Source: an optimization exercise on an open RTL-to-GDS flow (aim: small area, a short achievable clock period and few clock cycles). Production flows keep margins and buffers that such runs may drop.
At most, simulation tests tie the RTL to the original design; equivalence was not proved.
Some runs may be left out. An edit can pass the tests and still lose a function that they never use.
For runs 2 to 4, only the layout was checked, not whether the RTL still works.
Power figures rest on the tool's default switching activity, not on a simulated workload.

===== flow/run.sh =====
#!/bin/bash
# synth_recipe.tcl (not shown) runs the flow's synth.tcl, then flattens the netlist and writes it again
# the make line also repeats each setting of config.mk as NAME=value (left out here)
make -C /OpenROAD-flow-scripts/flow DESIGN_CONFIG=/design/flow/config.mk WORK_HOME=/design/flow/orfs CLKGATE_MAP_FILE= SYNTH_SCRIPT=/design/flow/synth_recipe.tcl finish

===== flow/config.mk =====
export PLATFORM = sky130hd
export DESIGN_NAME = cpu_design
export DESIGN_NICKNAME = cpu_design
export VERILOG_FILES = /design/flow/design.v
export SDC_FILE = /design/flow/constraint.sdc
export NUM_CORES = 4
export LEC_CHECK = 0
export CAP_MARGIN = 20
export CORE_MARGIN = 2
export CORE_UTILIZATION = 40
export SLEW_MARGIN = 20

===== flow/constraint.sdc =====
create_clock -name core_clock -period 8.0 [get_ports {clock}]
set_input_delay 1.6000 -clock core_clock [delete_from_list [all_inputs] [get_ports {clock}]]
set_output_delay 1.6000 -clock core_clock [all_outputs]
set_load 0.01 [all_outputs]

===== flow/design.v =====
module cpu_design (reset, clock, write_read, M_address, M_data_in, M_data_out, overflow, status);
input reset, clock;
input [7:0] M_data_in;
output write_read, overflow;
output [7:0] M_data_out;
output [11:0] M_address;
output [2:0] status;
reg [11:0] PC;
reg [7:0] IR, LO;
reg [7:0] R0, R1, R2, R3;
reg ovf;
reg st_e, st_t, st_h;
wire [3:0] op = IR[7:4];
wire [1:0] rd_i = IR[3:2];
wire [1:0] rs_i = IR[1:0];
wire op_ld   = op == 4'd1;
wire op_add  = op == 4'd3;
wire op_sub  = op == 4'd4;
wire op_swap = op == 4'd10;
wire op_jmp  = op == 4'd11;
wire op_jz   = op == 4'd12;
wire op_rd   = op == 4'd13;
wire op_wr   = op == 4'd14;
wire op_stop = op == 4'd15;
wire op_two  = op[3] & (op[2] | op[1] & op[0]) & ~op_stop;   
wire op_alu  = (op >= 4'd2) && (op <= 4'd10);
reg [7:0] rd, rs;
always @(*) begin
	case (rd_i)
		2'd0: rd = R0;
		2'd1: rd = R1;
		2'd2: rd = R2;
		default: rd = R3;
	endcase
	case (rs_i)
		2'd0: rs = R0;
		2'd1: rs = R1;
		2'd2: rs = R2;
		default: rs = R3;
	endcase
end
wire [8:0] sum = {1'b0, rd} + {1'b0, rs ^ {8{op_sub}}} + {8'd0, op_sub};
wire f8 = sum[8] ^ op_sub;
wire f7 = sum[7];
reg [7:0] res;
always @(*) begin
	case (op)
		4'd3, 4'd4: res = sum[7:0];
		4'd5: res = rd & rs;
		4'd6: res = rd | rs;
		4'd7: res = rd ^ rs;
		4'd8: res = {1'b0, rd[7:1]};
		4'd9: res = {rd[6:0], 1'b0};
		default: res = rs;   
	endcase
end
wire r0z = (R0 == 8'd0);
wire [11:0] tgt = {IR[3:0], LO};
wire [11:0] addr = st_t ? tgt : PC;
wire t_fetch = st_t & (op_jmp | op_jz);       
wire fetch = (~st_e & ~st_t & ~st_h) | (st_e & ~op_two & ~op_stop) | t_fetch;
assign M_address = addr;
assign M_data_out = R0;
assign write_read = st_t & op_wr;
assign overflow = ovf;
assign status = {1'b0, write_read, write_read | st_h};
wire ex = st_e;
wire wr_alu = ex & op_alu;
wire wr_sw  = ex & op_swap;
always @(posedge clock or negedge reset) begin
	if (!reset) begin
		PC <= 12'd0;
		st_e <= 1'b0;
		st_t <= 1'b0;
		st_h <= 1'b0;
		ovf <= 1'b0;
		R0 <= 8'd0;
		R1 <= 8'd0;
		R2 <= 8'd0;
		R3 <= 8'd0;
	end else begin
		if (fetch | (st_e & op_two))
			PC <= addr + 12'd1;
		st_e <= fetch;
		st_t <= st_e & op_two & ~(op_jz & ~r0z);
		if (st_e & op_stop)
			st_h <= 1'b1;
		if (ex & (op_add | op_sub))
			ovf <= f8 ^ f7;
		if (st_t & op_rd) R0 <= M_data_in;
		else if (ex & op_ld) R0 <= {4'd0, IR[3:0]};
		else if (wr_alu & (rd_i == 2'd0)) R0 <= res;
		else if (wr_sw & (rs_i == 2'd0)) R0 <= rd;
		if (wr_alu & (rd_i == 2'd1)) R1 <= res;
		else if (wr_sw & (rs_i == 2'd1)) R1 <= rd;
		if (wr_alu & (rd_i == 2'd2)) R2 <= res;
		else if (wr_sw & (rs_i == 2'd2)) R2 <= rd;
		if (wr_alu & (rd_i == 2'd3)) R3 <= res;
		else if (wr_sw & (rs_i == 2'd3)) R3 <= rd;
	end
end
always @(posedge clock) begin
	if (fetch)
		IR <= M_data_in;
	if (st_e & op_two)
		LO <= M_data_in;
end
endmodule

Figure 1. Placement view (run 1).
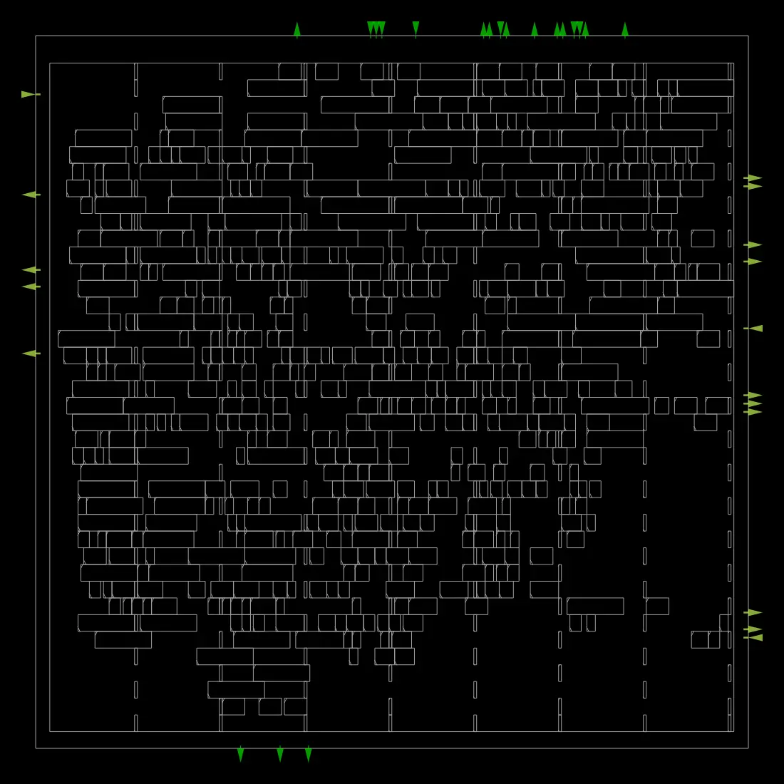
Cell Rows: 40
Fillers: 1155

Figure 2. Nets reached from selected ports (run 1).
Bar = 20 um.
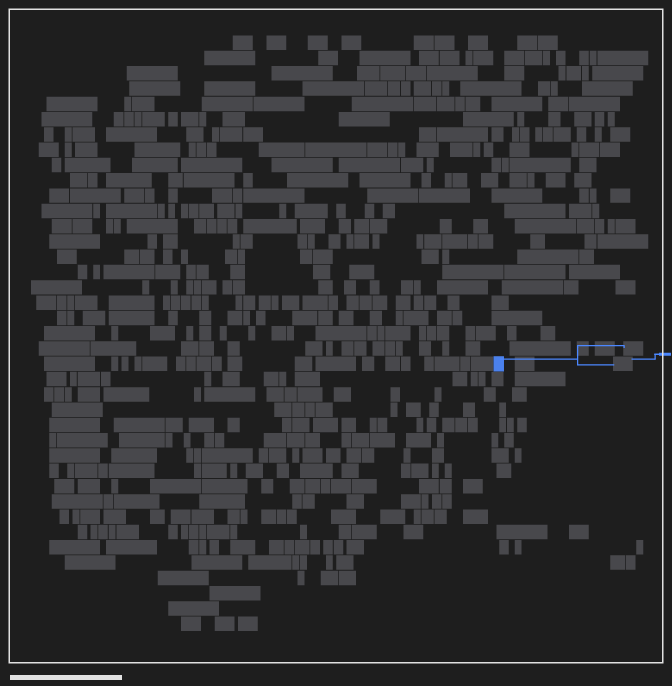
| port | color | direction | edge | end cells | buffers | wire |
|---|---|---|---|---|---|---|
| `write_read` | blue | output | right | 1 | 1 | 37.9 um |

Figure 3. Cells colored by class (run 1).
Fill, decap, tap and diode cells in gray.
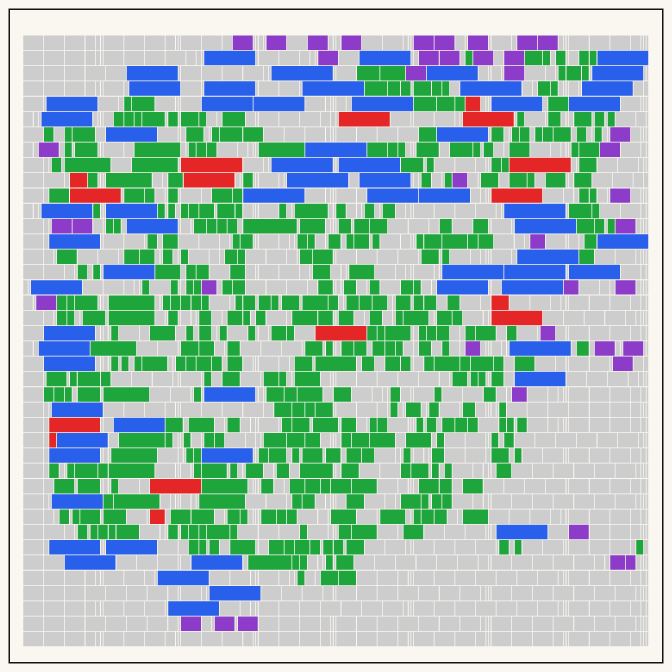
| class | color | cells |
|---|---|---|
| all other logic | green | 442 |
| flip-flops | blue | 64 |
| clock drivers and dummy loads | red | 16 |
| other buffers and delay cells | purple | 41 |
Final Core Density: 0.477
placeable core region: 12100 um2
register share of the cell area: 0.291

==> impl_metrics.py, run 1 <==
metrics = {
    "outcome": {
        "outcome": "no timing/DRC/antenna violations",
    },
    "timing": {
        "final_max_slew_viol_count": 0,
        "final_min_period_over_clock_period": 0.535,
        "rsz0062_at_grt": "no",
        "setup_viol_count_final": 0,
        "worst_slack_ns": 3.72,
        "final.setup.tns_ns": 0,
    },
    "cells_and_area": {
        "largest_register_ff_count": 12,
        "final-instance-count-excl-fill": 731,
    },
    "clock_network": {
        "clk_latency_worst_skew_pair_ns": 0.34,
        "cts.hold.buffers_added": 0,
        "htreeDepth": 3,
        "cts_tree": "built",
        "path_clk_slew_ns": 0.05,
        "clock-root-buffer": "clkbuf_16",
    },
    "power_and_ir_drop": {
        "sequential_logic_power_mw": 0.651,
        "combinational_power_share": 0.634,
        "ir_drop_mv": 0.212,
        "pg_comb_mw": 1.86,
        "p_clk_frac": 0.143,
        "sequentialPowerShare": 0.222,
    },
    "grt": {
        "grt_usage": 0.228,
        "overflow": 0,
        "vias_in_the_first_global_route": 4162,
        "initial_antenna_violation_count": 0,
        "grt_max_degree": 49,
    },
    "synth": {
        "synth_cell_types": 71,
        "ys_async_sr_fraction": 0.750,
        "number_of_synthesized_flops_with_an_enable_pin": 16,
        "netlist_area_um2": 5020,
        "synth-warning-count": 1,
    },
    "hold_path": {
        "worstHoldPathType": "register to register",
    },
    "detailed_routing": {
        "firstDrtPassIters": 6,
    },
    "floorplan": {
        "die_height_um": 116,
        "die_width_um": 116,
        "io-pin-count": 35,
    },
    "placed_design": {
        "port_buffers": 33,
        "placement.setup.worst_slack_ns": 4.05,
        "place_inst": 715,
        "hpwl_mm": 10.7,
    },
    "worst_setup_path": {
        "cp_max_fo": 31,
    },
}
Testbench counts for the RTL of run 1, summed over its fixed seeds: cycles 256,524.
-- run 1: logic make-up (layout without fill, tap and decap cells) --
kind of cell             Yosys count  in the layout  synth area share
buffers and inverters             59             83            0.0516
AND/OR/NAND/NOR                  167            167             0.165
AO/OA/AOI/OAI                    149            149             0.195
multiplexers                      55             55             0.156
XOR/XNOR                          19             19            0.0332
other                              1              1          0.000748
flip-flops                        64             64             0.335
adder cells (fa/ha/maj)           25             25            0.0639
-- run 1: metrics by stage --
step                      hold WS [ns]  power (mW)  area (um2)
after global routing             0.528        3.17        5770
after floorplan                  0.442        1.95        5020
after CTS                        0.485        2.92        5770
after detailed placement         0.470        2.48        5450
after global placement           0.461        2.46        5450
final                            0.480        2.93        5770
-- run 1: area by class of cell --
class                      count  area (um2)
clock buffer                   9         225
multi-input combinational    416        3080
clock inverter                 7        96.3
sequential                    64        1680
inverter                      26        97.6
tap                          168         210
timing repair buffer          41         385
fill                        1155        6340
-- run 1: synthesized netlist by cell type (7+ instances only) --
cell	number	area, um2
nand2_1	58	218
dfrtp_1	48	1200
a21oi_1	38	190
nor2_1	33	124
inv_1	26	97.6
ha_1	24	300
mux2_2	23	259
o21ai_0	22	110
o21ai_1	19	95.1
edfxtp_1	16	480
mux2i_1	16	160
clkbuf_1	15	56.3
mux4_2	15	338
nor3_1	15	75.1
xnor2_1	14	123
buf_2	12	60.1
o22ai_1	11	68.8
nand2b_1	10	62.6
nor2b_1	9	56.3
nor4_1	8	50.1
a211oi_1	7	52.6
nand3_1	7	35.0
-- run 1: layer usage --
metal / part of all wire / GRT usage / vias to the layer above
li1: - / - / 2042
met4: 0.019 / 0.0841 / 0
met2: 0.45 / 0.340 / 177
met1: 0.46 / 0.324 / 2133
met3: 0.071 / 0.0539 / 26
met5: 0 / 0 / -
-- run 1: worst paths after layout --
kind | start | endpoint | slack, ns | depth (start not counted)
max | IR[5] | status[0] | 3.72 | 4
max reg2reg | IR[5] | R0[2] | 3.99 | 10
min reg2reg | ovf | ovf | 0.48 | 2
min | ovf | ovf | 0.48 | 2
max in group asynchronous | reset | R3[3] | 6.18 | 2
min in group asynchronous | reset | R0[6] | 1.38 | 2
-- run 1: critical path, cell delays in order (launching register included) --
cell	delay [ns]
edfxtp_1	0.98
inv_1	0.25
nor3_1	0.40
or2_2	0.17
clkdlybuf4s50_1	0.52
Figure 4. Signal metal coverage by tile (run 1).
Bar = 20 um. The die is cut into 23 by 23 equal tiles; dark blue is low, red is high, scaled to the fullest tile. Values are wire area over tile area, all layers added.
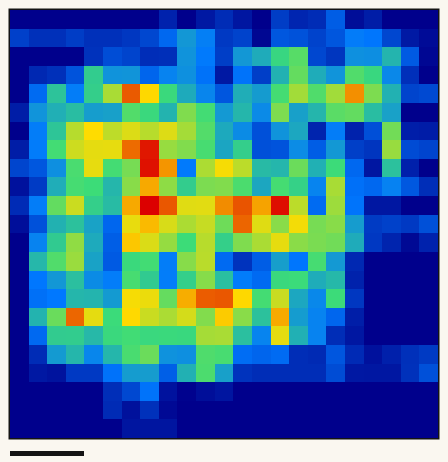

==> inputs of run 2 (changes only) <==
--- a/flow/design.v
+++ b/flow/design.v
@@ -5,11 +5,11 @@
 output [7:0] M_data_out;
 output [11:0] M_address;
 output [2:0] status;
-reg [11:0] PC;
-reg [7:0] IR, LO;
+reg [11:0] MAR, PC;
+reg [7:0] IR;
 reg [7:0] R0, R1, R2, R3;
 reg ovf;
-reg st_e, st_t, st_h;
+reg st_e, st_tj, st_tr, st_tw, st_h;
 wire [3:0] op = IR[7:4];
 wire [1:0] rd_i = IR[3:2];
 wire [1:0] rs_i = IR[1:0];
@@ -22,7 +22,7 @@
 wire op_rd   = op == 4'd13;
 wire op_wr   = op == 4'd14;
 wire op_stop = op == 4'd15;
-wire op_two  = op[3] & (op[2] | op[1] & op[0]) & ~op_stop;   
+wire op_two  = op_jmp | op_jz | op_rd | op_wr;
 wire op_alu  = (op >= 4'd2) && (op <= 4'd10);
 reg [7:0] rd, rs;
 always @(*) begin
@@ -55,23 +55,25 @@
 	endcase
 end
 wire r0z = (R0 == 8'd0);
-wire [11:0] tgt = {IR[3:0], LO};
-wire [11:0] addr = st_t ? tgt : PC;
-wire t_fetch = st_t & (op_jmp | op_jz);       
-wire fetch = (~st_e & ~st_t & ~st_h) | (st_e & ~op_two & ~op_stop) | t_fetch;
-assign M_address = addr;
+wire st_b = ~(st_e | st_tj | st_tr | st_tw | st_h);
+wire e_two = st_e & op_two;
+wire go_t = e_two & ~(op_jz & ~r0z);
+wire fetch = st_b | (st_e & ~op_two & ~op_stop) | st_tj;
+wire [11:0] mar_inc = MAR + 12'd1;
+assign M_address = MAR;
 assign M_data_out = R0;
-assign write_read = st_t & op_wr;
+assign write_read = st_tw;
 assign overflow = ovf;
-assign status = {1'b0, write_read, write_read | st_h};
-wire ex = st_e;
-wire wr_alu = ex & op_alu;
-wire wr_sw  = ex & op_swap;
+assign status = {1'b0, st_tw, st_tw | st_h};
+wire wr_alu = st_e & op_alu;
+wire wr_sw  = st_e & op_swap;
 always @(posedge clock or negedge reset) begin
 	if (!reset) begin
-		PC <= 12'd0;
+		MAR <= 12'd0;
 		st_e <= 1'b0;
-		st_t <= 1'b0;
+		st_tj <= 1'b0;
+		st_tr <= 1'b0;
+		st_tw <= 1'b0;
 		st_h <= 1'b0;
 		ovf <= 1'b0;
 		R0 <= 8'd0;
@@ -79,16 +81,22 @@
 		R2 <= 8'd0;
 		R3 <= 8'd0;
 	end else begin
-		if (fetch | (st_e & op_two))
-			PC <= addr + 12'd1;
+		if (go_t)
+			MAR <= {IR[3:0], M_data_in};
+		else if (st_tr | st_tw)
+			MAR <= PC;
+		else
+			MAR <= mar_inc;
 		st_e <= fetch;
-		st_t <= st_e & op_two & ~(op_jz & ~r0z);
+		st_tj <= go_t & (op_jmp | op_jz);
+		st_tr <= go_t & op_rd;
+		st_tw <= go_t & op_wr;
 		if (st_e & op_stop)
 			st_h <= 1'b1;
-		if (ex & (op_add | op_sub))
+		if (st_e & (op_add | op_sub))
 			ovf <= f8 ^ f7;
-		if (st_t & op_rd) R0 <= M_data_in;
-		else if (ex & op_ld) R0 <= {4'd0, IR[3:0]};
+		if (st_tr) R0 <= M_data_in;
+		else if (st_e & op_ld) R0 <= {4'd0, IR[3:0]};
 		else if (wr_alu & (rd_i == 2'd0)) R0 <= res;
 		else if (wr_sw & (rs_i == 2'd0)) R0 <= rd;
 		if (wr_alu & (rd_i == 2'd1)) R1 <= res;
@@ -100,9 +108,8 @@
 	end
 end
 always @(posedge clock) begin
-	if (fetch)
-		IR <= M_data_in;
-	if (st_e & op_two)
-		LO <= M_data_in;
+	IR <= M_data_in;
+	if (e_two)
+		PC <= mar_inc;
 end
 endmodule
Figure 5. Signal metal coverage by tile (run 2).
Bar = 20 um. The die is cut into 23 by 23 equal tiles; dark blue is low, red is high, scaled to the fullest tile. Values are wire area over tile area, all layers added.
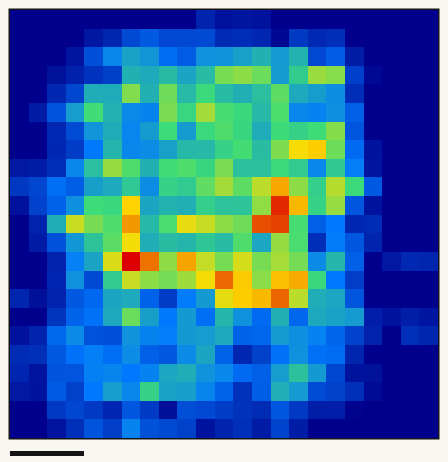
emptiest ninth of the die: lower right
tiles over half the peak: 16%
mean over tiles: 0.18
densest ninth of the die: center
fullest tile: 0.72
total routing usage reported by global routing: 0.230
via count of the routed design: 4356
overall routed net length: 14.8 mm

Figure 6. Logic cells by family (run 2).
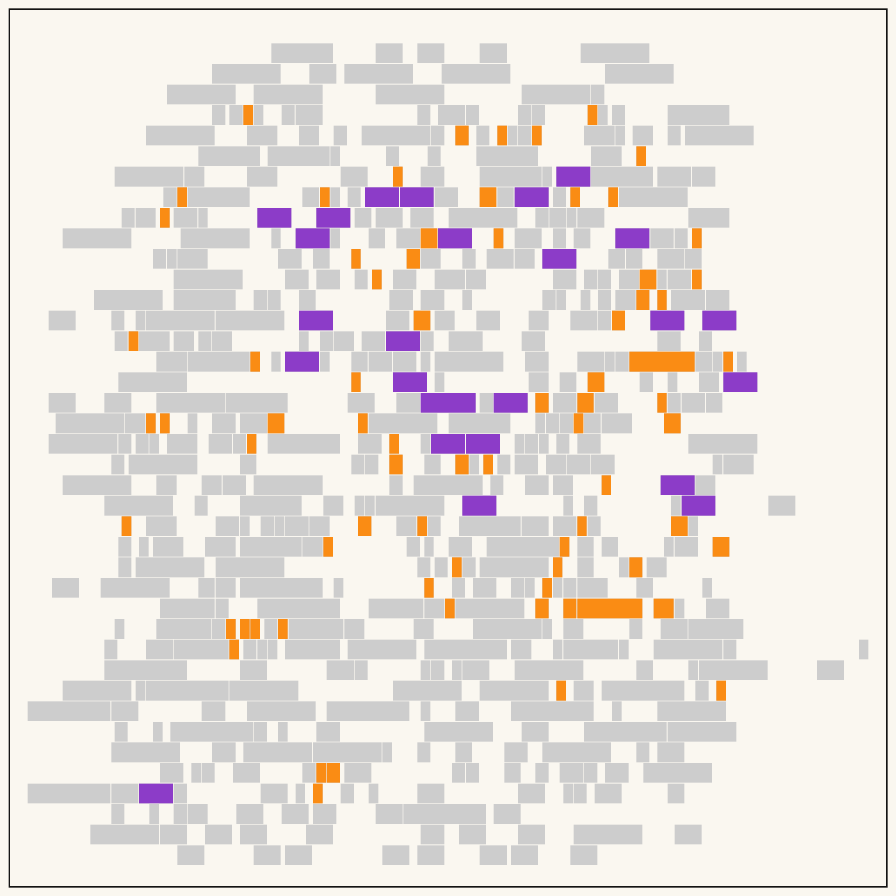
| family | color | cells | most used |
|---|---|---|---|
| adder and majority cells | purple | 25 | ha_1 |
| NOR gates | orange | 74 | nor2_1 |
share of cell area taken by multi-input logic gates: 0.522
final instance count without filler cells: 722
commonest non-fill, non-tap cell in the layout: dfrtp_1

==> run 2 against run 1 <==
  * Still clean
  * Hold slack worse by 0.035 ns
  * Combinational power is 37% lower
  * Setup slack better by 0.11 ns
  * First-iteration DRC count is 3.8% lower
  * Count of clock-buffer cells in the layout stayed put
  * Core utilization is 0.20 points lower
  * Non-clock buffer count is 2 lower
  * Sequential power is 0.8% lower
  * Cell count is 1.2% lower
==> impl_metrics.py, run 2 <==
metrics = {
    "synth": {
        "synth_cell_types": 70,
        "top_area_cells_in_the_synthesized_netlist": "dfrtp_1, edfxtp_1, mux4_2, ha_1, o21ai_0",
        "yosysTopAreaCell": "dfrtp_1",
        "largest_family_of_logic_cells_by_synthesized_area": "compound AO/OA/AOI/OAI gates",
        "synthDominantCellAreaShare": 0.250,
        "synth.yosys.seq_area_share": 0.354,
        "number_of_synthesized_flops_with_an_enable_pin": 12,
        "yosys-mux-area-fraction": 0.144,
        "post_synth_xor_area_fraction": 0.0367,
        "yosys.area_share.simple": 0.165,
        "synth-adder-area-share": 0.0640,
        "share_of_the_synthesized_area_in_compound_gates_ao_oa_aoi_oai": 0.188,
        "netlist_top_cells_count": "dfrtp_1, nor2_1, nand2_1",
        "netlist_area_um2": 5010,
        "synth-warning-count": 1,
        "synth_most_common_cell": "dfrtp_1",
    },
    "grt": {
        "overflow": 0,
        "initial_antenna_violation_count": 0,
        "vias_in_the_first_global_route": 4103,
        "grt_max_degree": 51,
    },
    "clock_network": {
        "htreeDepth": 3,
        "cts_tree": "built",
        "path_clk_slew_ns": 0.06,
        "clk_latency_worst_skew_pair_ns": 0.35,
        "clock-root-buffer": "clkbuf_16",
        "cts.hold.buffers_added": 0,
    },
    "placed_design": {
        "hpwl_mm": 10.2,
        "port_buffers": 33,
    },
    "outcome": {
        "outcome": "no timing/DRC/antenna violations",
    },
    "timing": {
        "rsz0062_at_grt": "no",
        "final_min_period_over_clock_period": 0.521,
        "holdWs_ns": 0.445,
        "setup_viol_count_final": 0,
        "final_period_minus_worst_setup_slack_ns": 4.17,
        "final.setup.tns_ns": 0,
        "final_max_slew_viol_count": 0,
    },
    "worst_setup_path": {
        "start_kind": "register",
        "cp_max_fo": 22,
        "crit_arrival_ns": 4.43,
    },
    "floorplan": {
        "rows": 40,
        "die_width_um": 116,
        "io-pin-count": 35,
        "die_height_um": 116,
        "fp.coreArea_um2": 12100,
    },
    "cells_and_area": {
        "nets": 584,
    },
    "flow_run": {
        "drv_cap": 0,
    },
    "power_and_ir_drop": {
        "power.total_mw": 2.25,
        "ir_drop_mv": 0.142,
    },
    "detailed_routing": {
        "drc_errors_left": 0,
        "firstDrtPassIters": 5,
    },
    "hold_path": {
        "worstHoldPathType": "register to register",
    },
}
==> run 2: changes by cell type after synthesis, sizes merged, moves of 4 or more <==
cell | previous run | this run
mux2i | 16 | 20
xor2 | 5 | 13
xnor2 | 14 | 8
nand2 | 58 | 48
nand3 | 7 | 13
o21ai | 41 | 45
mux2 | 23 | 12
o22ai | 11 | 4
dfxtp | 0 | 8
nor4 | 8 | 3
nor2 | 33 | 49
edfxtp | 16 | 12
==> run 2: worst max-delay path: stages (launching register included) <==
cell and delay, ns:
dfxtp_1 0.77, nor4b_4 1.01, xor2_1 0.25, inv_1 0.08, fa_1 0.43, nor2b_1 0.18
o2111ai_1 0.20, and3b_1 0.22, o32ai_1 0.59, a221oi_1 0.17, a21oi_1 0.18
==> run 2: cell type report <==
class                   instances  area [um2]
flip-flops and latches         70        1770
clock buffers                   9         225
well taps                     168         210
clock inverters                 7        81.3
inverters                      23        86.3
multi-input cells             406        3000
repair buffers                 39         370
fillers                      1179        6360
==> run 2: final timing paths <==
check	cells past startpoint	from	slack, ns	end
max reg2reg	10	IR[6]	3.83	R0[6]
max in group asynchronous	2	reset	6.16	R3[4]
min reg2reg	2	st_tj	0.45	st_e
min in group asynchronous	2	reset	1.38	MAR[1]
max	10	IR[6]	3.83	R0[6]
min	2	st_tj	0.45	st_e
==> run 2: per-stage QoR <==
step,utilization,cell area [um2],std cells,worst slack (ns)
floorplan,-,5010,532,5.01
global placement,0.449,5440,706,4.11
detailed placement,0.449,5440,706,3.94
CTS,0.475,5750,722,3.95
global route,0.475,5750,722,3.53
finish,0.475,5750,722,3.83
==> run 2: layer usage <==
metal | track usage | share of wire | up-vias
met3 | 0.0528 | 0.072 | 24
li1 | - | - | 1988
met2 | 0.337 | 0.45 | 193
met4 | 0.0778 | 0.021 | 0
met1 | 0.337 | 0.46 | 2151
met5 | 0 | 0 | -
==> run 2: power breakdown <==
group          total [mW]  switching (mW)  internal (mW)
combinational        1.18           0.643          0.536
sequential          0.646           0.139          0.507
clock               0.423           0.177          0.246
total                2.25           0.959           1.29
Figure 7. Placement view (run 2).
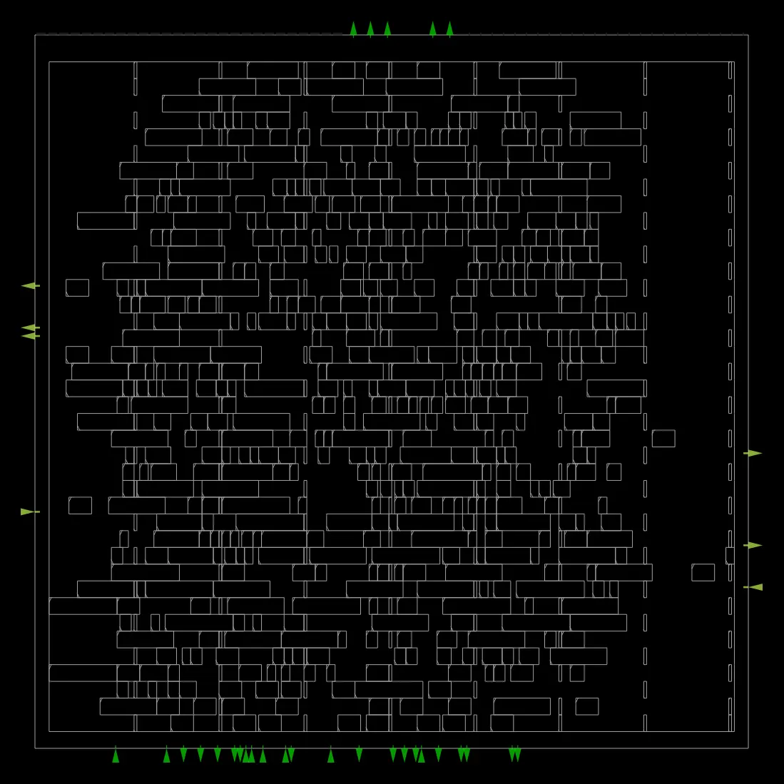

==> inputs of run 3 (changes only) <==
--- a/flow/design.v
+++ b/flow/design.v
@@ -39,7 +39,8 @@
 		default: rs = R3;
 	endcase
 end
-wire [8:0] sum = {1'b0, rd} + {1'b0, rs ^ {8{op_sub}}} + {8'd0, op_sub};
+wire [9:0] sum_c = {1'b0, rd, 1'b1} + {1'b0, rs ^ {8{op_sub}}, op_sub};
+wire [8:0] sum = sum_c[9:1];
 wire f8 = sum[8] ^ op_sub;
 wire f7 = sum[7];
 reg [7:0] res;
@@ -109,7 +110,6 @@
 end
 always @(posedge clock) begin
 	IR <= M_data_in;
-	if (e_two)
-		PC <= mar_inc;
+	PC <= mar_inc;   
 end
 endmodule
--- a/flow/config.mk
+++ b/flow/config.mk
@@ -5,7 +5,9 @@
 export SDC_FILE = /design/flow/constraint.sdc
 export NUM_CORES = 4
 export LEC_CHECK = 0
+export ABC_CLOCK_PERIOD_IN_PS = 2500
 export CAP_MARGIN = 20
 export CORE_MARGIN = 2
 export CORE_UTILIZATION = 40
+export SETUP_SLACK_MARGIN = 5
 export SLEW_MARGIN = 20
Figure 8. Placement view (run 3).
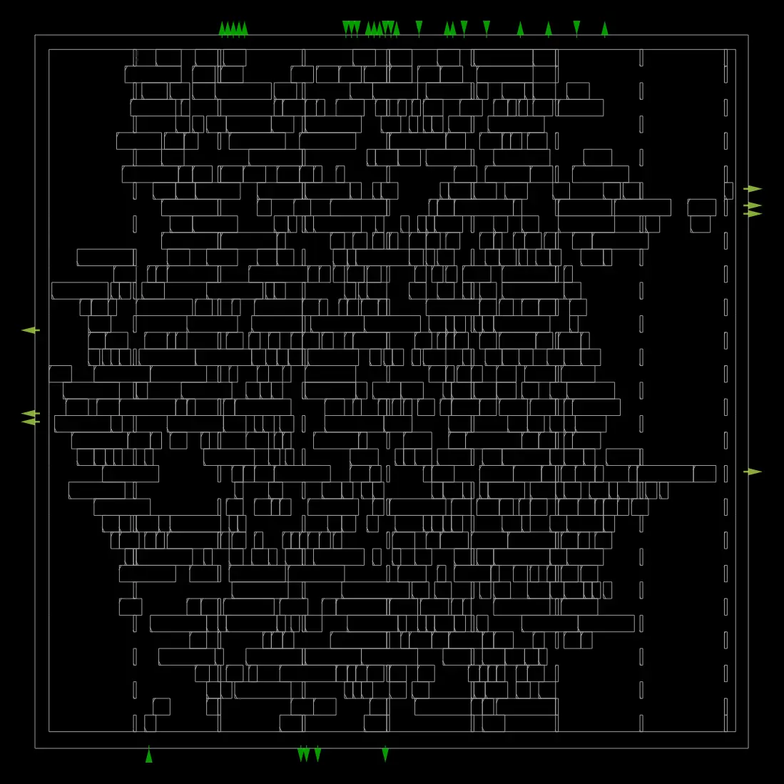
num tapcells: 172
Cell Rows: 41

Figure 9. Nets reached from selected ports (run 3).
Bar = 20 um.
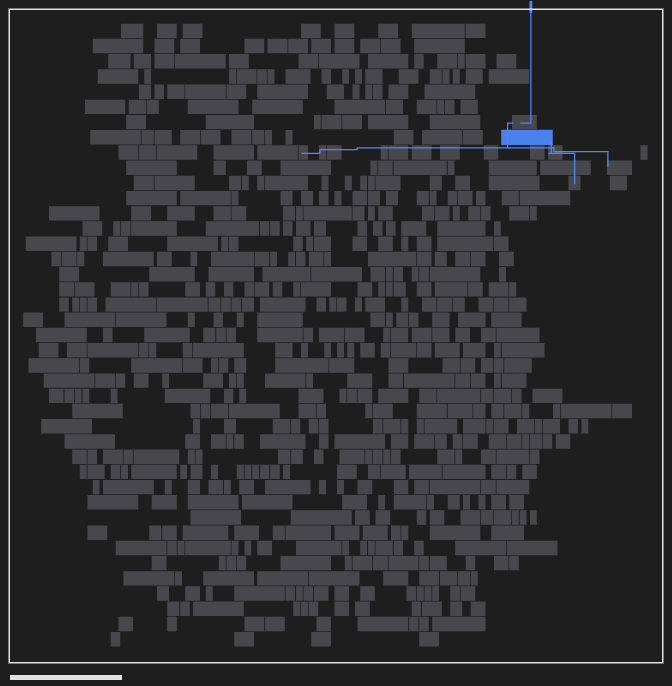
| port | color | direction | edge | end cells | buffers | wire |
|---|---|---|---|---|---|---|
| `write_read` | blue | output | top | 1 | 2 | 98.4 um |

==> run 3 against run 2 <==
  * Clock skew is 0.0022 ns lower
  * Wire length rose by 6.4%
  * Maximum frequency grew 39%
  * Core utilization increased by 2.6 points
  * Sequential share of layout area down 4.0 points
  * Critical path depth fell by 9
  * Global-route usage rose by 0.30 points
  * Hold slack better by 0.023 ns
  * Sequential cell count stayed put
  * Setup slack better by 1.2 ns
==> impl_metrics.py, run 3 <==
metrics = {
    "outcome": {
        "outcome": "no timing/DRC/antenna violations",
    },
    "synth": {
        "number_of_synthesized_flops_with_an_enable_pin": 0,
        "netlist_area_um2": 5070,
        "synthDominantCellAreaShare": 0.247,
        "synth.yosys.seq_area_share": 0.326,
        "synth_most_common_cell": "nor2_1",
        "synth_cell_types": 66,
        "netlist_top_cells_count": "nor2_1, dfrtp_1, a21oi_1",
        "synth-warning-count": 1,
    },
    "detailed_routing": {
        "overall_routed_net_length_mm": 15.8,
        "via_count_of_the_routed_design": 4703,
        "firstDrtPassIters": 7,
        "drc_errors_left": 0,
    },
    "cells_and_area": {
        "nets": 642,
        "utilization": 0.501,
        "commonest_non_fill_non_tap_cell_in_the_layout": "nor2_1",
    },
    "timing": {
        "final_min_period_over_clock_period": 0.375,
        "worst_slack_ns": 5.00,
        "final_period_minus_worst_setup_slack_ns": 3.00,
        "final_max_slew_viol_count": 0,
        "final.setup.tns_ns": 0,
    },
    "power_and_ir_drop": {
        "power.switching_fraction": 0.426,
        "power_report.internal_total_mw": 1.47,
        "power.total_mw": 2.57,
        "ir_drop_mv": 0.189,
        "net-switching-power_mw": 1.09,
    },
    "grt": {
        "grt_use_met3": 0.0441,
        "global_route.peak_usage_layer": "met2",
        "initial_antenna_violation_count": 0,
        "grt_max_degree": 51,
        "grt_use_met2": 0.360,
        "vias_in_the_first_global_route": 4368,
        "overflow": 0,
        "grtUsageMet1": 0.324,
    },
    "worst_setup_path": {
        "cp_top_family": "buffers and inverters",
        "critical_path_max_stage_delay_ns": 0.58,
        "cp_max_fo": 5,
        "timing.critical_path.buf_inv": 1,
        "critPathSlowestCell": "clkdlybuf4s50_1",
        "rrSetupSlack_ns": 5.00,
        "start_kind": "register",
        "timing.critical_path.cells": "clkdlybuf4s50_1",
    },
    "floorplan": {
        "die_height_um": 117,
        "fp.coreArea_um2": 12500,
        "die_width_um": 117,
    },
    "placed_design": {
        "place_inst": 739,
        "port_buffers": 33,
        "placement.setup.worst_slack_ns": 4.52,
    },
    "clock_network": {
        "cts.hold.buffers_added": 0,
        "htreeDepth": 3,
        "clock-root-buffer": "clkbuf_16",
        "cts_tree": "built",
        "clk_latency_worst_skew_pair_ns": 0.36,
    },
    "hold_path": {
        "worstHoldPathType": "register to register",
    },
}
run 3: cell types whose count changed in the layout (fill, tap and decap cells not counted), sizes merged, moves of 12 or more:
cell    change
buf        +31
dfxtp      +12
edfxtp     -12
inv        +12
mux2i      +19
o21ai      -16
run 3: worst paths after layout:
kind / endpoint / cells past startpoint / startpoint
setup / recovery: M_data_out[7] / 1 / R0[7]
hold / removal: st_e / 1 / st_tj
setup reg to reg: R0[0] / 11 / IR[2]
hold reg to reg: st_e / 1 / st_tj
max in group asynchronous: MAR[3] / 2 / reset
min in group asynchronous: R2[4] / 2 / reset
run 3: kinds of logic (layout without fill, tap and decap cells):
| group | Yosys count | after routing | synth area share |
|---|---|---|---|
| AND/OR/NAND/NOR | 166 | 166 | 0.161 |
| multiplexers | 58 | 58 | 0.156 |
| flip-flops | 70 | 70 | 0.326 |
| buffers and inverters | 73 | 123 | 0.0580 |
| adder cells (fa/ha/maj) | 22 | 22 | 0.0543 |
| other | 1 | 1 | 0.000739 |
| XOR/XNOR | 21 | 21 | 0.0400 |
| AO/OA/AOI/OAI | 154 | 154 | 0.204 |
run 3: metrics by stage:
stage | area (um2) | hold WS (ns)
after floorplan | 5130 | 0.423
after global placement | 5510 | 0.429
after detailed placement | 5510 | 0.460
after CTS | 6010 | 0.474
after global routing | 6270 | 0.487
final | 6270 | 0.468
run 3: layout make-up:
| cell class | instances | area [um2] |
|---|---|---|
| inverters | 37 | 139 |
| clock inverters | 5 | 57.6 |
| repair buffers | 70 | 619 |
| flip-flops and latches | 70 | 1680 |
| clock buffers | 11 | 243 |
| multi-input cells | 422 | 3310 |
| well taps | 172 | 215 |
| fillers | 1176 | 6250 |
run 3: repair_timing:
action	CTS	global route
buffers inserted	16	16
resized for setup	21	24
pin swaps	4	9
endpoints found under the setup margin	34	33
run 3: layer usage:
layer,share of wire,routed length (um)
met1,0.43,6730
met2,0.46,7210
met3,0.086,1360
met4,0.029,454
met5,0,0
run 3: power by group through the flow:
stage | combinational, mW | clock (mW) | sequential [mW]
after global routing | 1.63 | 0.428 | 0.679
after detailed placement | 1.27 | 0 | 0.665
after CTS | 1.34 | 0.416 | 0.656
final | 1.49 | 0.413 | 0.660
after global placement | 1.24 | 0 | 0.657
after floorplan | 0.939 | 0 | 0.628
==> inputs of run 4 (changes only) <==
--- a/flow/config.mk
+++ b/flow/config.mk
@@ -5,7 +5,6 @@
 export SDC_FILE = /design/flow/constraint.sdc
 export NUM_CORES = 4
 export LEC_CHECK = 0
-export ABC_CLOCK_PERIOD_IN_PS = 2500
 export CAP_MARGIN = 20
 export CORE_MARGIN = 2
 export CORE_UTILIZATION = 40
Figure 10. Cells colored by class (run 4).
Fill, decap, tap and diode cells in gray.
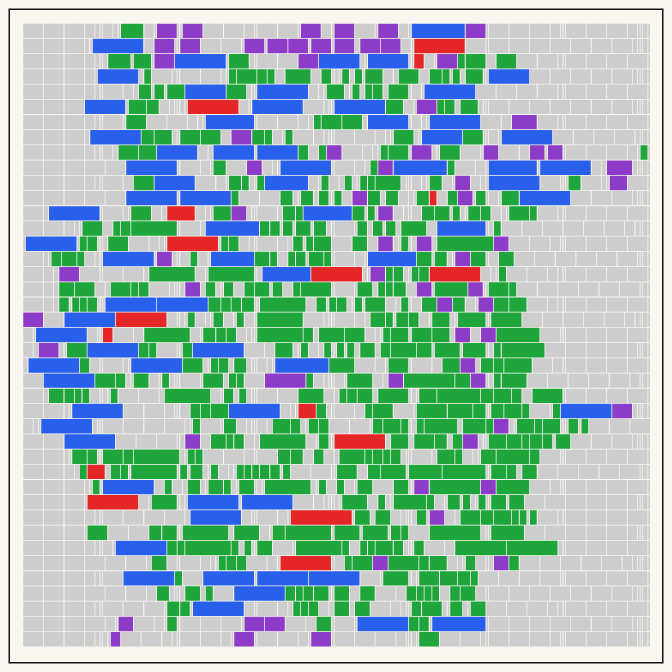
| class | color | cells |
|---|---|---|
| clock drivers and dummy loads | red | 16 |
| all other logic | green | 459 |
| flip-flops | blue | 70 |
| other buffers and delay cells | purple | 70 |
placeable core region: 12500 um2
Final Core Density: 0.501
register share of the cell area: 0.269
post-route cell area: 6270 um2

Figure 11. Logic cells by family (run 4).
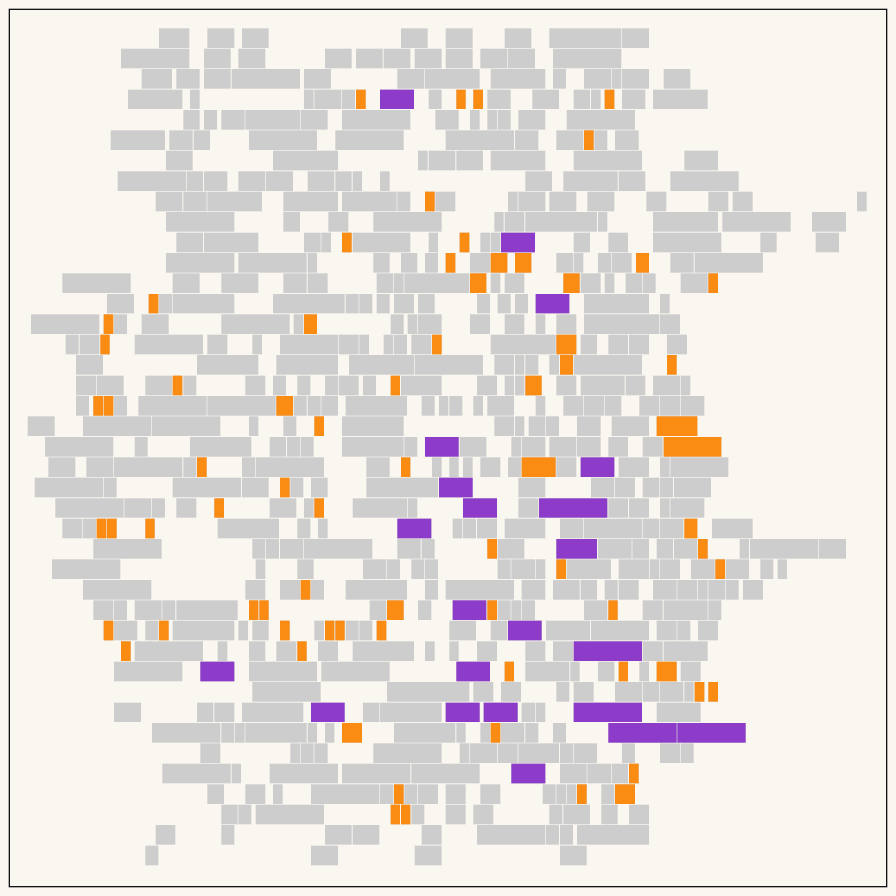
| family | color | cells | most used |
|---|---|---|---|
| adder and majority cells | purple | 22 | ha_1 |
| NOR gates | orange | 73 | nor2_1 |
commonest non-fill, non-tap cell in the layout: nor2_1
final instance count without filler cells: 787
share of cell area taken by multi-input logic gates: 0.528

==> run 4 against run 3 <==
  * Critical path depth did not move
  * Sequential share of layout area is the same
  * Non-clock buffer count stayed put
  * Cell area unchanged
  * Sequential cell count did not move
  * Maximum frequency did not move
  * Clock skew is the same
  * Register-to-register slack about the same
  * Die area unchanged
  * Core utilization did not move
  * Combinational power about the same
  * Total power unchanged
  * Largest cell class unchanged
  * Highest routed layer unchanged
==> impl_metrics.py, run 4 <==
metrics = {
    "worst_setup_path": {
        "timing.critical_path.cells": "clkdlybuf4s50_1",
        "timing.rr.start": "IR[2]",
        "timing.critical_path.buf_inv": 1,
        "cp_top_family": "buffers and inverters",
        "cp-startpoint": "R0[7]",
        "critPathSlowestCell": "clkdlybuf4s50_1",
    },
    "cells_and_area": {
        "nets": 642,
    },
    "clock_network": {
        "htreeDepth": 3,
        "cts_tree": "built",
        "clock-root-buffer": "clkbuf_16",
        "clk_latency_worst_skew_pair_ns": 0.36,
        "cts.hold.buffers_added": 0,
    },
    "floorplan": {
        "rows": 41,
    },
    "synth": {
        "synthDominantCellAreaShare": 0.247,
        "synth_cell_types": 66,
        "synth.yosys.seq_area_share": 0.326,
        "synth-warning-count": 1,
    },
    "timing": {
        "final_max_slew_viol_count": 0,
        "final.setup.tns_ns": 0,
        "final_min_period_over_clock_period": 0.375,
        "final_period_minus_worst_setup_slack_ns": 3.00,
    },
    "detailed_routing": {
        "wl_met1_mm": 6.73,
        "firstDrtPassIters": 7,
        "topRoutingLayerUsed": "met4",
        "route.met2.wl_mm": 7.21,
        "detail_route_met3_wl_mm": 1.36,
        "drc_errors_left": 0,
        "overall_routed_net_length_mm": 15.8,
    },
    "grt": {
        "vias_in_the_first_global_route": 4368,
        "initial_antenna_violation_count": 0,
        "overflow": 0,
        "grt_max_degree": 51,
    },
    "placed_design": {
        "port_buffers": 33,
    },
    "power_and_ir_drop": {
        "ir_drop_mv": 0.189,
    },
    "outcome": {
        "outcome": "no timing/DRC/antenna violations",
    },
    "hold_path": {
        "worst_hold_path_startpoint": "st_tj",
    },
}
-- run 4: worst paths after layout --
path | to | slack [ns] | cells past startpoint
max in group asynchronous | MAR[3] | 6.11 | 2
worst min-delay path | st_e | 0.47 | 1
worst max-delay path | M_data_out[7] | 5.00 | 1
min in group asynchronous | R2[4] | 1.37 | 2
worst min register to register | st_e | 0.47 | 1
worst max register to register | R0[0] | 5.00 | 11
-- run 4: layout make-up --
cell class	instances	area [um2]	area share
clock buffers	11	243	0.0387
clock inverters	5	57.6	0.00919
inverters	37	139	0.0222
multi-input cells	422	3310	0.528
flip-flops and latches	70	1680	0.269
well taps	172	215	0.0343
repair buffers	70	619	0.0988
-- run 4: timing repair --
item | CTS | global route
buffers inserted | 16 | 16
pin swaps | 4 | 9
endpoints found under the hold margin | 0 | 0
resized for setup | 21 | 24
setup endpoints to repair | 34 | 33
-- run 4: logic make-up (layout without fill, tap and decap cells) --
family / after synthesis / in the layout / share of synthesized area
AND/OR/NAND/NOR: 166 / 166 / 0.161
AO/OA/AOI/OAI: 154 / 154 / 0.204
buffers and inverters: 73 / 123 / 0.0580
flip-flops: 70 / 70 / 0.326
multiplexers: 58 / 58 / 0.156
adder cells (fa/ha/maj): 22 / 22 / 0.0543
XOR/XNOR: 21 / 21 / 0.0400
other: 1 / 1 / 0.000739
-- run 4: power breakdown --
part           total, mW  leakage (nW)  switching (mW)  internal (mW)
Clock              0.413         0.150           0.163          0.250
Combinational       1.49          1.86           0.781          0.712
Sequential         0.660         0.764           0.149          0.511
-- run 4: metrics by stage --
stage	worst slack, ns	hold slack (ns)	utilization	area (um2)	instances
after global placement	4.53	0.429	0.441	5510	739
after detailed placement	4.52	0.460	0.441	5510	739
after global routing	4.90	0.487	0.501	6270	787
after floorplan	4.92	0.423	-	5130	565
after CTS	5.00	0.474	0.480	6010	771
final	5.00	0.468	0.501	6270	787
-- run 4: per-layer routing --
layer,global-route usage,up-vias
met5,0,-
met4,0.0949,0
met3,0.0441,47
met2,0.360,217
met1,0.324,2281
li1,-,2158
Figure 12. Signal metal coverage by tile (run 4).
Bar = 20 um. The die is cut into 23 by 23 equal tiles; dark blue is low, red is high, scaled to the fullest tile. Values are wire area over tile area, all layers added.
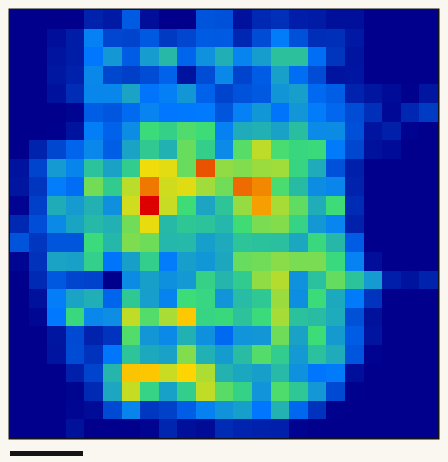

==> inputs of run 5 (changes only) <==
--- a/flow/design.v
+++ b/flow/design.v
@@ -60,7 +60,15 @@
 wire e_two = st_e & op_two;
 wire go_t = e_two & ~(op_jz & ~r0z);
 wire fetch = st_b | (st_e & ~op_two & ~op_stop) | st_tj;
-wire [11:0] mar_inc = MAR + 12'd1;
+wire wr0 = st_tr | st_e & (op_ld | op_alu & (rd_i == 2'd0) | op_swap & (rs_i == 2'd0));
+wire r0_nz_next = ~wr0 & ~r0z
+	| st_e & op_ld & (|IR[3:0])
+	| st_e & (op == 4'd8) & (rd_i == 2'd0) & (|R0[7:1])
+	| st_e & (op == 4'd9) & (rd_i == 2'd0) & (|R0[6:0]);
+wire skip = fetch & r0_nz_next & (M_data_in[7:4] == 4'd12);
+wire [10:0] mar_hi_inc = MAR[11:1] + 11'd1;
+wire [11:0] mar_inc = {MAR[0] ? mar_hi_inc : MAR[11:1], ~MAR[0]};
+wire [11:0] mar_next = {(MAR[0] | skip) ? mar_hi_inc : MAR[11:1], MAR[0] ^ ~skip};
 assign M_address = MAR;
 assign M_data_out = R0;
 assign write_read = st_tw;
@@ -87,8 +95,8 @@
 		else if (st_tr | st_tw)
 			MAR <= PC;
 		else
-			MAR <= mar_inc;
-		st_e <= fetch;
+			MAR <= mar_next;
+		st_e <= fetch & ~skip;
 		st_tj <= go_t & (op_jmp | op_jz);
 		st_tr <= go_t & op_rd;
 		st_tw <= go_t & op_wr;
==> flow/flow/run.sh (new file) <==
#!/bin/bash
set -euo pipefail
here=$(cd "$(dirname "$0")" && pwd)
source "$here/params.sh"
bash standard.sh SETUP_SLACK_MARGIN=$MARGIN \
  "BUFFER_PORTS_ARGS=-buffer_cell $PORT_BUF" finish > make.log 2>&1
==> flow/flow/params.sh (new file) <==
MARGIN=6.2
PORT_BUF=sky130_fd_sc_hd__buf_2
==> flow/standard.sh (new file) <==
#!/bin/bash
# synth_recipe.tcl (not shown) runs the flow's synth.tcl, then flattens the netlist and writes it again
# the make line also repeats each setting of config.mk as NAME=value (left out here)
make -C /OpenROAD-flow-scripts/flow DESIGN_CONFIG=/design/flow/config.mk WORK_HOME=/design/flow/orfs CLKGATE_MAP_FILE= SYNTH_SCRIPT=/design/flow/synth_recipe.tcl "${@:-finish}"
removed: flow/run.sh
Figure 13. Signal metal coverage by tile (run 5).
Bar = 20 um. The die is cut into 23 by 23 equal tiles; dark blue is low, red is high, scaled to the fullest tile. Values are wire area over tile area, all layers added.
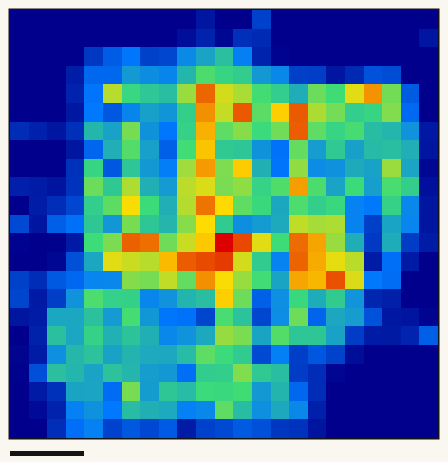
fullest tile: 0.63
densest ninth of the die: center
mean over tiles: 0.19
tiles over half the peak: 22%
nearly empty tiles: 23%
emptiest ninth of the die: lower right

Figure 14. Cells colored by class (run 5).
Fill, decap, tap and diode cells in gray.
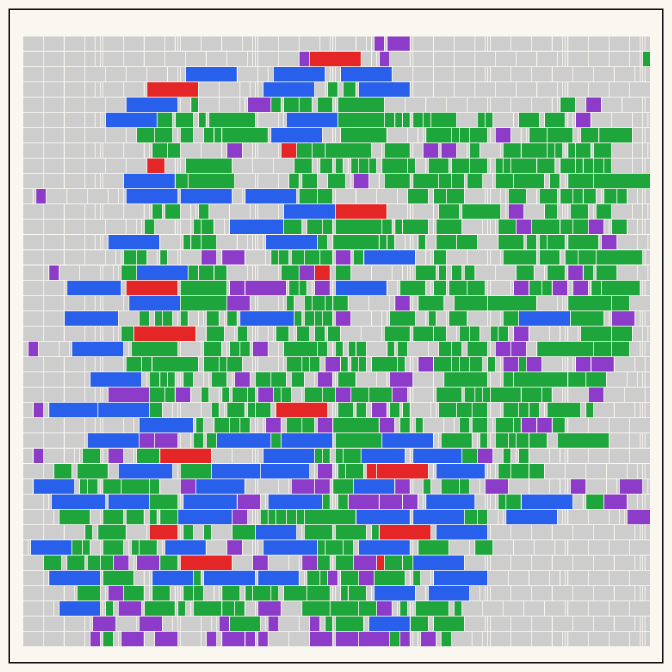
| class | color | cells |
|---|---|---|
| flip-flops | blue | 70 |
| other buffers and delay cells | purple | 109 |
| all other logic | green | 447 |
| clock drivers and dummy loads | red | 16 |
placeable core region: 12200 um2
post-route cell area: 6720 um2
Final Core Density: 0.553
register share of the cell area: 0.252
Cell Rows: 40

==> run 5 against run 4 <==
  * Still clean on timing, DRC and antenna
  * Core utilization up 5.2 points
  * Largest cell class unchanged
  * Count of clock-buffer cells in the layout unchanged
  * Critical path depth up 10
  * Critical endpoint is now R3[7]
  * Synthesized area down 0.81%
  * Maximum frequency down 0.38%
  * Wire length down 1.7%
  * Register-to-register slack about the same
==> impl_metrics.py, run 5 <==
metrics = {
    "power_and_ir_drop": {
        "ir_drop_mv": 0.179,
        "power_leakage_nw": 2.85,
        "power.density_cell_area_nw_per_um2": 439,
    },
    "worst_setup_path": {
        "r2r-end": "R3[7]",
        "critPathSlowestCell": "mux4_2",
        "timing_worst_setup_path_type": "register to register",
        "timing.critical_path.cells": "mux4_2 -> xor2_1 -> ha_1 -> a21oi_2 -> o21bai_1 -> a21o_1 -> or3_1 -> and4b_4 -> a21boi_4 -> buf_4 -> o21ai_1",
        "timing.critical_path.depth": 11,
        "cp_top_family": "compound AO/OA/AOI/OAI gates",
        "rrSetupSlack_ns": 4.99,
        "cp_max_fo": 5,
        "crit_arrival_ns": 3.21,
        "timing.critical_path.buf_inv": 1,
        "ff2ff_path_depth": 11,
        "timing.rr.start": "R0[4]",
    },
    "synth": {
        "synth_cell_types": 63,
        "synth-warning-count": 1,
        "synthDominantCellAreaShare": 0.249,
        "synth.yosys.seq_area_share": 0.328,
    },
    "timing": {
        "final_period_minus_worst_setup_slack_ns": 3.01,
        "worst_slack_ns": 4.99,
        "final_min_period_over_clock_period": 0.376,
        "final.setup.tns_ns": 0,
        "holdWs_ns": 0.498,
        "final_max_slew_viol_count": 0,
    },
    "grt": {
        "vias_in_the_first_global_route": 4447,
        "initial_antenna_violation_count": 0,
        "grt_max_degree": 51,
        "overflow": 0,
    },
    "clock_network": {
        "clock-root-buffer": "clkbuf_16",
        "cts_tree": "built",
        "path_clk_slew_ns": 0.06,
        "cts.hold.buffers_added": 0,
        "htreeDepth": 3,
        "clk_latency_worst_skew_pair_ns": 0.34,
    },
    "outcome": {
        "outcome": "no timing/DRC/antenna violations",
    },
    "detailed_routing": {
        "overall_routed_net_length_mm": 15.5,
        "postRouteAntennaNets": 0,
        "drc_errors_left": 0,
        "firstDrtPassIters": 8,
    },
    "cells_and_area": {
        "commonest_non_fill_non_tap_cell_in_the_layout": "buf_4",
        "final-instance-count-excl-fill": 810,
        "layout.area.seq_um2": 1700,
        "multi_input_gate_area_um2": 3500,
        "nets": 670,
    },
    "placed_design": {
        "place_inst": 722,
        "placement.setup.worst_slack_ns": 4.22,
        "port_buffers": 33,
    },
    "hold_path": {
        "hold_path_depth": 2,
        "hold_end": "MAR[0]",
        "worst_hold_path_startpoint": "PC[0]",
    },
    "floorplan": {
        "die_height_um": 116,
        "floorplan.die_area_um2": 13500,
        "initial_core_util": 0.414,
    },
    "flow_run": {
        "drv_cap": 0,
    },
}
Testbench counts for the RTL of run 5, summed over its fixed seeds: cycles 245,097.
-- run 5: changes by cell type in the layout (fill, tap and decap cells not counted), moves of 16 or more --
cell	change
nor2_1	-32
inv_1	-16
buf_4	+26
mux2i_1	-28
buf_6	+26
clkdlybuf4s50_1	-29
buf_2	+16
o21ai_1	+20
-- run 5: worst max-delay path by stage --
stage                       from  endpoint  slack, ns
finish                     R0[4]     R3[7]       4.99
global route               IR[0]     R0[7]       4.92
CTS                        IR[0]     R0[7]       5.00
detailed placement         IR[6]     R0[7]       4.22
global placement           IR[6]     R0[7]       4.38
floorplan           M_data_in[4]   MAR[10]       4.94
-- run 5: logic make-up after synthesis --
group,synth area share
simple gates,0.164
flops,0.328
xor+xnor,0.0679
mux,0.120
compound gates,0.204
buf+inv,0.0567
other cells,0.000745
fa+ha+maj,0.0572
-- run 5: layout make-up --
class                   count  area share
multi-input cells         422       0.521
flip-flops and latches     70       0.252
repair buffers            109       0.136
clock buffers              11      0.0361
well taps                 168      0.0313
inverters                  25      0.0143
clock inverters             5     0.00875
-- run 5: report_power, final --
part | internal [mW] | switching, mW | total (mW)
Sequential | 0.514 | 0.132 | 0.646
Clock | 0.250 | 0.155 | 0.405
Combinational | 0.965 | 0.933 | 1.90
Total | 1.73 | 1.22 | 2.95
-- run 5: what timing repair did --
action | 4_1_cts | 5_1_grt
pin swaps | 36 | 25
resized for setup | 108 | 30
endpoints found under the setup margin | 121 | 73
setup buffers | 65 | 7
-- run 5: layer usage --
metal | global-route usage | vias to the layer above | wire length (um)
li1 | - | 2179 | -
met1 | 0.347 | 2306 | 6980
met2 | 0.373 | 206 | 7140
met3 | 0.0389 | 25 | 1080
met4 | 0.0754 | 0 | 294
met5 | 0 | - | 0
-- run 5: per-stage QoR --
stage                      util  cell area [um2]  power, mW
after floorplan               -             5190       1.69
after global placement    0.439             5340       1.96
after detailed placement  0.439             5340       2.00
after CTS                 0.538             6550       2.83
after global routing      0.553             6720       3.14
final                     0.553             6720       2.95
-- run 5: tightest hold or removal path, delay by kind of cell (launching register included) --
kind / cells / cell delay [ns]
compound gates: 2 / 0.15
flops: 1 / 0.30
Figure 15. Placement view (run 5).
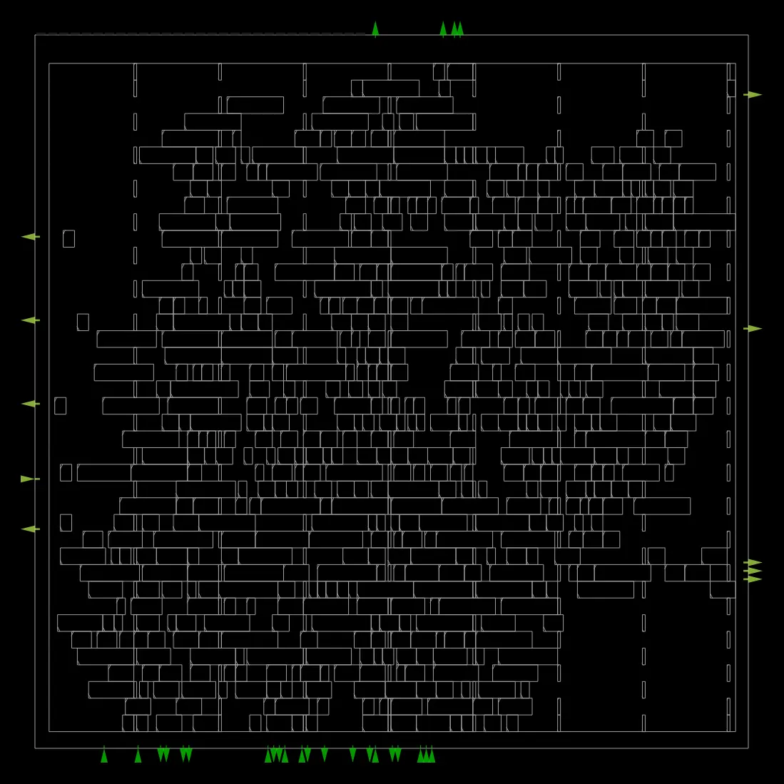

==> inputs of run 6 (changes only) <==
==> flow/flow/params.sh (replaced) <==
MARGIN=5.6
PORT_BUF=sky130_fd_sc_hd__buf_2
Figure 16. Placement view (run 6).
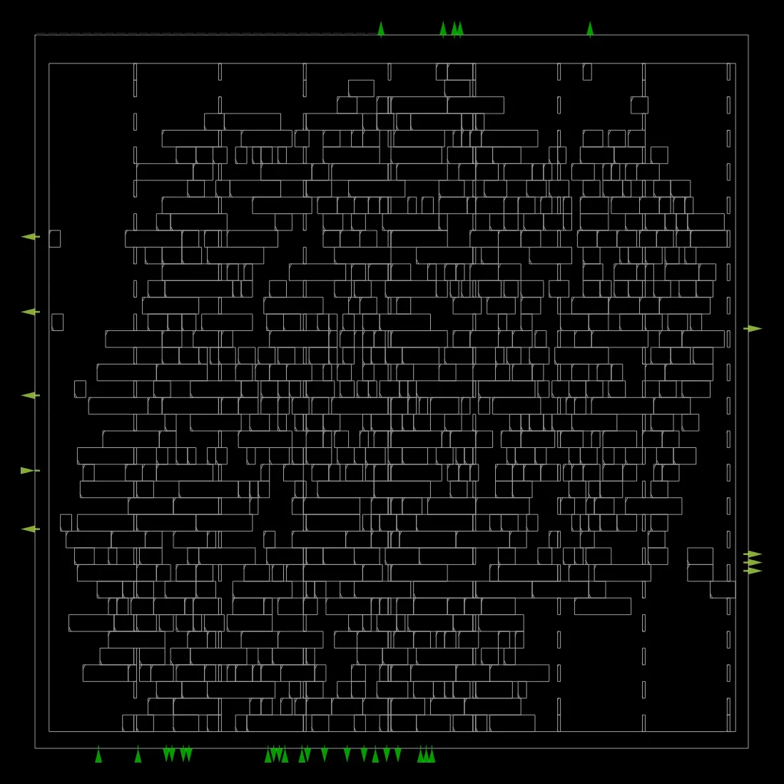
final instance count without filler cells: 825
Final Core Density: 0.567

==> run 6 against run 5 <==
  * Sequential share of layout area shrank 0.64 points
  * Largest power group unchanged
  * Clock power grew 8.6%
  * Total power grew 3.1%
  * Sequential power is essentially flat
  * Critical endpoint is now R0[7]
  * Hold slack gained 0.030 ns
==> impl_metrics.py, run 6 <==
metrics = {
    "power_and_ir_drop": {
        "sequential_logic_power_mw": 0.645,
        "combinational_power_share": 0.643,
        "power_report.internal_total_mw": 1.78,
        "power_leakage_nw": 2.95,
        "power.density_cell_area_nw_per_um2": 441,
        "sequentialPowerShare": 0.212,
    },
    "floorplan": {
        "rows": 40,
        "die_height_um": 116,
        "initial_core_util": 0.414,
        "fp.coreArea_um2": 12200,
    },
    "worst_setup_path": {
        "timing.rr.start": "IR[0]",
        "crit_arrival_ns": 3.28,
        "r2r-end": "R0[7]",
        "ff2ff_path_depth": 11,
    },
    "placed_design": {
        "placed_area_um2": 5330,
    },
    "grt": {
        "overflow": 0,
        "grt_max_degree": 51,
        "initial_antenna_violation_count": 0,
    },
    "outcome": {
        "outcome": "no timing/DRC/antenna violations",
    },
    "clock_network": {
        "cts_tree": "built",
        "path_clk_slew_ns": 0.06,
        "htreeDepth": 3,
    },
    "synth": {
        "synth-warning-count": 1,
        "synth.yosys.seq_area_share": 0.328,
    },
    "cells_and_area": {
        "nets": 685,
        "multi_input_gate_area_um2": 3520,
    },
    "detailed_routing": {
        "overall_routed_net_length_mm": 16.3,
        "firstDrtPassIters": 5,
        "postRouteAntennaNets": 0,
    },
    "timing": {
        "final_max_slew_viol_count": 0,
        "final.setup.tns_ns": 0,
    },
}
Figure 17. Logic cells by family (run 6).
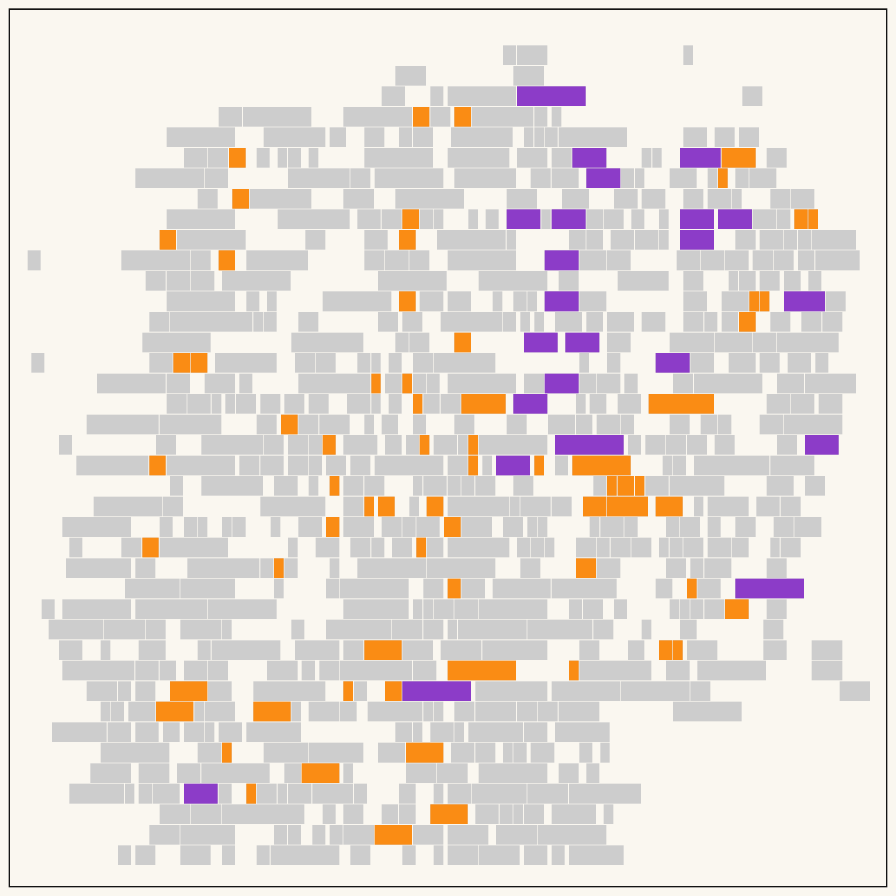
| family | color | cells | most used |
|---|---|---|---|
| NOR gates | orange | 67 | nor2_1 |
| adder and majority cells | purple | 23 | ha_1 |
commonest non-fill, non-tap cell in the layout: buf_4
share of cell area taken by multi-input logic gates: 0.511

==> run 6: cell types whose count changed in the layout (fill, tap and decap cells not counted), moves of 3 or more <==
cell,delta
a21oi_1,-6
and3_1,+3
xnor2_2,+3
buf_4,+14
a21oi_2,+7
and3_4,-3
==> run 6: worst max path at each step <==
stage                       from      end  depth (start not counted)
finish                     IR[0]    R0[7]                         11
floorplan           M_data_in[4]  MAR[10]                          9
CTS                        IR[0]    R0[7]                         12
detailed placement         IR[5]  MAR[11]                         12
global placement           IR[6]    R0[7]                         11
global route               IR[0]    R0[7]                         11
==> run 6: area by class of cell <==
| type | count | area share |
|---|---|---|
| tap | 168 | 0.0305 |
| clock buffer | 10 | 0.0332 |
| timing repair buffer | 124 | 0.151 |
| sequential | 70 | 0.246 |
| multi-input combinational | 422 | 0.511 |
| inverter | 25 | 0.0151 |
| clock inverter | 6 | 0.0136 |
==> run 6: logic make-up (layout without fill, tap and decap cells) <==
| group | Yosys count | after routing | share of synthesized area |
|---|---|---|---|
| other cells | 1 | 1 | 0.000745 |
| mux | 39 | 39 | 0.120 |
| compound gates | 163 | 163 | 0.204 |
| simple gates | 160 | 160 | 0.164 |
| fa+ha+maj | 23 | 23 | 0.0572 |
| buf+inv | 68 | 165 | 0.0567 |
| xor+xnor | 36 | 36 | 0.0679 |
| flops | 70 | 70 | 0.328 |
==> run 6: critical path, cell delays in order (launching register included) <==
cell,delay [ns]
dfxtp_4,0.43
mux4_2,0.60
xor2_1,0.17
ha_1,0.29
a21oi_2,0.20
o21bai_1,0.07
a21o_1,0.19
or3_1,0.32
and4b_4,0.23
a21boi_4,0.21
o211ai_1,0.11
o21a_1,0.11
==> run 6: per-stage QoR <==
step                hold slack [ns]   util  cells  setup WS (ns)
finish                        0.528  0.567    825           4.94
floorplan                     0.459      -    560           4.94
CTS                           0.518  0.543    809           4.96
global route                  0.571  0.567    825           4.85
detailed placement            0.492  0.438    722           4.25
global placement              0.489  0.438    722           4.38
==> run 6: per-layer routing <==
metal | GRT usage | vias to the layer above | wire length, um
met1 | 0.350 | 2308 | 7210
li1 | - | 2206 | -
met4 | 0.0833 | 0 | 311
met3 | 0.0550 | 35 | 1320
met5 | 0 | - | 0
met2 | 0.382 | 238 | 7470
==> run 6: repair_timing <==
action                                  in CTS  in global routing
setup buffers                               71                 16
resized for setup                          116                 36
endpoints found under the setup margin      70                 69
pin swaps                                   44                 28
Figure 18. Signal metal coverage by tile (run 6).
Bar = 20 um. The die is cut into 23 by 23 equal tiles; dark blue is low, red is high, scaled to the fullest tile. Values are wire area over tile area, all layers added.
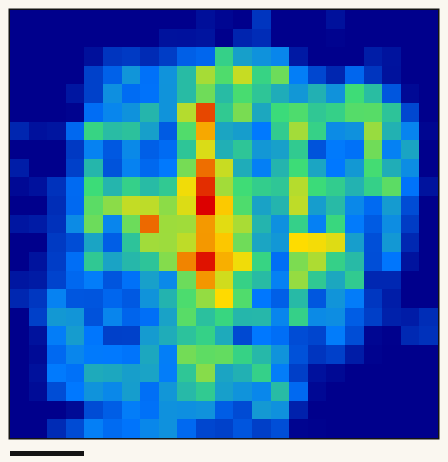

==> inputs of run 7 (changes only) <==
==> flow/flow/params.sh (replaced) <==
MARGIN=5
PORT_BUF=sky130_fd_sc_hd__buf_1
Figure 19. Signal metal coverage by tile (run 7).
Bar = 20 um. The die is cut into 23 by 23 equal tiles; dark blue is low, red is high, scaled to the fullest tile. Values are wire area over tile area, all layers added.
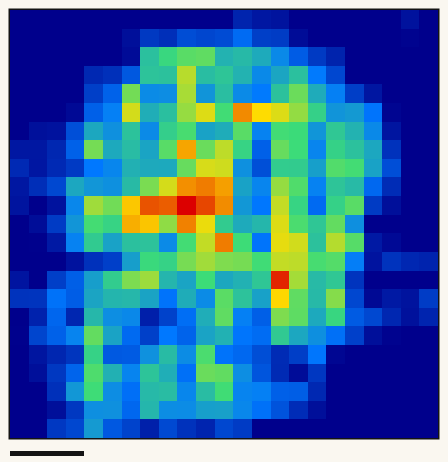
tiles over half the peak: 17%
emptiest ninth of the die: lower right
mean over tiles: 0.18
overall routed net length: 15.0 mm
routed length per placed instance: 19.4 um
total routing usage reported by global routing: 0.223
via count of the routed design: 4563

==> run 7 against run 6 <==
  * Cell area decreased by 12%
  * Critical path depth decreased by 1
  * Core utilization decreased by 7.0 points
  * Total power decreased by 16%
  * Sequential power increased by 5.3%
  * Non-clock buffer count decreased by 49
  * Cell count decreased by 5.9%
  * First-iteration DRC count decreased by 31%
  * Die area unchanged
  * Still clean
  * Largest power group unchanged
  * Count of clock-buffer cells in the layout increased by 1
==> impl_metrics.py, run 7 <==
metrics = {
    "worst_setup_path": {
        "timing.critical_path.buf_inv": 1,
        "critPathCapture": "R1[6]",
        "critical_path_max_stage_delay_ns": 0.57,
        "cp_top_family": "compound AO/OA/AOI/OAI gates",
        "cp-startpoint": "IR[0]",
        "critPathSlowestCell": "mux4_2",
        "start_kind": "register",
        "timing.critical_path.depth": 10,
        "timing_worst_setup_path_type": "register to register",
        "r2r-end": "R1[6]",
        "timing.critical_path.cells": "buf_4 -> mux4_2 -> xor2_1 -> ha_1 -> a31oi_1 -> a21boi_1 -> o41ai_2 -> xnor2_1 -> a21oi_2 -> a21oi_1",
        "crit_arrival_ns": 3.19,
        "ff2ff_path_depth": 10,
        "timing.rr.start": "IR[0]",
    },
    "grt": {
        "overflow": 0,
        "grt_max_degree": 51,
        "initial_antenna_violation_count": 0,
    },
    "synth": {
        "synth-warning-count": 1,
        "synth.yosys.seq_area_share": 0.328,
        "synth_cell_types": 63,
    },
    "floorplan": {
        "rows": 40,
        "initial_core_util": 0.414,
        "die_height_um": 116,
        "fp.coreArea_um2": 12200,
    },
    "power_and_ir_drop": {
        "combinational_power_share": 0.581,
        "power.total_mw": 2.57,
        "power_leakage_nw": 2.47,
        "power.density_cell_area_nw_per_um2": 425,
        "sequentialPowerShare": 0.265,
        "power_report.internal_total_mw": 1.46,
    },
    "timing": {
        "final.setup.tns_ns": 0,
        "final_max_slew_viol_count": 0,
    },
    "cells_and_area": {
        "nets": 636,
    },
    "clock_network": {
        "path_clk_slew_ns": 0.06,
        "cts_tree": "built",
        "htreeDepth": 3,
    },
    "detailed_routing": {
        "postRouteAntennaNets": 0,
        "firstDrtPassIters": 5,
        "number_of_drc_markers_in_iteration_0": 376,
    },
    "outcome": {
        "outcome": "no timing/DRC/antenna violations",
    },
    "hold_path": {
        "hold_path_depth": 2,
    },
}
Figure 20. Placement view (run 7).
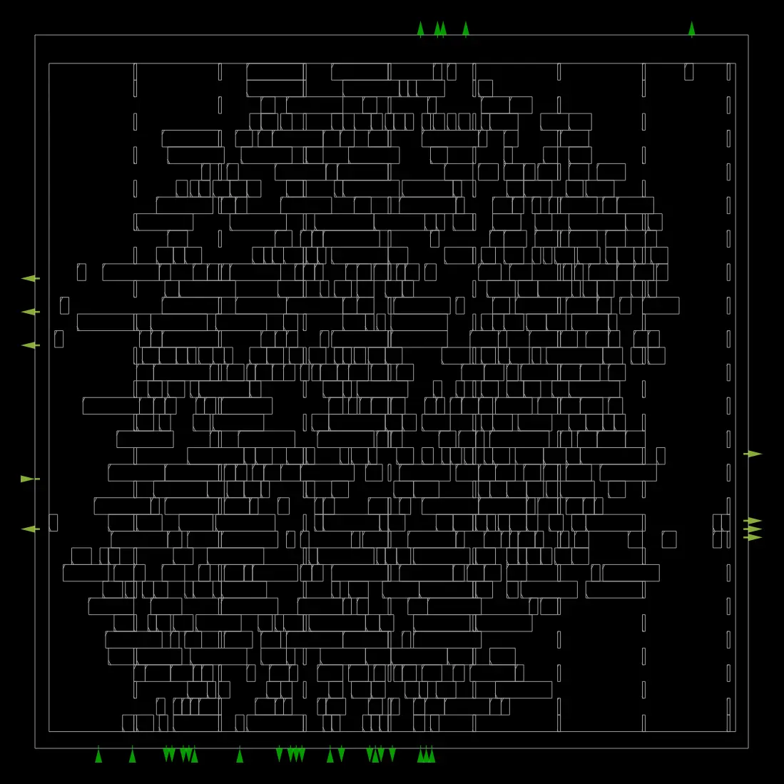
num tapcells: 168
Final Core Density: 0.497
Fillers: 1117
final instance count without filler cells: 776
register share of the cell area: 0.278

run 7: cell counts after synthesis:
No cell type changed its count.
run 7: cell families (layout without fill, tap and decap cells):
| kind of cell | count (synthesis) | count (layout) | synth area share |
|---|---|---|---|
| buf+inv | 68 | 116 | 0.0567 |
| fa+ha+maj | 23 | 23 | 0.0572 |
| other cells | 1 | 1 | 0.000745 |
| compound gates | 163 | 163 | 0.204 |
| xor+xnor | 36 | 36 | 0.0679 |
| mux | 39 | 39 | 0.120 |
| flops | 70 | 70 | 0.328 |
| simple gates | 160 | 160 | 0.164 |
run 7: metrics by stage:
step / utilization / hold slack, ns / area (um2) / worst slack (ns) / instances
3_3_place_gp: 0.429 / 0.497 / 5220 / 3.88 / 722
5_1_grt: 0.497 / 0.539 / 6040 / 4.84 / 776
2_1_floorplan: - / 0.459 / 5070 / 4.94 / 560
3_5_place_dp: 0.429 / 0.510 / 5220 / 3.88 / 722
6_report: 0.497 / 0.521 / 6040 / 4.98 / 776
4_1_cts: 0.469 / 0.524 / 5710 / 5.00 / 753
run 7: area by class of cell:
class	instances	area (um2)
fillers	1117	6120
multi-input cells	422	3310
flip-flops and latches	70	1680
repair buffers	75	454
clock buffers	11	233
well taps	168	210
inverters	25	93.8
clock inverters	5	58.8
run 7: repair_timing:
action / 4_1_cts / 5_1_grt
pin swaps: 2 / 14
gates resized for setup: 26 / 42
setup buffers: 15 / 23
hold buffers: 0 / 0
setup endpoints to repair: 46 / 35
run 7: power by group through the flow:
| stage | clock network (mW) | logic, mW | registers [mW] |
|---|---|---|---|
| final | 0.398 | 1.49 | 0.679 |
| after global routing | 0.420 | 1.62 | 0.700 |
| after CTS | 0.402 | 1.32 | 0.676 |
| after detailed placement | 0 | 1.23 | 0.683 |
| after global placement | 0 | 1.21 | 0.672 |
| after floorplan | 0 | 0.983 | 0.632 |
run 7: worst min path at each step:
stage | endpoint | slack, ns | from
finish | MAR[1] | 0.52 | PC[1]
global route | st_h | 0.54 | st_h
CTS | st_h | 0.52 | st_h
detailed placement | st_h | 0.51 | st_h
global placement | st_h | 0.50 | st_h
floorplan | st_h | 0.46 | st_h
run 7: metal layers:
layer / GRT usage / vias up / wire (um)
met1: 0.315 / 2229 / 6660
met5: 0 / - / 0
met2: 0.340 / 201 / 6860
li1: - / 2104 / -
met4: 0.0873 / 0 / 420
met3: 0.0415 / 29 / 1070
Figure 21. Cells colored by class (run 7).
Fill, decap, tap and diode cells in gray.
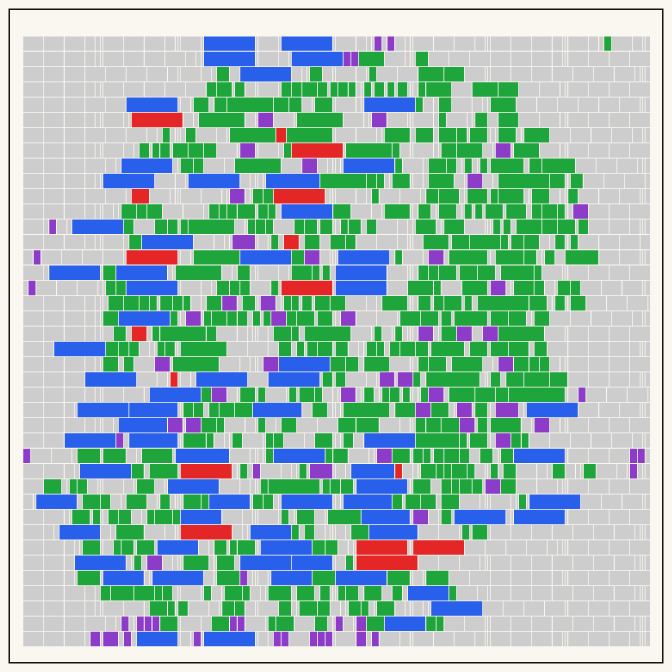

==> inputs of run 8 (changes only) <==
--- a/flow/config.mk
+++ b/flow/config.mk
@@ -8,5 +8,7 @@
 export CAP_MARGIN = 20
 export CORE_MARGIN = 2
 export CORE_UTILIZATION = 40
+export CTS_BUF_LIST = sky130_fd_sc_hd__clkbuf_8
+export CTS_CLUSTER_SIZE = 30
 export SETUP_SLACK_MARGIN = 5
 export SLEW_MARGIN = 20
Figure 22. Cells colored by class (run 8).
Fill, decap, tap and diode cells in gray.
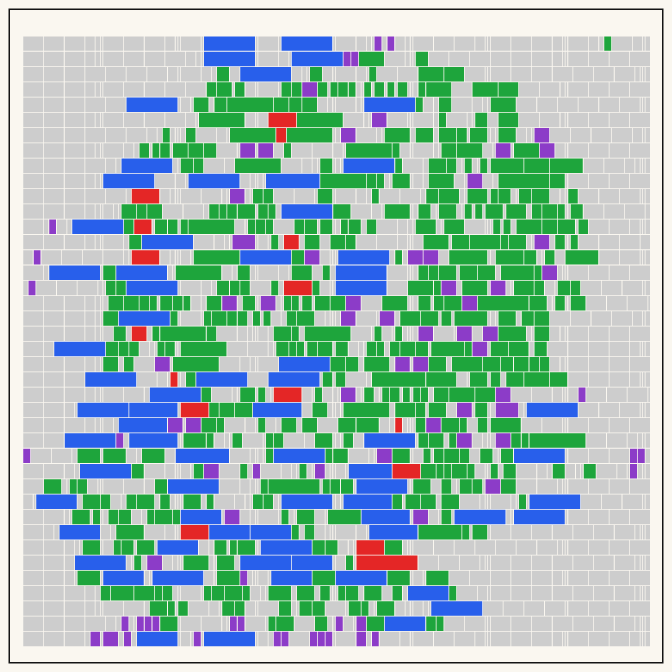
| class | color | cells |
|---|---|---|
| all other logic | green | 448 |
| clock drivers and dummy loads | red | 16 |
| flip-flops | blue | 70 |
| other buffers and delay cells | purple | 81 |
Final Core Density: 0.490
register share of the cell area: 0.282

Figure 23. Signal metal coverage by tile (run 8).
Bar = 20 um. The die is cut into 23 by 23 equal tiles; dark blue is low, red is high, scaled to the fullest tile. Values are wire area over tile area, all layers added.
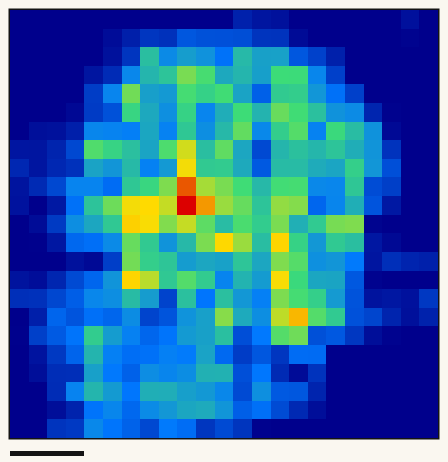
densest ninth of the die: center
nearly empty tiles: 27%
fullest tile: 0.79
mean over tiles: 0.18
emptiest ninth of the die: lower right
via count of the routed design: 4529
overall routed net length: 15.0 mm
total routing usage reported by global routing: 0.221

==> run 8 against run 7 <==
  * Still clean
  * Clock power shrank 28%
  * Combinational power is essentially flat
  * Cell area shrank 1.4%
  * Core utilization shrank 0.71 points
  * Synthesized area is the same
  * Die area is the same
  * Critical path depth grew 1
  * Sequential power is essentially flat
  * Wire length shrank 0.44%
  * Largest power group unchanged
==> impl_metrics.py, run 8 <==
metrics = {
    "outcome": {
        "outcome": "no timing/DRC/antenna violations",
    },
    "timing": {
        "final.setup.tns_ns": 0,
        "maxClockFrequency_mhz": 333,
        "final_min_period_over_clock_period": 0.375,
        "holdWs_ns": 0.521,
        "tightest_slew_ns": 0.748,
        "setup_viol_count_final": 0,
        "final_max_slew_viol_count": 0,
    },
    "power_and_ir_drop": {
        "ir_drop_mv": 0.151,
        "power_leakage_nw": 2.46,
        "power.density_cell_area_nw_per_um2": 412,
    },
    "worst_setup_path": {
        "crit_arrival_ns": 3.26,
        "worst_setup_end_kind": "register",
        "timing.critical_path.buf_inv": 0,
        "timing_worst_setup_path_type": "register to register",
        "start_kind": "register",
        "critical_path_max_stage_delay_ns": 0.54,
        "critPathSlowestCell": "mux4_2",
        "cp-startpoint": "R0[4]",
        "cp_top_family": "compound AO/OA/AOI/OAI gates",
        "timing.rr.start": "R0[4]",
        "timing.critical_path.cells": "mux4_2 -> xor2_2 -> ha_4 -> a21oi_4 -> o21bai_1 -> a21o_1 -> or3_1 -> and4b_4 -> a21boi_4 -> o211ai_1 -> o21a_1",
    },
    "clock_network": {
        "cts.hold.buffers_added": 0,
        "cts_tree": "built",
        "path_clk_slew_ns": 0.08,
        "htreeDepth": 3,
    },
    "synth": {
        "synth.yosys.seq_area_share": 0.328,
        "synth_cell_types": 63,
        "synth-warning-count": 1,
        "ys_async_sr_fraction": 0.714,
    },
    "placed_design": {
        "place_inst": 722,
        "hpwl_mm": 9.89,
    },
    "detailed_routing": {
        "number_of_drc_markers_in_iteration_0": 398,
        "firstDrtPassIters": 5,
        "postRouteAntennaNets": 0,
        "wl_per_cell_um": 19.1,
    },
    "cells_and_area": {
        "final-instance-count-excl-fill": 783,
        "nets": 643,
    },
    "grt": {
        "global_route_wire_length_before_repair_mm": 22.9,
        "vias_in_the_first_global_route": 4094,
        "overflow": 0,
        "initial_antenna_violation_count": 0,
        "grt_max_degree": 51,
    },
    "floorplan": {
        "initial_core_util": 0.414,
        "fp.coreArea_um2": 12200,
        "rows": 40,
        "die_height_um": 116,
    },
    "hold_path": {
        "worst_hold_path_startpoint": "PC[1]",
    },
}
run 8: cell counts after synthesis:
Identical to the previous run, type by type.
run 8: cell families (layout without fill, tap and decap cells):
logic type / count (synthesis) / after routing / synth area share
buffers and inverters: 68 / 122 / 0.0567
DFF: 70 / 70 / 0.328
muxes: 39 / 40 / 0.120
other: 1 / 1 / 0.000745
and+or+nand+nor: 160 / 160 / 0.164
AOI/OAI and AO/OA: 163 / 163 / 0.204
xor gates and xnor gates: 36 / 36 / 0.0679
adders and majority gates: 23 / 23 / 0.0572
run 8: stage by stage:
step	instance area [um2]	util	total power, mW	setup slack [ns]
CTS	5610	0.461	2.28	5.00
finish	5950	0.490	2.45	5.00
global placement	5220	0.429	1.89	3.88
global route	5950	0.490	2.62	4.89
floorplan	5070	-	1.62	4.94
detailed placement	5220	0.429	1.92	3.88
run 8: layout make-up:
class | instances | area [um2]
fill | 1130 | 6210
multi-input combinational | 423 | 3290
sequential | 70 | 1680
timing repair buffer | 81 | 493
tap | 168 | 210
clock buffer | 9 | 124
inverter | 25 | 93.8
clock inverter | 7 | 66.3
run 8: final timing paths:
kind                               end  slack, ns  cells after the start
worst max-delay path             R0[7]       5.00                     11
min in group asynchronous       MAR[3]       1.36                      2
worst max register to register   R0[7]       5.00                     11
worst min-delay path            MAR[1]       0.52                      2
max in group asynchronous        R0[4]       6.15                      2
worst min register to register  MAR[1]       0.52                      2
run 8: worst min-delay path: cells and delay by family (launching register included):
kind / cells / cell delay, ns
flip-flops: 1 / 0.30
AO/OA/AOI/OAI: 2 / 0.18
run 8: layer usage:
layer	wire length [um]	track usage	vias up
met5	0	0	-
met4	337	0.0690	0
met3	1030	0.0358	27
met2	6790	0.339	175
li1	-	-	2123
met1	6790	0.320	2204
run 8: where the power goes:
group | leakage [nW] | switching [mW] | internal [mW]
registers | 0.765 | 0.174 | 0.506
logic | 1.59 | 0.768 | 0.717
clock network | 0.0982 | 0.145 | 0.142
total | 2.46 | 1.09 | 1.37
run 8: timing repair:
action | in CTS | in global routing
gates resized for setup | 24 | 28
pin swaps | 2 | 11
setup endpoints to repair | 46 | 32
cloned | 0 | 1
buffers inserted | 16 | 28
Figure 24. Nets reached from selected ports (run 8).
Bar = 20 um.
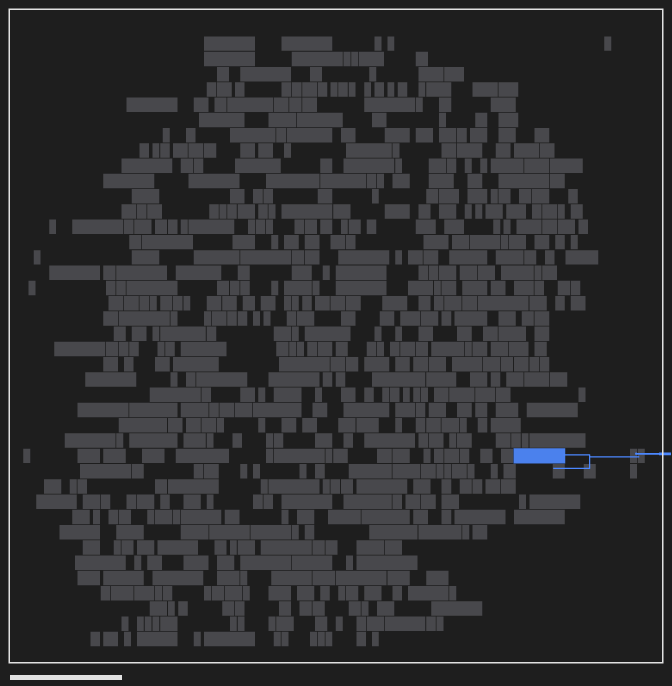

==> inputs of run 9 (changes only) <==
==> flow/run.sh (new file) <==
#!/bin/bash
# synth_recipe.tcl (not shown) runs the flow's synth.tcl, then flattens the netlist and writes it again
# the make line also repeats each setting of config.mk as NAME=value (left out here)
make -C /OpenROAD-flow-scripts/flow DESIGN_CONFIG=/design/flow/config.mk WORK_HOME=/design/flow/orfs CLKGATE_MAP_FILE= SYNTH_SCRIPT=/design/flow/synth_recipe.tcl finish
removed: flow/flow/run.sh
removed: flow/flow/params.sh
removed: flow/standard.sh
Figure 25. Nets reached from selected ports (run 9).
Bar = 20 um.
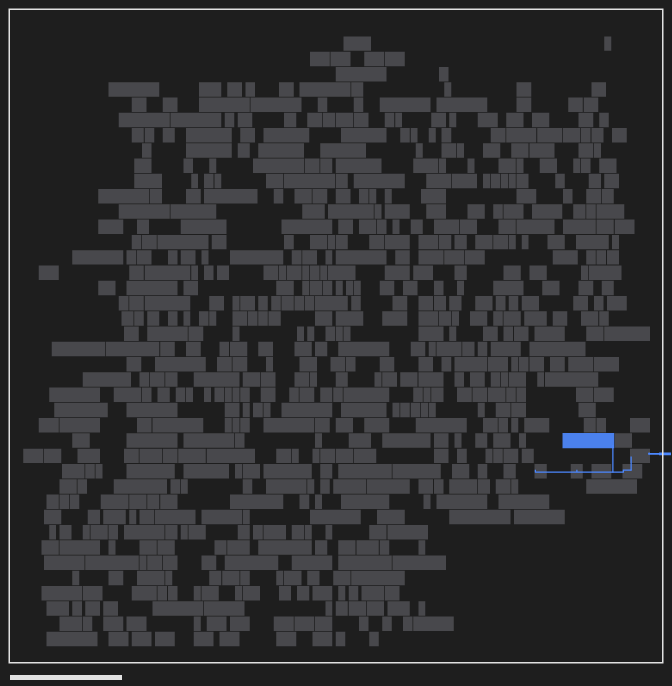
| port | color | direction | edge | end cells | buffers | wire |
|---|---|---|---|---|---|---|
| `write_read` | blue | output | right | 1 | 1 | 27.0 um |
number of top-level design ports: 35
count of buffers from port buffering: 33

Figure 26. Signal metal coverage by tile (run 9).
Bar = 20 um. The die is cut into 23 by 23 equal tiles; dark blue is low, red is high, scaled to the fullest tile. Values are wire area over tile area, all layers added.
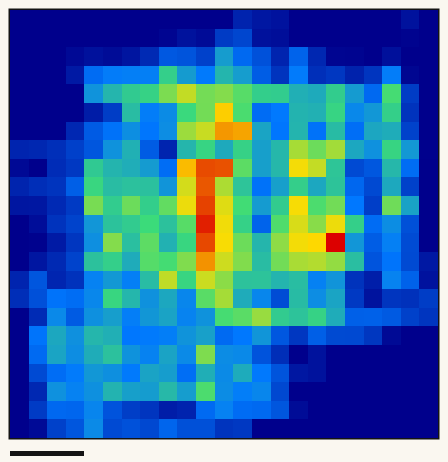
tiles over half the peak: 14%
nearly empty tiles: 23%
fullest tile: 0.73
mean over tiles: 0.18
densest ninth of the die: center
routed length per placed instance: 19.3 um
total routing usage reported by global routing: 0.232
overall routed net length: 15.2 mm
via count of the routed design: 4611

==> run 9 against run 8 <==
  * Maximum frequency down 0.85%
  * Non-clock buffer count up 7
  * Sequential cell count unchanged
  * Clock skew down 0.0028 ns
  * Core utilization up 2.0 points
  * Via count up 1.8%
  * Hold slack better by 0.0032 ns
  * Total power up 5.8%
  * Die area unchanged
  * Clock power up 3%
  * Cell area up 4.1%
  * Setup slack worse by 0.026 ns
==> impl_metrics.py, run 9 <==
metrics = {
    "worst_setup_path": {
        "start_kind": "register",
        "ff2ff_path_depth": 11,
        "timing.critical_path.cells": "buf_4 -> mux4_2 -> xor2_1 -> ha_1 -> a21o_1 -> a41o_1 -> nor4_1 -> and4b_4 -> xnor2_2 -> xnor2_2 -> a31oi_1",
        "crit_arrival_ns": 3.25,
        "worst_setup_end_kind": "register",
        "critPathSlowestCell": "mux4_2",
        "timing_worst_setup_path_type": "register to register",
        "timing.rr.start": "IR[0]",
    },
    "outcome": {
        "outcome": "no timing/DRC/antenna violations",
    },
    "floorplan": {
        "die_width_um": 116,
        "die_height_um": 116,
        "fp.coreArea_um2": 12200,
        "initial_core_util": 0.414,
        "rows": 40,
    },
    "timing": {
        "setup_viol_count_final": 0,
        "maxClockFrequency_mhz": 331,
        "final_min_period_over_clock_period": 0.378,
        "final.setup.tns_ns": 0,
        "tightest_slew_ns": 0.757,
        "final_max_slew_viol_count": 0,
        "final_period_minus_worst_setup_slack_ns": 3.02,
    },
    "power_and_ir_drop": {
        "power_leakage_nw": 2.57,
        "ir_drop_mv": 0.183,
        "power.density_cell_area_nw_per_um2": 418,
        "power.total_mw": 2.59,
    },
    "detailed_routing": {
        "firstDrtPassIters": 6,
        "number_of_drc_markers_in_iteration_0": 460,
        "postRouteAntennaNets": 0,
    },
    "synth": {
        "yosys_register_bits": 70,
        "largest_family_of_logic_cells_by_synthesized_area": "compound AO/OA/AOI/OAI gates",
        "share_of_the_synthesized_area_in_compound_gates_ao_oa_aoi_oai": 0.204,
        "ys_async_sr_fraction": 0.714,
        "synth.yosys.seq_area_share": 0.328,
        "synth_cell_types": 63,
        "yosys-mux-area-fraction": 0.120,
        "post_synth_xor_area_fraction": 0.0679,
        "yosys.area_share.simple": 0.164,
        "synth-warning-count": 1,
        "synth-adder-area-share": 0.0572,
        "number_of_synthesized_flops_with_an_enable_pin": 0,
        "top_area_cells_in_the_synthesized_netlist": "dfrtp_1, dfxtp_1, mux4_2, ha_1, a21oi_1",
    },
    "clock_network": {
        "path_clk_slew_ns": 0.08,
        "cts.hold.buffers_added": 0,
        "cts_tree": "built",
        "htreeDepth": 3,
    },
    "grt": {
        "initial_antenna_violation_count": 0,
        "vias_in_the_first_global_route": 4266,
        "overflow": 0,
        "global_route_wire_length_before_repair_mm": 23.7,
        "grt_max_degree": 51,
    },
    "cells_and_area": {
        "final-instance-count-excl-fill": 789,
        "final_cell_area_um2": 6200,
        "nets": 649,
    },
    "hold_path": {
        "hold_path_depth": 1,
        "worst_hold_path_startpoint": "MAR[3]",
    },
    "placed_design": {
        "placed_area_um2": 5420,
        "hpwl_mm": 9.90,
        "place_inst": 722,
    },
}
-- run 9: final timing paths --
path,slack [ns],end
max in group asynchronous,6.16,st_e
setup reg to reg,4.98,ovf
hold / removal,0.52,PC[3]
hold reg to reg,0.52,PC[3]
min in group asynchronous,1.34,MAR[2]
setup / recovery,4.98,ovf
-- run 9: critical path: cells and delay by family, from the launching register on --
kind                     cells  cell delay, ns
AO/OA/AOI/OAI                3            0.52
XOR/XNOR                     3            0.49
adder cells (fa/ha/maj)      1            0.22
buffers and inverters        1            0.16
flip-flops                   1            0.40
multiplexers                 1            0.59
AND/OR/NAND/NOR              2            0.52
-- run 9: layout make-up --
| type | instances | area (um2) |
|---|---|---|
| clock inverters | 7 | 75.1 |
| clock buffers | 9 | 124 |
| flip-flops and latches | 70 | 1700 |
| well taps | 168 | 210 |
| inverters | 25 | 93.8 |
| repair buffers | 88 | 746 |
| fillers | 1160 | 5960 |
| multi-input cells | 422 | 3250 |
-- run 9: cell families (layout without fill, tap and decap cells) --
family / after synthesis / after routing
AO/OA/AOI/OAI: 163 / 163
AND/OR/NAND/NOR: 160 / 160
flip-flops: 70 / 70
buffers and inverters: 68 / 129
multiplexers: 39 / 39
XOR/XNOR: 36 / 36
adder cells (fa/ha/maj): 23 / 23
other: 1 / 1
-- run 9: per-layer routing --
metal | GRT usage | routed length [um] | vias to the layer above
met4 | 0.0683 | 279 | 0
met5 | 0 | 0 | -
li1 | - | - | 2128
met3 | 0.0519 | 1220 | 24
met2 | 0.346 | 7020 | 220
met1 | 0.340 | 6710 | 2239
-- run 9: power breakdown --
group          switching [mW]  internal (mW)  total, mW
logic                   0.826          0.819       1.65
registers               0.142          0.513      0.654
clock network           0.150          0.145      0.295
-- run 9: per-stage QoR --
stage | hold slack (ns) | worst slack (ns) | utilization
after floorplan | 0.459 | 4.94 | -
after global placement | 0.504 | 4.24 | 0.446
after detailed placement | 0.505 | 4.24 | 0.446
after CTS | 0.524 | 4.94 | 0.490
after global routing | 0.553 | 4.85 | 0.510
final | 0.525 | 4.98 | 0.510
-- run 9: what timing repair did --
action                                  in CTS  in global routing
gates resized for setup                     57                 30
pin swaps                                   11                 14
endpoints found under the setup margin      61                 47
setup buffers                               32                 19
gates cloned                                 0                  0
Figure 27. Logic cells by family (run 9).
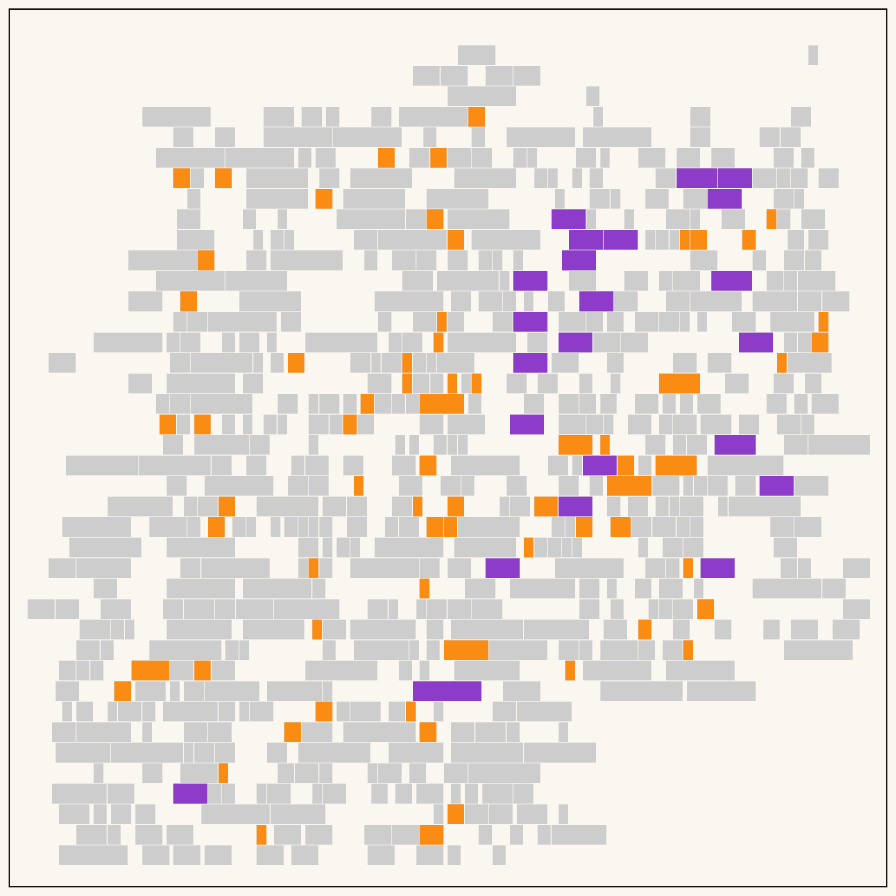

==> inputs of run 10 (changes only) <==
--- a/flow/config.mk
+++ b/flow/config.mk
@@ -8,7 +8,5 @@
 export CAP_MARGIN = 20
 export CORE_MARGIN = 2
 export CORE_UTILIZATION = 40
-export CTS_BUF_LIST = sky130_fd_sc_hd__clkbuf_8
-export CTS_CLUSTER_SIZE = 30
 export SETUP_SLACK_MARGIN = 5
 export SLEW_MARGIN = 20
Figure 28. Logic cells by family (run 10).
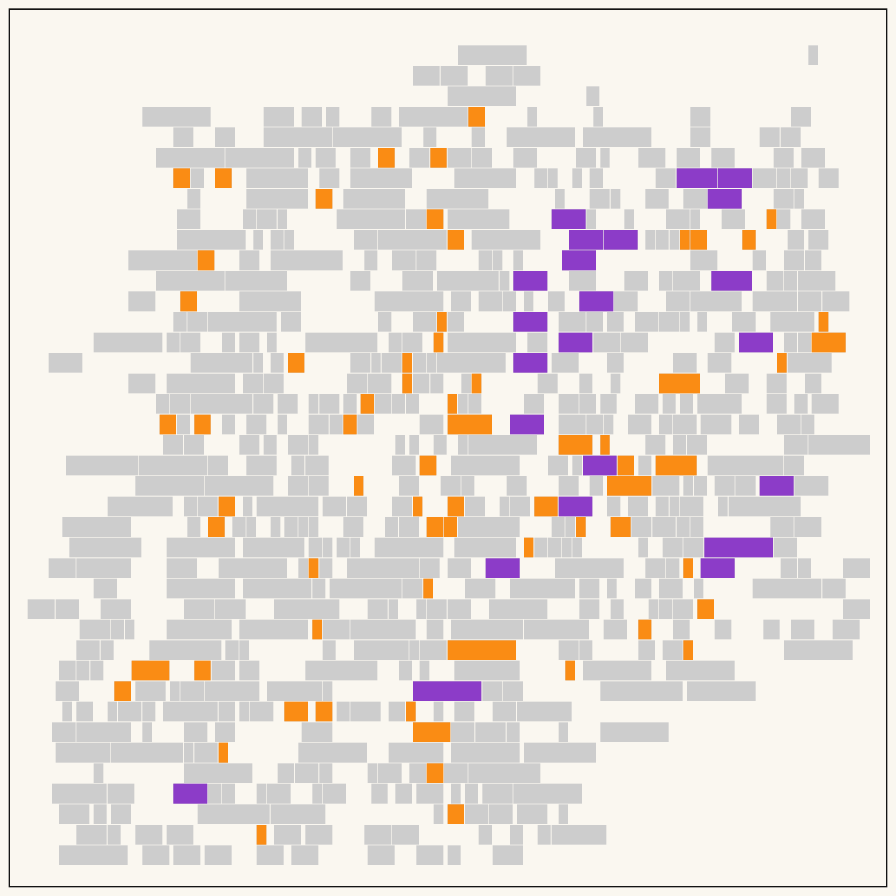
| family | color | cells | most used |
|---|---|---|---|
| adder and majority cells | purple | 23 | ha_1 |
| NOR gates | orange | 67 | nor2_1 |

==> run 10 against run 9 <==
  * Still clean
  * Critical path depth up 1
  * Largest cell class unchanged
  * Sequential share of layout area down 0.70 points
  * Synthesized cell count unchanged
  * Global-route usage up 0.077 points
  * Critical endpoint is now R0[0]
  * First-iteration DRC count up 19%
==> impl_metrics.py, run 10 <==
metrics = {
    "outcome": {
        "outcome": "no timing/DRC/antenna violations",
    },
    "detailed_routing": {
        "postRouteAntennaNets": 0,
        "via_count_of_the_routed_design": 4581,
        "wl_met1_mm": 6.75,
        "number_of_drc_markers_in_iteration_0": 547,
        "firstDrtPassIters": 6,
        "topRoutingLayerUsed": "met4",
        "wl_per_cell_um": 19.4,
    },
    "synth": {
        "number_of_synthesized_flops_with_an_enable_pin": 0,
        "synth_cell_types": 63,
        "yosys_register_bits": 70,
    },
    "worst_setup_path": {
        "r2r-end": "R0[0]",
        "start_kind": "register",
        "rrSetupSlack_ns": 4.92,
        "timing.rr.start": "IR[2]",
    },
    "power_and_ir_drop": {
        "power_leader": "combinational cells",
        "power_report.internal_total_mw": 1.60,
        "pg_comb_mw": 1.68,
        "sequentialPowerShare": 0.243,
        "power.switching_fraction": 0.417,
        "clock_net_power_mw": 0.408,
        "power_leakage_nw": 2.63,
    },
    "clock_network": {
        "htreeDepth": 3,
        "cts_tree": "built",
    },
    "grt": {
        "initial_antenna_violation_count": 0,
        "global_route_wire_length_before_repair_mm": 23.8,
        "grt_max_degree": 51,
        "grt_use_met2": 0.347,
        "grt_usage": 0.233,
    },
    "floorplan": {
        "rows": 40,
        "io-pin-count": 35,
        "die_width_um": 116,
        "fp.coreArea_um2": 12200,
    },
    "hold_path": {
        "hold_path_depth": 2,
    },
    "timing": {
        "maxClockFrequency_mhz": 324,
        "final_max_slew_viol_count": 0,
        "setup_viol_count_final": 0,
        "final.setup.tns_ns": 0,
    },
    "cells_and_area": {
        "nets": 650,
    },
}
Figure 29. Placement view (run 10).
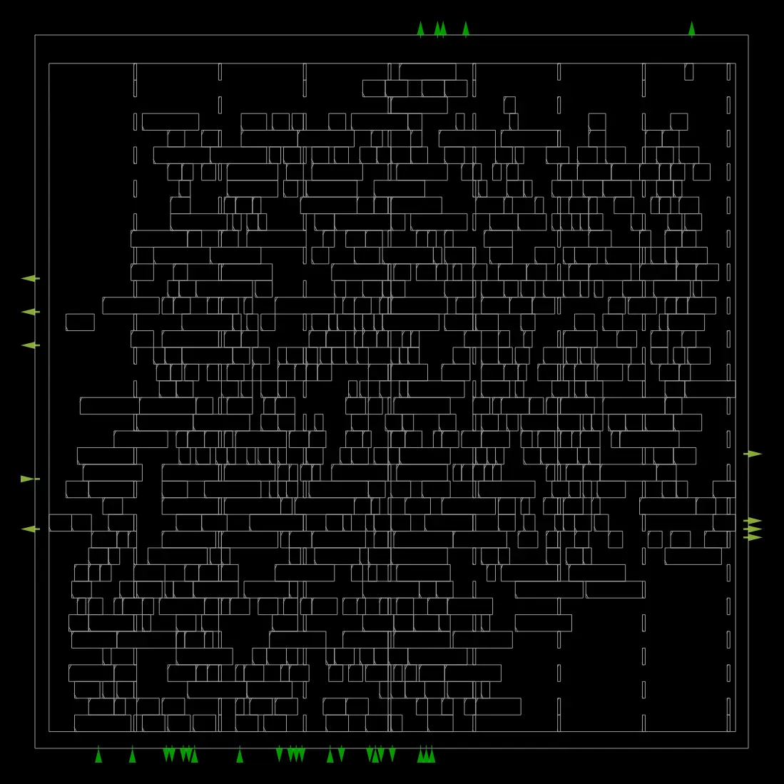
Final Core Density: 0.523
final instance count without filler cells: 790
Fillers: 1147

-- run 10: cell counts after synthesis --
No cell type changed its count.
-- run 10: worst max path at each step --
stage / startpoint / endpoint / slack [ns] / cells past startpoint
final: IR[2] / R0[0] / 4.92 / 12
after global routing: IR[6] / MAR[4] / 4.85 / 13
after CTS: IR[0] / R0[0] / 4.94 / 12
after detailed placement: IR[2] / R0[0] / 4.24 / 10
after global placement: IR[2] / R0[0] / 4.24 / 10
after floorplan: M_data_in[4] / MAR[10] / 4.94 / 9
-- run 10: layout make-up --
type / count / area [um2] / share of cell area
clock inverters: 6 / 71.3 / 0.0112
flip-flops and latches: 70 / 1700 / 0.267
clock buffers: 10 / 229 / 0.0360
repair buffers: 89 / 756 / 0.119
well taps: 168 / 210 / 0.0331
inverters: 25 / 93.8 / 0.0148
multi-input cells: 422 / 3300 / 0.519
-- run 10: worst max-delay path, cell delays in order (launching register included) --
cell	delay, ns
dfxtp_4	0.42
buf_6	0.16
mux4_2	0.58
inv_1	0.13
ha_1	0.24
a21o_1	0.19
a21oi_2	0.14
o21ai_0	0.09
a222oi_1	0.41
buf_4	0.20
a211oi_1	0.07
a211oi_1	0.23
o21ai_1	0.10
-- run 10: logic make-up after synthesis --
kind of cell	Yosys count	synth area share
compound gates	163	0.204
simple gates	160	0.164
flops	70	0.328
buf+inv	68	0.0567
mux	39	0.120
xor+xnor	36	0.0679
fa+ha+maj	23	0.0572
other cells	1	0.000745
-- run 10: stage by stage --
stage | total power [mW] | setup WS (ns) | instance area (um2) | std cells | hold WS, ns
floorplan | 1.62 | 4.94 | 5070 | 560 | 0.459
global placement | 1.97 | 4.24 | 5420 | 722 | 0.504
detailed placement | 2.00 | 4.24 | 5420 | 722 | 0.505
CTS | 2.57 | 4.94 | 6050 | 770 | 0.520
global route | 2.94 | 4.85 | 6360 | 790 | 0.549
finish | 2.75 | 4.92 | 6360 | 790 | 0.516
-- run 10: timing repair --
| action | 4_1_cts | 5_1_grt |
|---|---|---|
| pin swaps | 13 | 15 |
| setup endpoints to repair | 52 | 46 |
| cloned | 0 | 0 |
| gates resized for setup | 53 | 39 |
| setup buffers | 32 | 20 |
Figure 30. Cells colored by class (run 10).
Fill, decap, tap and diode cells in gray.
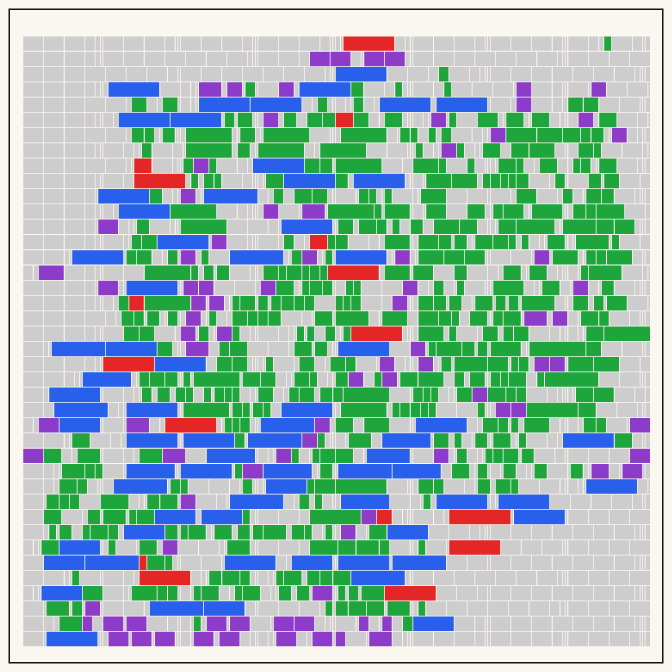

==> inputs of run 11 (changes only) <==
--- a/flow/design.v
+++ b/flow/design.v
@@ -43,17 +43,26 @@
 wire [8:0] sum = sum_c[9:1];
 wire f8 = sum[8] ^ op_sub;
 wire f7 = sum[7];
-reg [7:0] res;
+reg [3:0] lut;
 always @(*) begin
 	case (op)
-		4'd3, 4'd4: res = sum[7:0];
-		4'd5: res = rd & rs;
-		4'd6: res = rd | rs;
-		4'd7: res = rd ^ rs;
-		4'd8: res = {1'b0, rd[7:1]};
-		4'd9: res = {rd[6:0], 1'b0};
-		default: res = rs;   
+		4'd5: lut = 4'b1000;
+		4'd6: lut = 4'b1110;
+		4'd7: lut = 4'b0110;
+		default: lut = 4'b1010;   
 	endcase
+end
+wire sel_sum = op_add | op_sub;
+wire sel_shr = op == 4'd8;
+wire sel_shl = op == 4'd9;
+reg [7:0] res;
+integer bi;
+always @(*) begin
+	for (bi = 0; bi < 8; bi = bi + 1)
+		res[bi] = lut[{rd[bi], rs[bi]}];
+	if (sel_shr) res = {1'b0, rd[7:1]};
+	if (sel_shl) res = {rd[6:0], 1'b0};
+	if (sel_sum) res = sum[7:0];
 end
 wire r0z = (R0 == 8'd0);
 wire st_b = ~(st_e | st_tj | st_tr | st_tw | st_h);
==> flow/flow/run.sh (new file) <==
#!/bin/bash
set -euo pipefail
here=$(cd "$(dirname "$0")" && pwd)
source "$here/params.sh"
bash standard.sh SETUP_SLACK_MARGIN=$MARGIN \
  "BUFFER_PORTS_ARGS=-buffer_cell $PORT_BUF" finish > make.log 2>&1
==> flow/flow/params.sh (new file) <==
MARGIN=5
PORT_BUF=sky130_fd_sc_hd__buf_1
==> flow/standard.sh (new file) <==
#!/bin/bash
# synth_recipe.tcl (not shown) runs the flow's synth.tcl, then flattens the netlist and writes it again
# the make line also repeats each setting of config.mk as NAME=value (left out here)
make -C /OpenROAD-flow-scripts/flow DESIGN_CONFIG=/design/flow/config.mk WORK_HOME=/design/flow/orfs CLKGATE_MAP_FILE= SYNTH_SCRIPT=/design/flow/synth_recipe.tcl "${@:-finish}"
--- a/flow/config.mk
+++ b/flow/config.mk
@@ -7,6 +7,8 @@
 export LEC_CHECK = 0
 export CAP_MARGIN = 20
 export CORE_MARGIN = 2
-export CORE_UTILIZATION = 40
+export CORE_UTILIZATION = 65
+export CTS_BUF_LIST = sky130_fd_sc_hd__clkbuf_8
+export CTS_CLUSTER_SIZE = 30
 export SETUP_SLACK_MARGIN = 5
 export SLEW_MARGIN = 20
removed: flow/run.sh
Figure 31. Cells colored by class (run 11).
Fill, decap, tap and diode cells in gray.
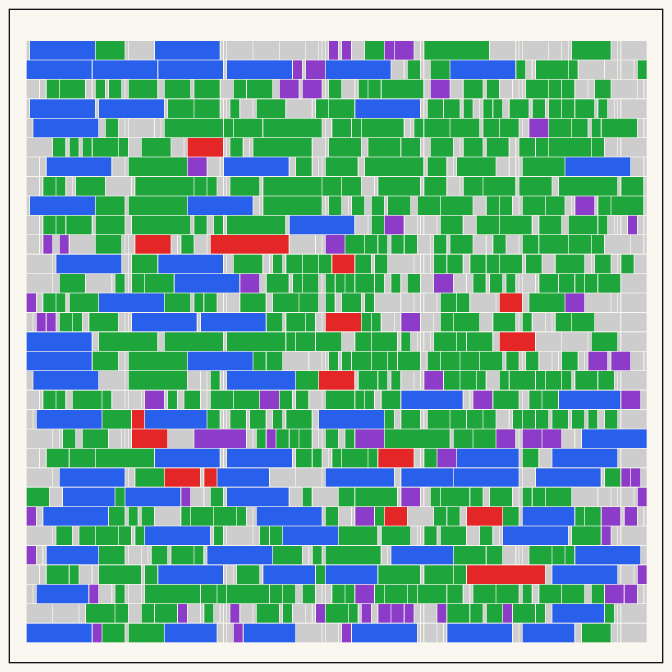
| class | color | cells |
|---|---|---|
| all other logic | green | 423 |
| clock drivers and dummy loads | red | 16 |
| flip-flops | blue | 70 |
| other buffers and delay cells | purple | 66 |
placeable core region: 7330 um2
Cell Rows: 31

==> run 11 against run 10 <==
  * Still clean on timing, DRC and antenna
  * Total power is 15% lower
  * Via count grew 1.1%
  * Clock skew up 0.0070 ns
  * Hold slack got worse by 0.052 ns
  * Clock power fell by 19%
  * Sequential cell count did not move
  * Sequential share of layout area increased by 2.9 points
  * Cell count decreased by 15%
  * Core utilization is 25 points higher
  * Die area decreased by 38%
  * Largest cell class unchanged
==> impl_metrics.py, run 11 <==
metrics = {
    "cells_and_area": {
        "utilization": 0.775,
        "fillers": 515,
    },
    "timing": {
        "final.setup.tns_ns": 0,
        "final_max_slew_viol_count": 0,
        "setup_viol_count_final": 0,
        "maxClockFrequency_mhz": 329,
        "holdWs_ns": 0.464,
    },
    "synth": {
        "synth-adder-area-share": 0.0293,
        "post_synth_xor_area_fraction": 0.0611,
        "yosys-mux-area-fraction": 0.181,
        "synth_cell_types": 71,
        "yosys.area_share.simple": 0.174,
        "number_of_synthesized_flops_with_an_enable_pin": 0,
        "share_of_the_synthesized_area_in_compound_gates_ao_oa_aoi_oai": 0.164,
    },
    "detailed_routing": {
        "wl_per_cell_um": 21.9,
        "postRouteAntennaNets": 0,
        "number_of_drc_markers_in_iteration_0": 644,
    },
    "grt": {
        "grt_max_degree": 51,
        "initial_antenna_violation_count": 0,
        "grt_usage": 0.372,
    },
    "floorplan": {
        "io-pin-count": 35,
    },
    "power_and_ir_drop": {
        "power.total_mw": 2.33,
        "power_report.internal_total_mw": 1.29,
    },
    "placed_design": {
        "placed_area_um2": 5050,
    },
    "outcome": {
        "outcome": "no timing/DRC/antenna violations",
    },
    "worst_setup_path": {
        "start_kind": "register",
    },
    "clock_network": {
        "cts_tree": "built",
    },
}
Testbench counts for the RTL of run 11, summed over its fixed seeds: cycles 245,097.
Figure 32. Logic cells by family (run 11).
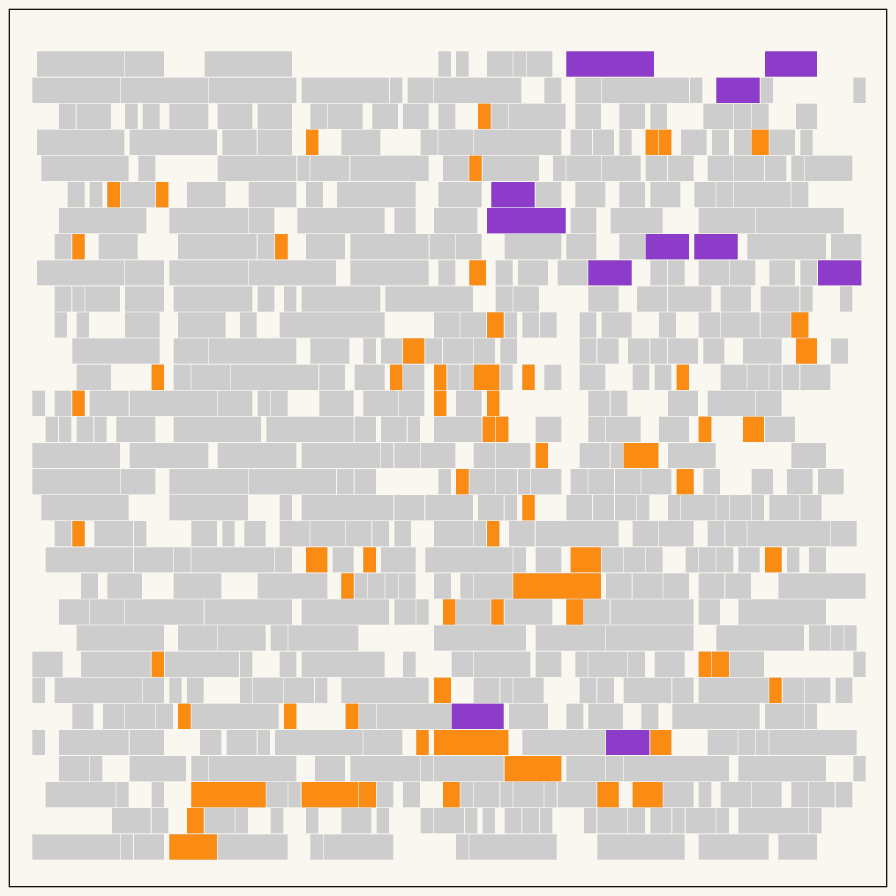
| family | color | cells | most used |
|---|---|---|---|
| adder and majority cells | purple | 11 | ha_1 |
| NOR gates | orange | 64 | nor2_1 |
final instance count without filler cells: 674
commonest non-fill, non-tap cell in the layout: dfrtp_1
share of cell area taken by multi-input logic gates: 0.566

==> run 11: cells by family after synthesis <==
logic type,count (synthesis)
multiplexers,66
adder cells (fa/ha/maj),11
other,1
buffers and inverters,57
XOR/XNOR,33
flip-flops,70
AND/OR/NAND/NOR,170
AO/OA/AOI/OAI,128
==> run 11: repair_timing <==
item	4_1_cts	5_1_grt
resized for setup	21	27
setup buffers	27	4
setup endpoints to repair	37	26
pin swaps	5	10
==> run 11: power by group through the flow <==
stage / combinational (mW) / clock, mW / sequential (mW)
2_1_floorplan: 0.898 / 0 / 0.636
3_3_place_gp: 1.09 / 0 / 0.676
3_5_place_dp: 1.12 / 0 / 0.687
4_1_cts: 1.21 / 0.331 / 0.675
5_1_grt: 1.41 / 0.346 / 0.704
6_report: 1.32 / 0.329 / 0.684
==> run 11: metal layers <==
layer	wire (um)	vias to the layer above	GRT usage
met5	0	-	0
li1	-	2035	-
met4	569	0	0.141
met3	1630	70	0.0913
met1	5970	2197	0.534
met2	6610	330	0.545
==> run 11: area by class of cell <==
| class | instances | area [um2] | share of cell area |
|---|---|---|---|
| inverter | 14 | 52.6 | 0.00925 |
| sequential | 70 | 1680 | 0.296 |
| timing repair buffer | 66 | 389 | 0.0685 |
| clock buffer | 9 | 124 | 0.0218 |
| tap | 99 | 124 | 0.0218 |
| multi-input combinational | 409 | 3220 | 0.566 |
| clock inverter | 7 | 96.3 | 0.0170 |
==> run 11: critical path, stage by stage, from the launching register on <==
cell,delay [ns]
dfxtp_4,0.36
or4b_4,0.63
buf_4,0.19
xnor2_1,0.14
ha_2,0.22
or3_1,0.40
a21oi_1,0.15
o31a_1,0.18
xnor2_2,0.15
xnor3_1,0.25
mux2_2,0.27
==> run 11: path summary, 6_finish.rpt <==
kind                       slack (ns)  cells after the start     end   from
max                              4.96                     10     ovf  IR[7]
min                              0.46                      2  MAR[1]  PC[1]
max reg2reg                      4.96                     10     ovf  IR[7]
min reg2reg                      0.46                      2  MAR[1]  PC[1]
max in group asynchronous        6.15                      2   R0[0]  reset
min in group asynchronous        1.35                      2     ovf  reset
Figure 33. Signal metal coverage by tile (run 11).
Bar = 20 um. The die is cut into 18 by 18 equal tiles; dark blue is low, red is high, scaled to the fullest tile. Values are wire area over tile area, all layers added.
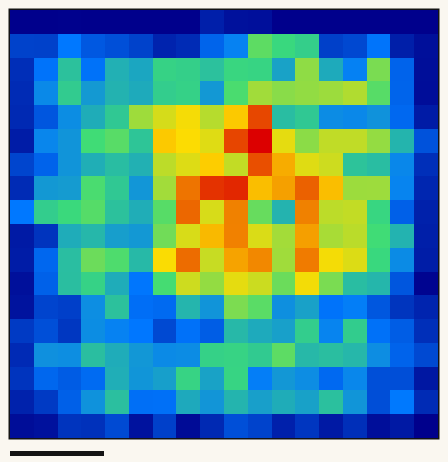

==> inputs of run 12 (changes only) <==
==> flow/flow/params.sh (replaced) <==
MARGIN=4.5
PORT_BUF=sky130_fd_sc_hd__buf_1
Figure 34. Signal metal coverage by tile (run 12).
Bar = 20 um. The die is cut into 18 by 18 equal tiles; dark blue is low, red is high, scaled to the fullest tile. Values are wire area over tile area, all layers added.
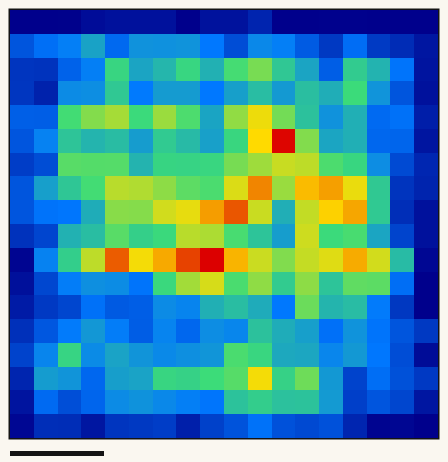
densest ninth of the die: center
fullest tile: 0.79
mean over tiles: 0.27
tiles over half the peak: 23%
nearly empty tiles: 5.9%
total routing usage reported by global routing: 0.332
overall routed net length: 13.4 mm

Figure 35. Logic cells by family (run 12).
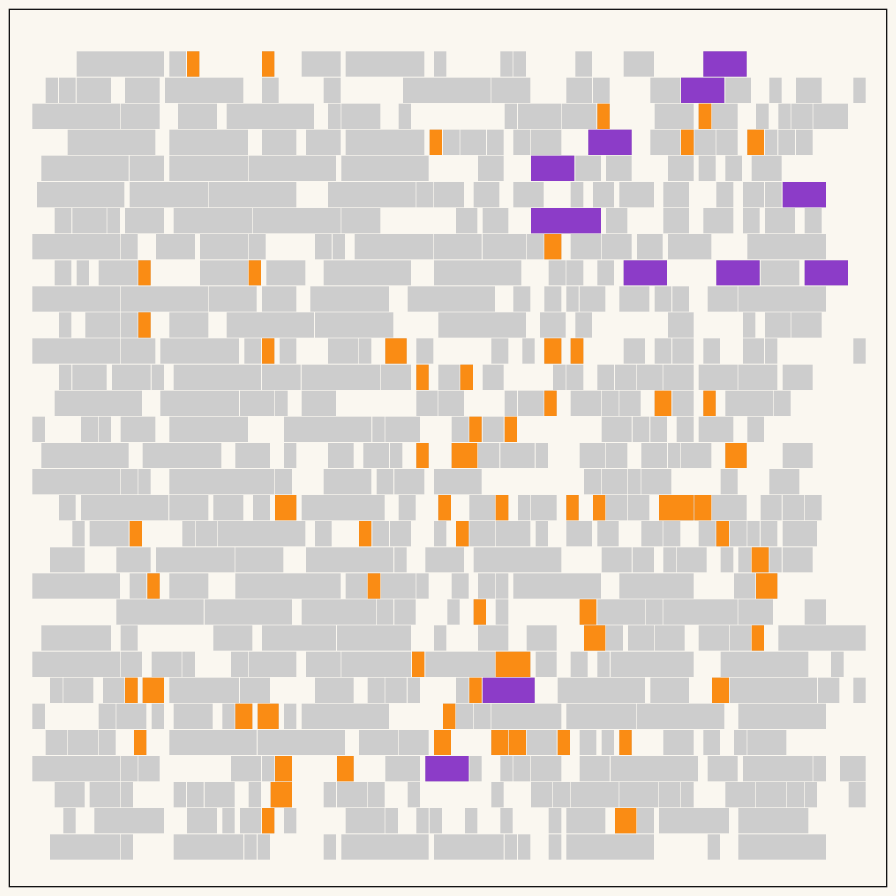
| family | color | cells | most used |
|---|---|---|---|
| adder and majority cells | purple | 11 | ha_1 |
| NOR gates | orange | 64 | nor2_1 |
share of cell area taken by multi-input logic gates: 0.576
final instance count without filler cells: 646

==> run 12 against run 11 <==
  * Sequential share of layout area increased by 2.1 points
  * Count of clock-buffer cells in the layout increased by 1
  * Clock skew about the same
  * Register-to-register slack got worse by 0.32 ns
  * Die area unchanged
  * Hold slack got worse by 0.0056 ns
  * Critical endpoint unchanged
  * Still clean
  * Total power decreased by 8.2%
  * Wire length decreased by 9.1%
==> impl_metrics.py, run 12 <==
metrics = {
    "outcome": {
        "outcome": "no timing/DRC/antenna violations",
    },
    "cells_and_area": {
        "commonest_non_fill_non_tap_cell_in_the_layout": "dfrtp_1",
        "commonest_cells_after_routing_fill_and_taps_aside": "dfrtp_1, nand2_1, nor2_1",
    },
    "grt": {
        "grt_max_degree": 51,
        "initial_antenna_violation_count": 0,
    },
    "synth": {
        "number_of_synthesized_flops_with_an_enable_pin": 0,
        "synthDominantCellAreaShare": 0.252,
        "yosys_register_bits": 70,
        "synth_cell_types": 71,
        "synth-warning-count": 1,
    },
    "worst_setup_path": {
        "crit_arrival_ns": 3.59,
        "cp_top_family": "multiplexers",
        "critical_path_max_stage_delay_ns": 0.70,
        "timing.critical_path.buf_inv": 0,
        "start_kind": "register",
        "timing.critical_path.cells": "mux4_2 -> fa_1 -> a211o_1 -> a21oi_1 -> o31a_1 -> xnor2_1 -> xnor3_1 -> mux2_2",
        "critPathSlowestCell": "mux4_2",
    },
    "timing": {
        "setup_viol_count_final": 0,
        "final.setup.tns_ns": 0,
        "maxClockFrequency_mhz": 298,
        "final_max_slew_viol_count": 0,
    },
    "detailed_routing": {
        "postRouteAntennaNets": 0,
        "number_of_drc_markers_in_iteration_0": 486,
        "wl_per_cell_um": 20.8,
    },
    "floorplan": {
        "rows": 31,
        "io-pin-count": 35,
        "fp.coreArea_um2": 7330,
    },
    "clock_network": {
        "clock_sinks": 70,
        "htreeDepth": 3,
        "path_clk_slew_ns": 0.08,
    },
    "power_and_ir_drop": {
        "ir_drop_mv": 0.246,
    },
}
-- run 12: cell types whose count changed in the layout (fill, tap and decap cells not counted), sizes merged --
| cell | before | now |
|---|---|---|
| clkinv | 4 | 2 |
| inv | 15 | 16 |
| clkbuf | 12 | 11 |
| buf | 63 | 37 |
-- run 12: path summary, 6_finish.rpt --
check | from | to | slack [ns] | cells after the start
max in group asynchronous | reset | R2[5] | 6.17 | 2
setup reg to reg | IR[2] | ovf | 4.64 | 8
setup / recovery | IR[2] | ovf | 4.64 | 8
hold reg to reg | PC[1] | MAR[1] | 0.46 | 2
min in group asynchronous | reset | MAR[3] | 1.36 | 2
hold / removal | PC[1] | MAR[1] | 0.46 | 2
-- run 12: cell type report --
type                            instances  area (um2)  share of cell area
Tap cell                               99         124              0.0236
Clock buffer                           10         138              0.0262
Timing Repair Buffer                   38         163              0.0310
Multi-Input combinational cell        409        3030               0.576
Inverter                               14        52.6              0.0100
Sequential cell                        70        1670               0.317
Clock inverter                          6        86.3              0.0164
-- run 12: tightest hold or removal path: stages (launching register included) --
cell	delay, ns
dfxtp_1	0.30
nand2_1	0.05
a31oi_1	0.08
-- run 12: repair_timing --
item,in CTS,in global routing
gates resized for setup,5,6
buffers inserted,1,3
pin swaps,1,1
gates cloned,0,0
setup endpoints to repair,20,16
-- run 12: metal layers --
layer	track usage	part of all wire
met5	0	0
met4	0.121	0.020
met3	0.0722	0.10
met2	0.474	0.45
met1	0.498	0.43
-- run 12: power breakdown --
group	leakage, nW	switching [mW]	internal, mW
clock network	0.118	0.140	0.184
logic	1.17	0.618	0.511
registers	0.769	0.178	0.507
total	2.06	0.936	1.20
-- run 12: stage by stage --
stage / util / hold slack [ns] / power [mW] / cell area [um2]
4_1_cts: 0.712 / 0.462 / 2.11 / 5220
3_3_place_gp: 0.679 / 0.435 / 1.75 / 4980
5_1_grt: 0.717 / 0.493 / 2.28 / 5260
6_report: 0.717 / 0.458 / 2.14 / 5260
3_5_place_dp: 0.679 / 0.449 / 1.78 / 4980
2_1_floorplan: - / 0.429 / 1.50 / 4960
-- run 12: cells by family after synthesis --
group	after synthesis	synth area share
AOI/OAI and AO/OA	128	0.164
xor gates and xnor gates	33	0.0611
adders and majority gates	11	0.0293
buffers and inverters	57	0.0576
DFF	70	0.333
muxes	66	0.181
other	1	0.000757
and+or+nand+nor	170	0.174

==> layout pictures side by side <==
Placement view.
Plate I
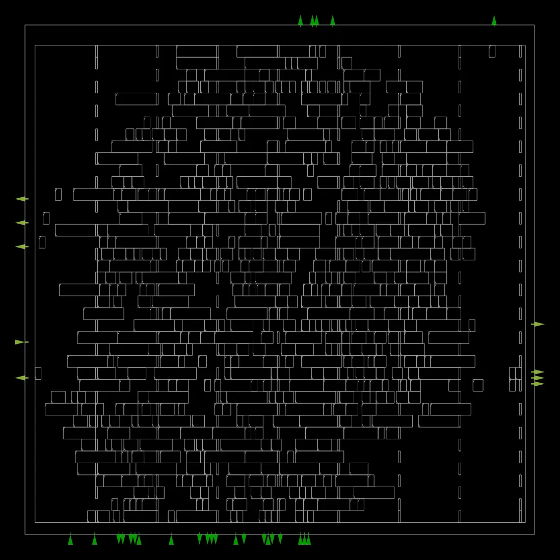
Plate II
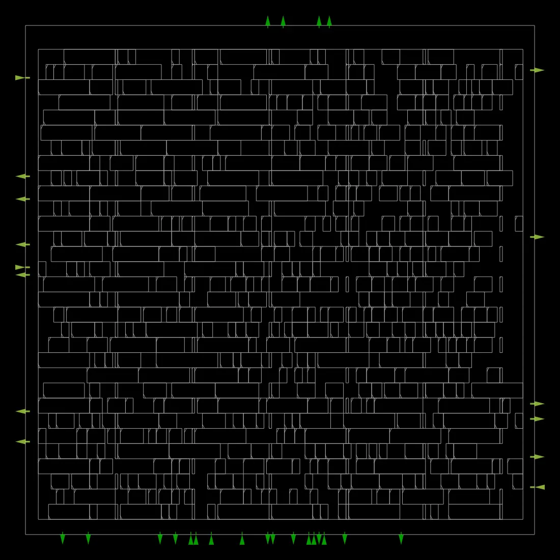
Plate I is run 8.
Plate II is run 12.
Of these, highest utilization: Plate II
Of these, most cells: Plate I

-- afterwards: timing with drivers on the ports --
In the flow no input, the clock included, has a driving cell. The finished layouts below were timed again as built, in two steps. Step 1 (the two cells are an assumption about what drives the block):
set clk [get_ports {clock}]
set_driving_cell -lib_cell sky130_fd_sc_hd__clkbuf_16 $clk
set_driving_cell -lib_cell sky130_fd_sc_hd__buf_2 [delete_from_list [all_inputs] $clk]
Step 2, shift: input delay + t, output delay - t, t = (earliest + latest rising clock arrival at the registers) / 2. This alone moves slack from input paths to output paths. Three values: ideal ports, drivers, drivers and shift; two values: the first two.
run | shift t [ns] | slack for setup (ns) | worst hold slack (ns) | slew at the worst register clock pin (ns) | cell pins on the clock port's net
run 1 | 0.379 | 3.718 / 3.680 / 3.994 | 0.480 / 0.480 / 0.480 | 0.06 / 0.06 | 1
run 2 | 0.378 | 3.831 / 3.831 / 3.831 | 0.445 / 0.445 / 0.445 | 0.07 / 0.07 | 1
run 3 | 0.392 | 5.001 / 4.960 / 5.001 | 0.468 / 0.468 / 0.468 | 0.06 / 0.06 | 1
run 4 | 0.392 | 5.001 / 4.960 / 5.001 | 0.468 / 0.468 / 0.468 | 0.06 / 0.06 | 1
run 5 | 0.372 | 4.989 / 4.989 / 4.715 | 0.498 / 0.498 / 0.498 | 0.06 / 0.06 | 1
run 6 | 0.376 | 4.944 / 4.944 / 4.696 | 0.528 / 0.528 / 0.528 | 0.06 / 0.06 | 1
run 7 | 0.374 | 4.984 / 4.984 / 4.657 | 0.521 / 0.521 / 0.521 | 0.06 / 0.06 | 1
run 8 | 0.389 | 5.001 / 5.001 / 4.630 | 0.521 / 0.521 / 0.521 | 0.08 / 0.08 | 1
run 9 | 0.404 | 4.975 / 4.975 / 4.677 | 0.525 / 0.525 / 0.525 | 0.08 / 0.08 | 1
run 10 | 0.387 | 4.917 / 4.917 / 4.696 | 0.516 / 0.516 / 0.516 | 0.06 / 0.06 | 1
run 11 | 0.388 | 4.963 / 4.963 / 4.599 | 0.464 / 0.464 / 0.464 | 0.09 / 0.09 | 1
run 12 | 0.376 | 4.641 / 4.641 / 4.452 | 0.458 / 0.458 / 0.458 | 0.08 / 0.08 | 1
After both steps every run listed still meets setup and hold. For run 8, which loses most, drivers alone change the setup slack by 0.000 ns; drivers and shift together by -0.371 ns.
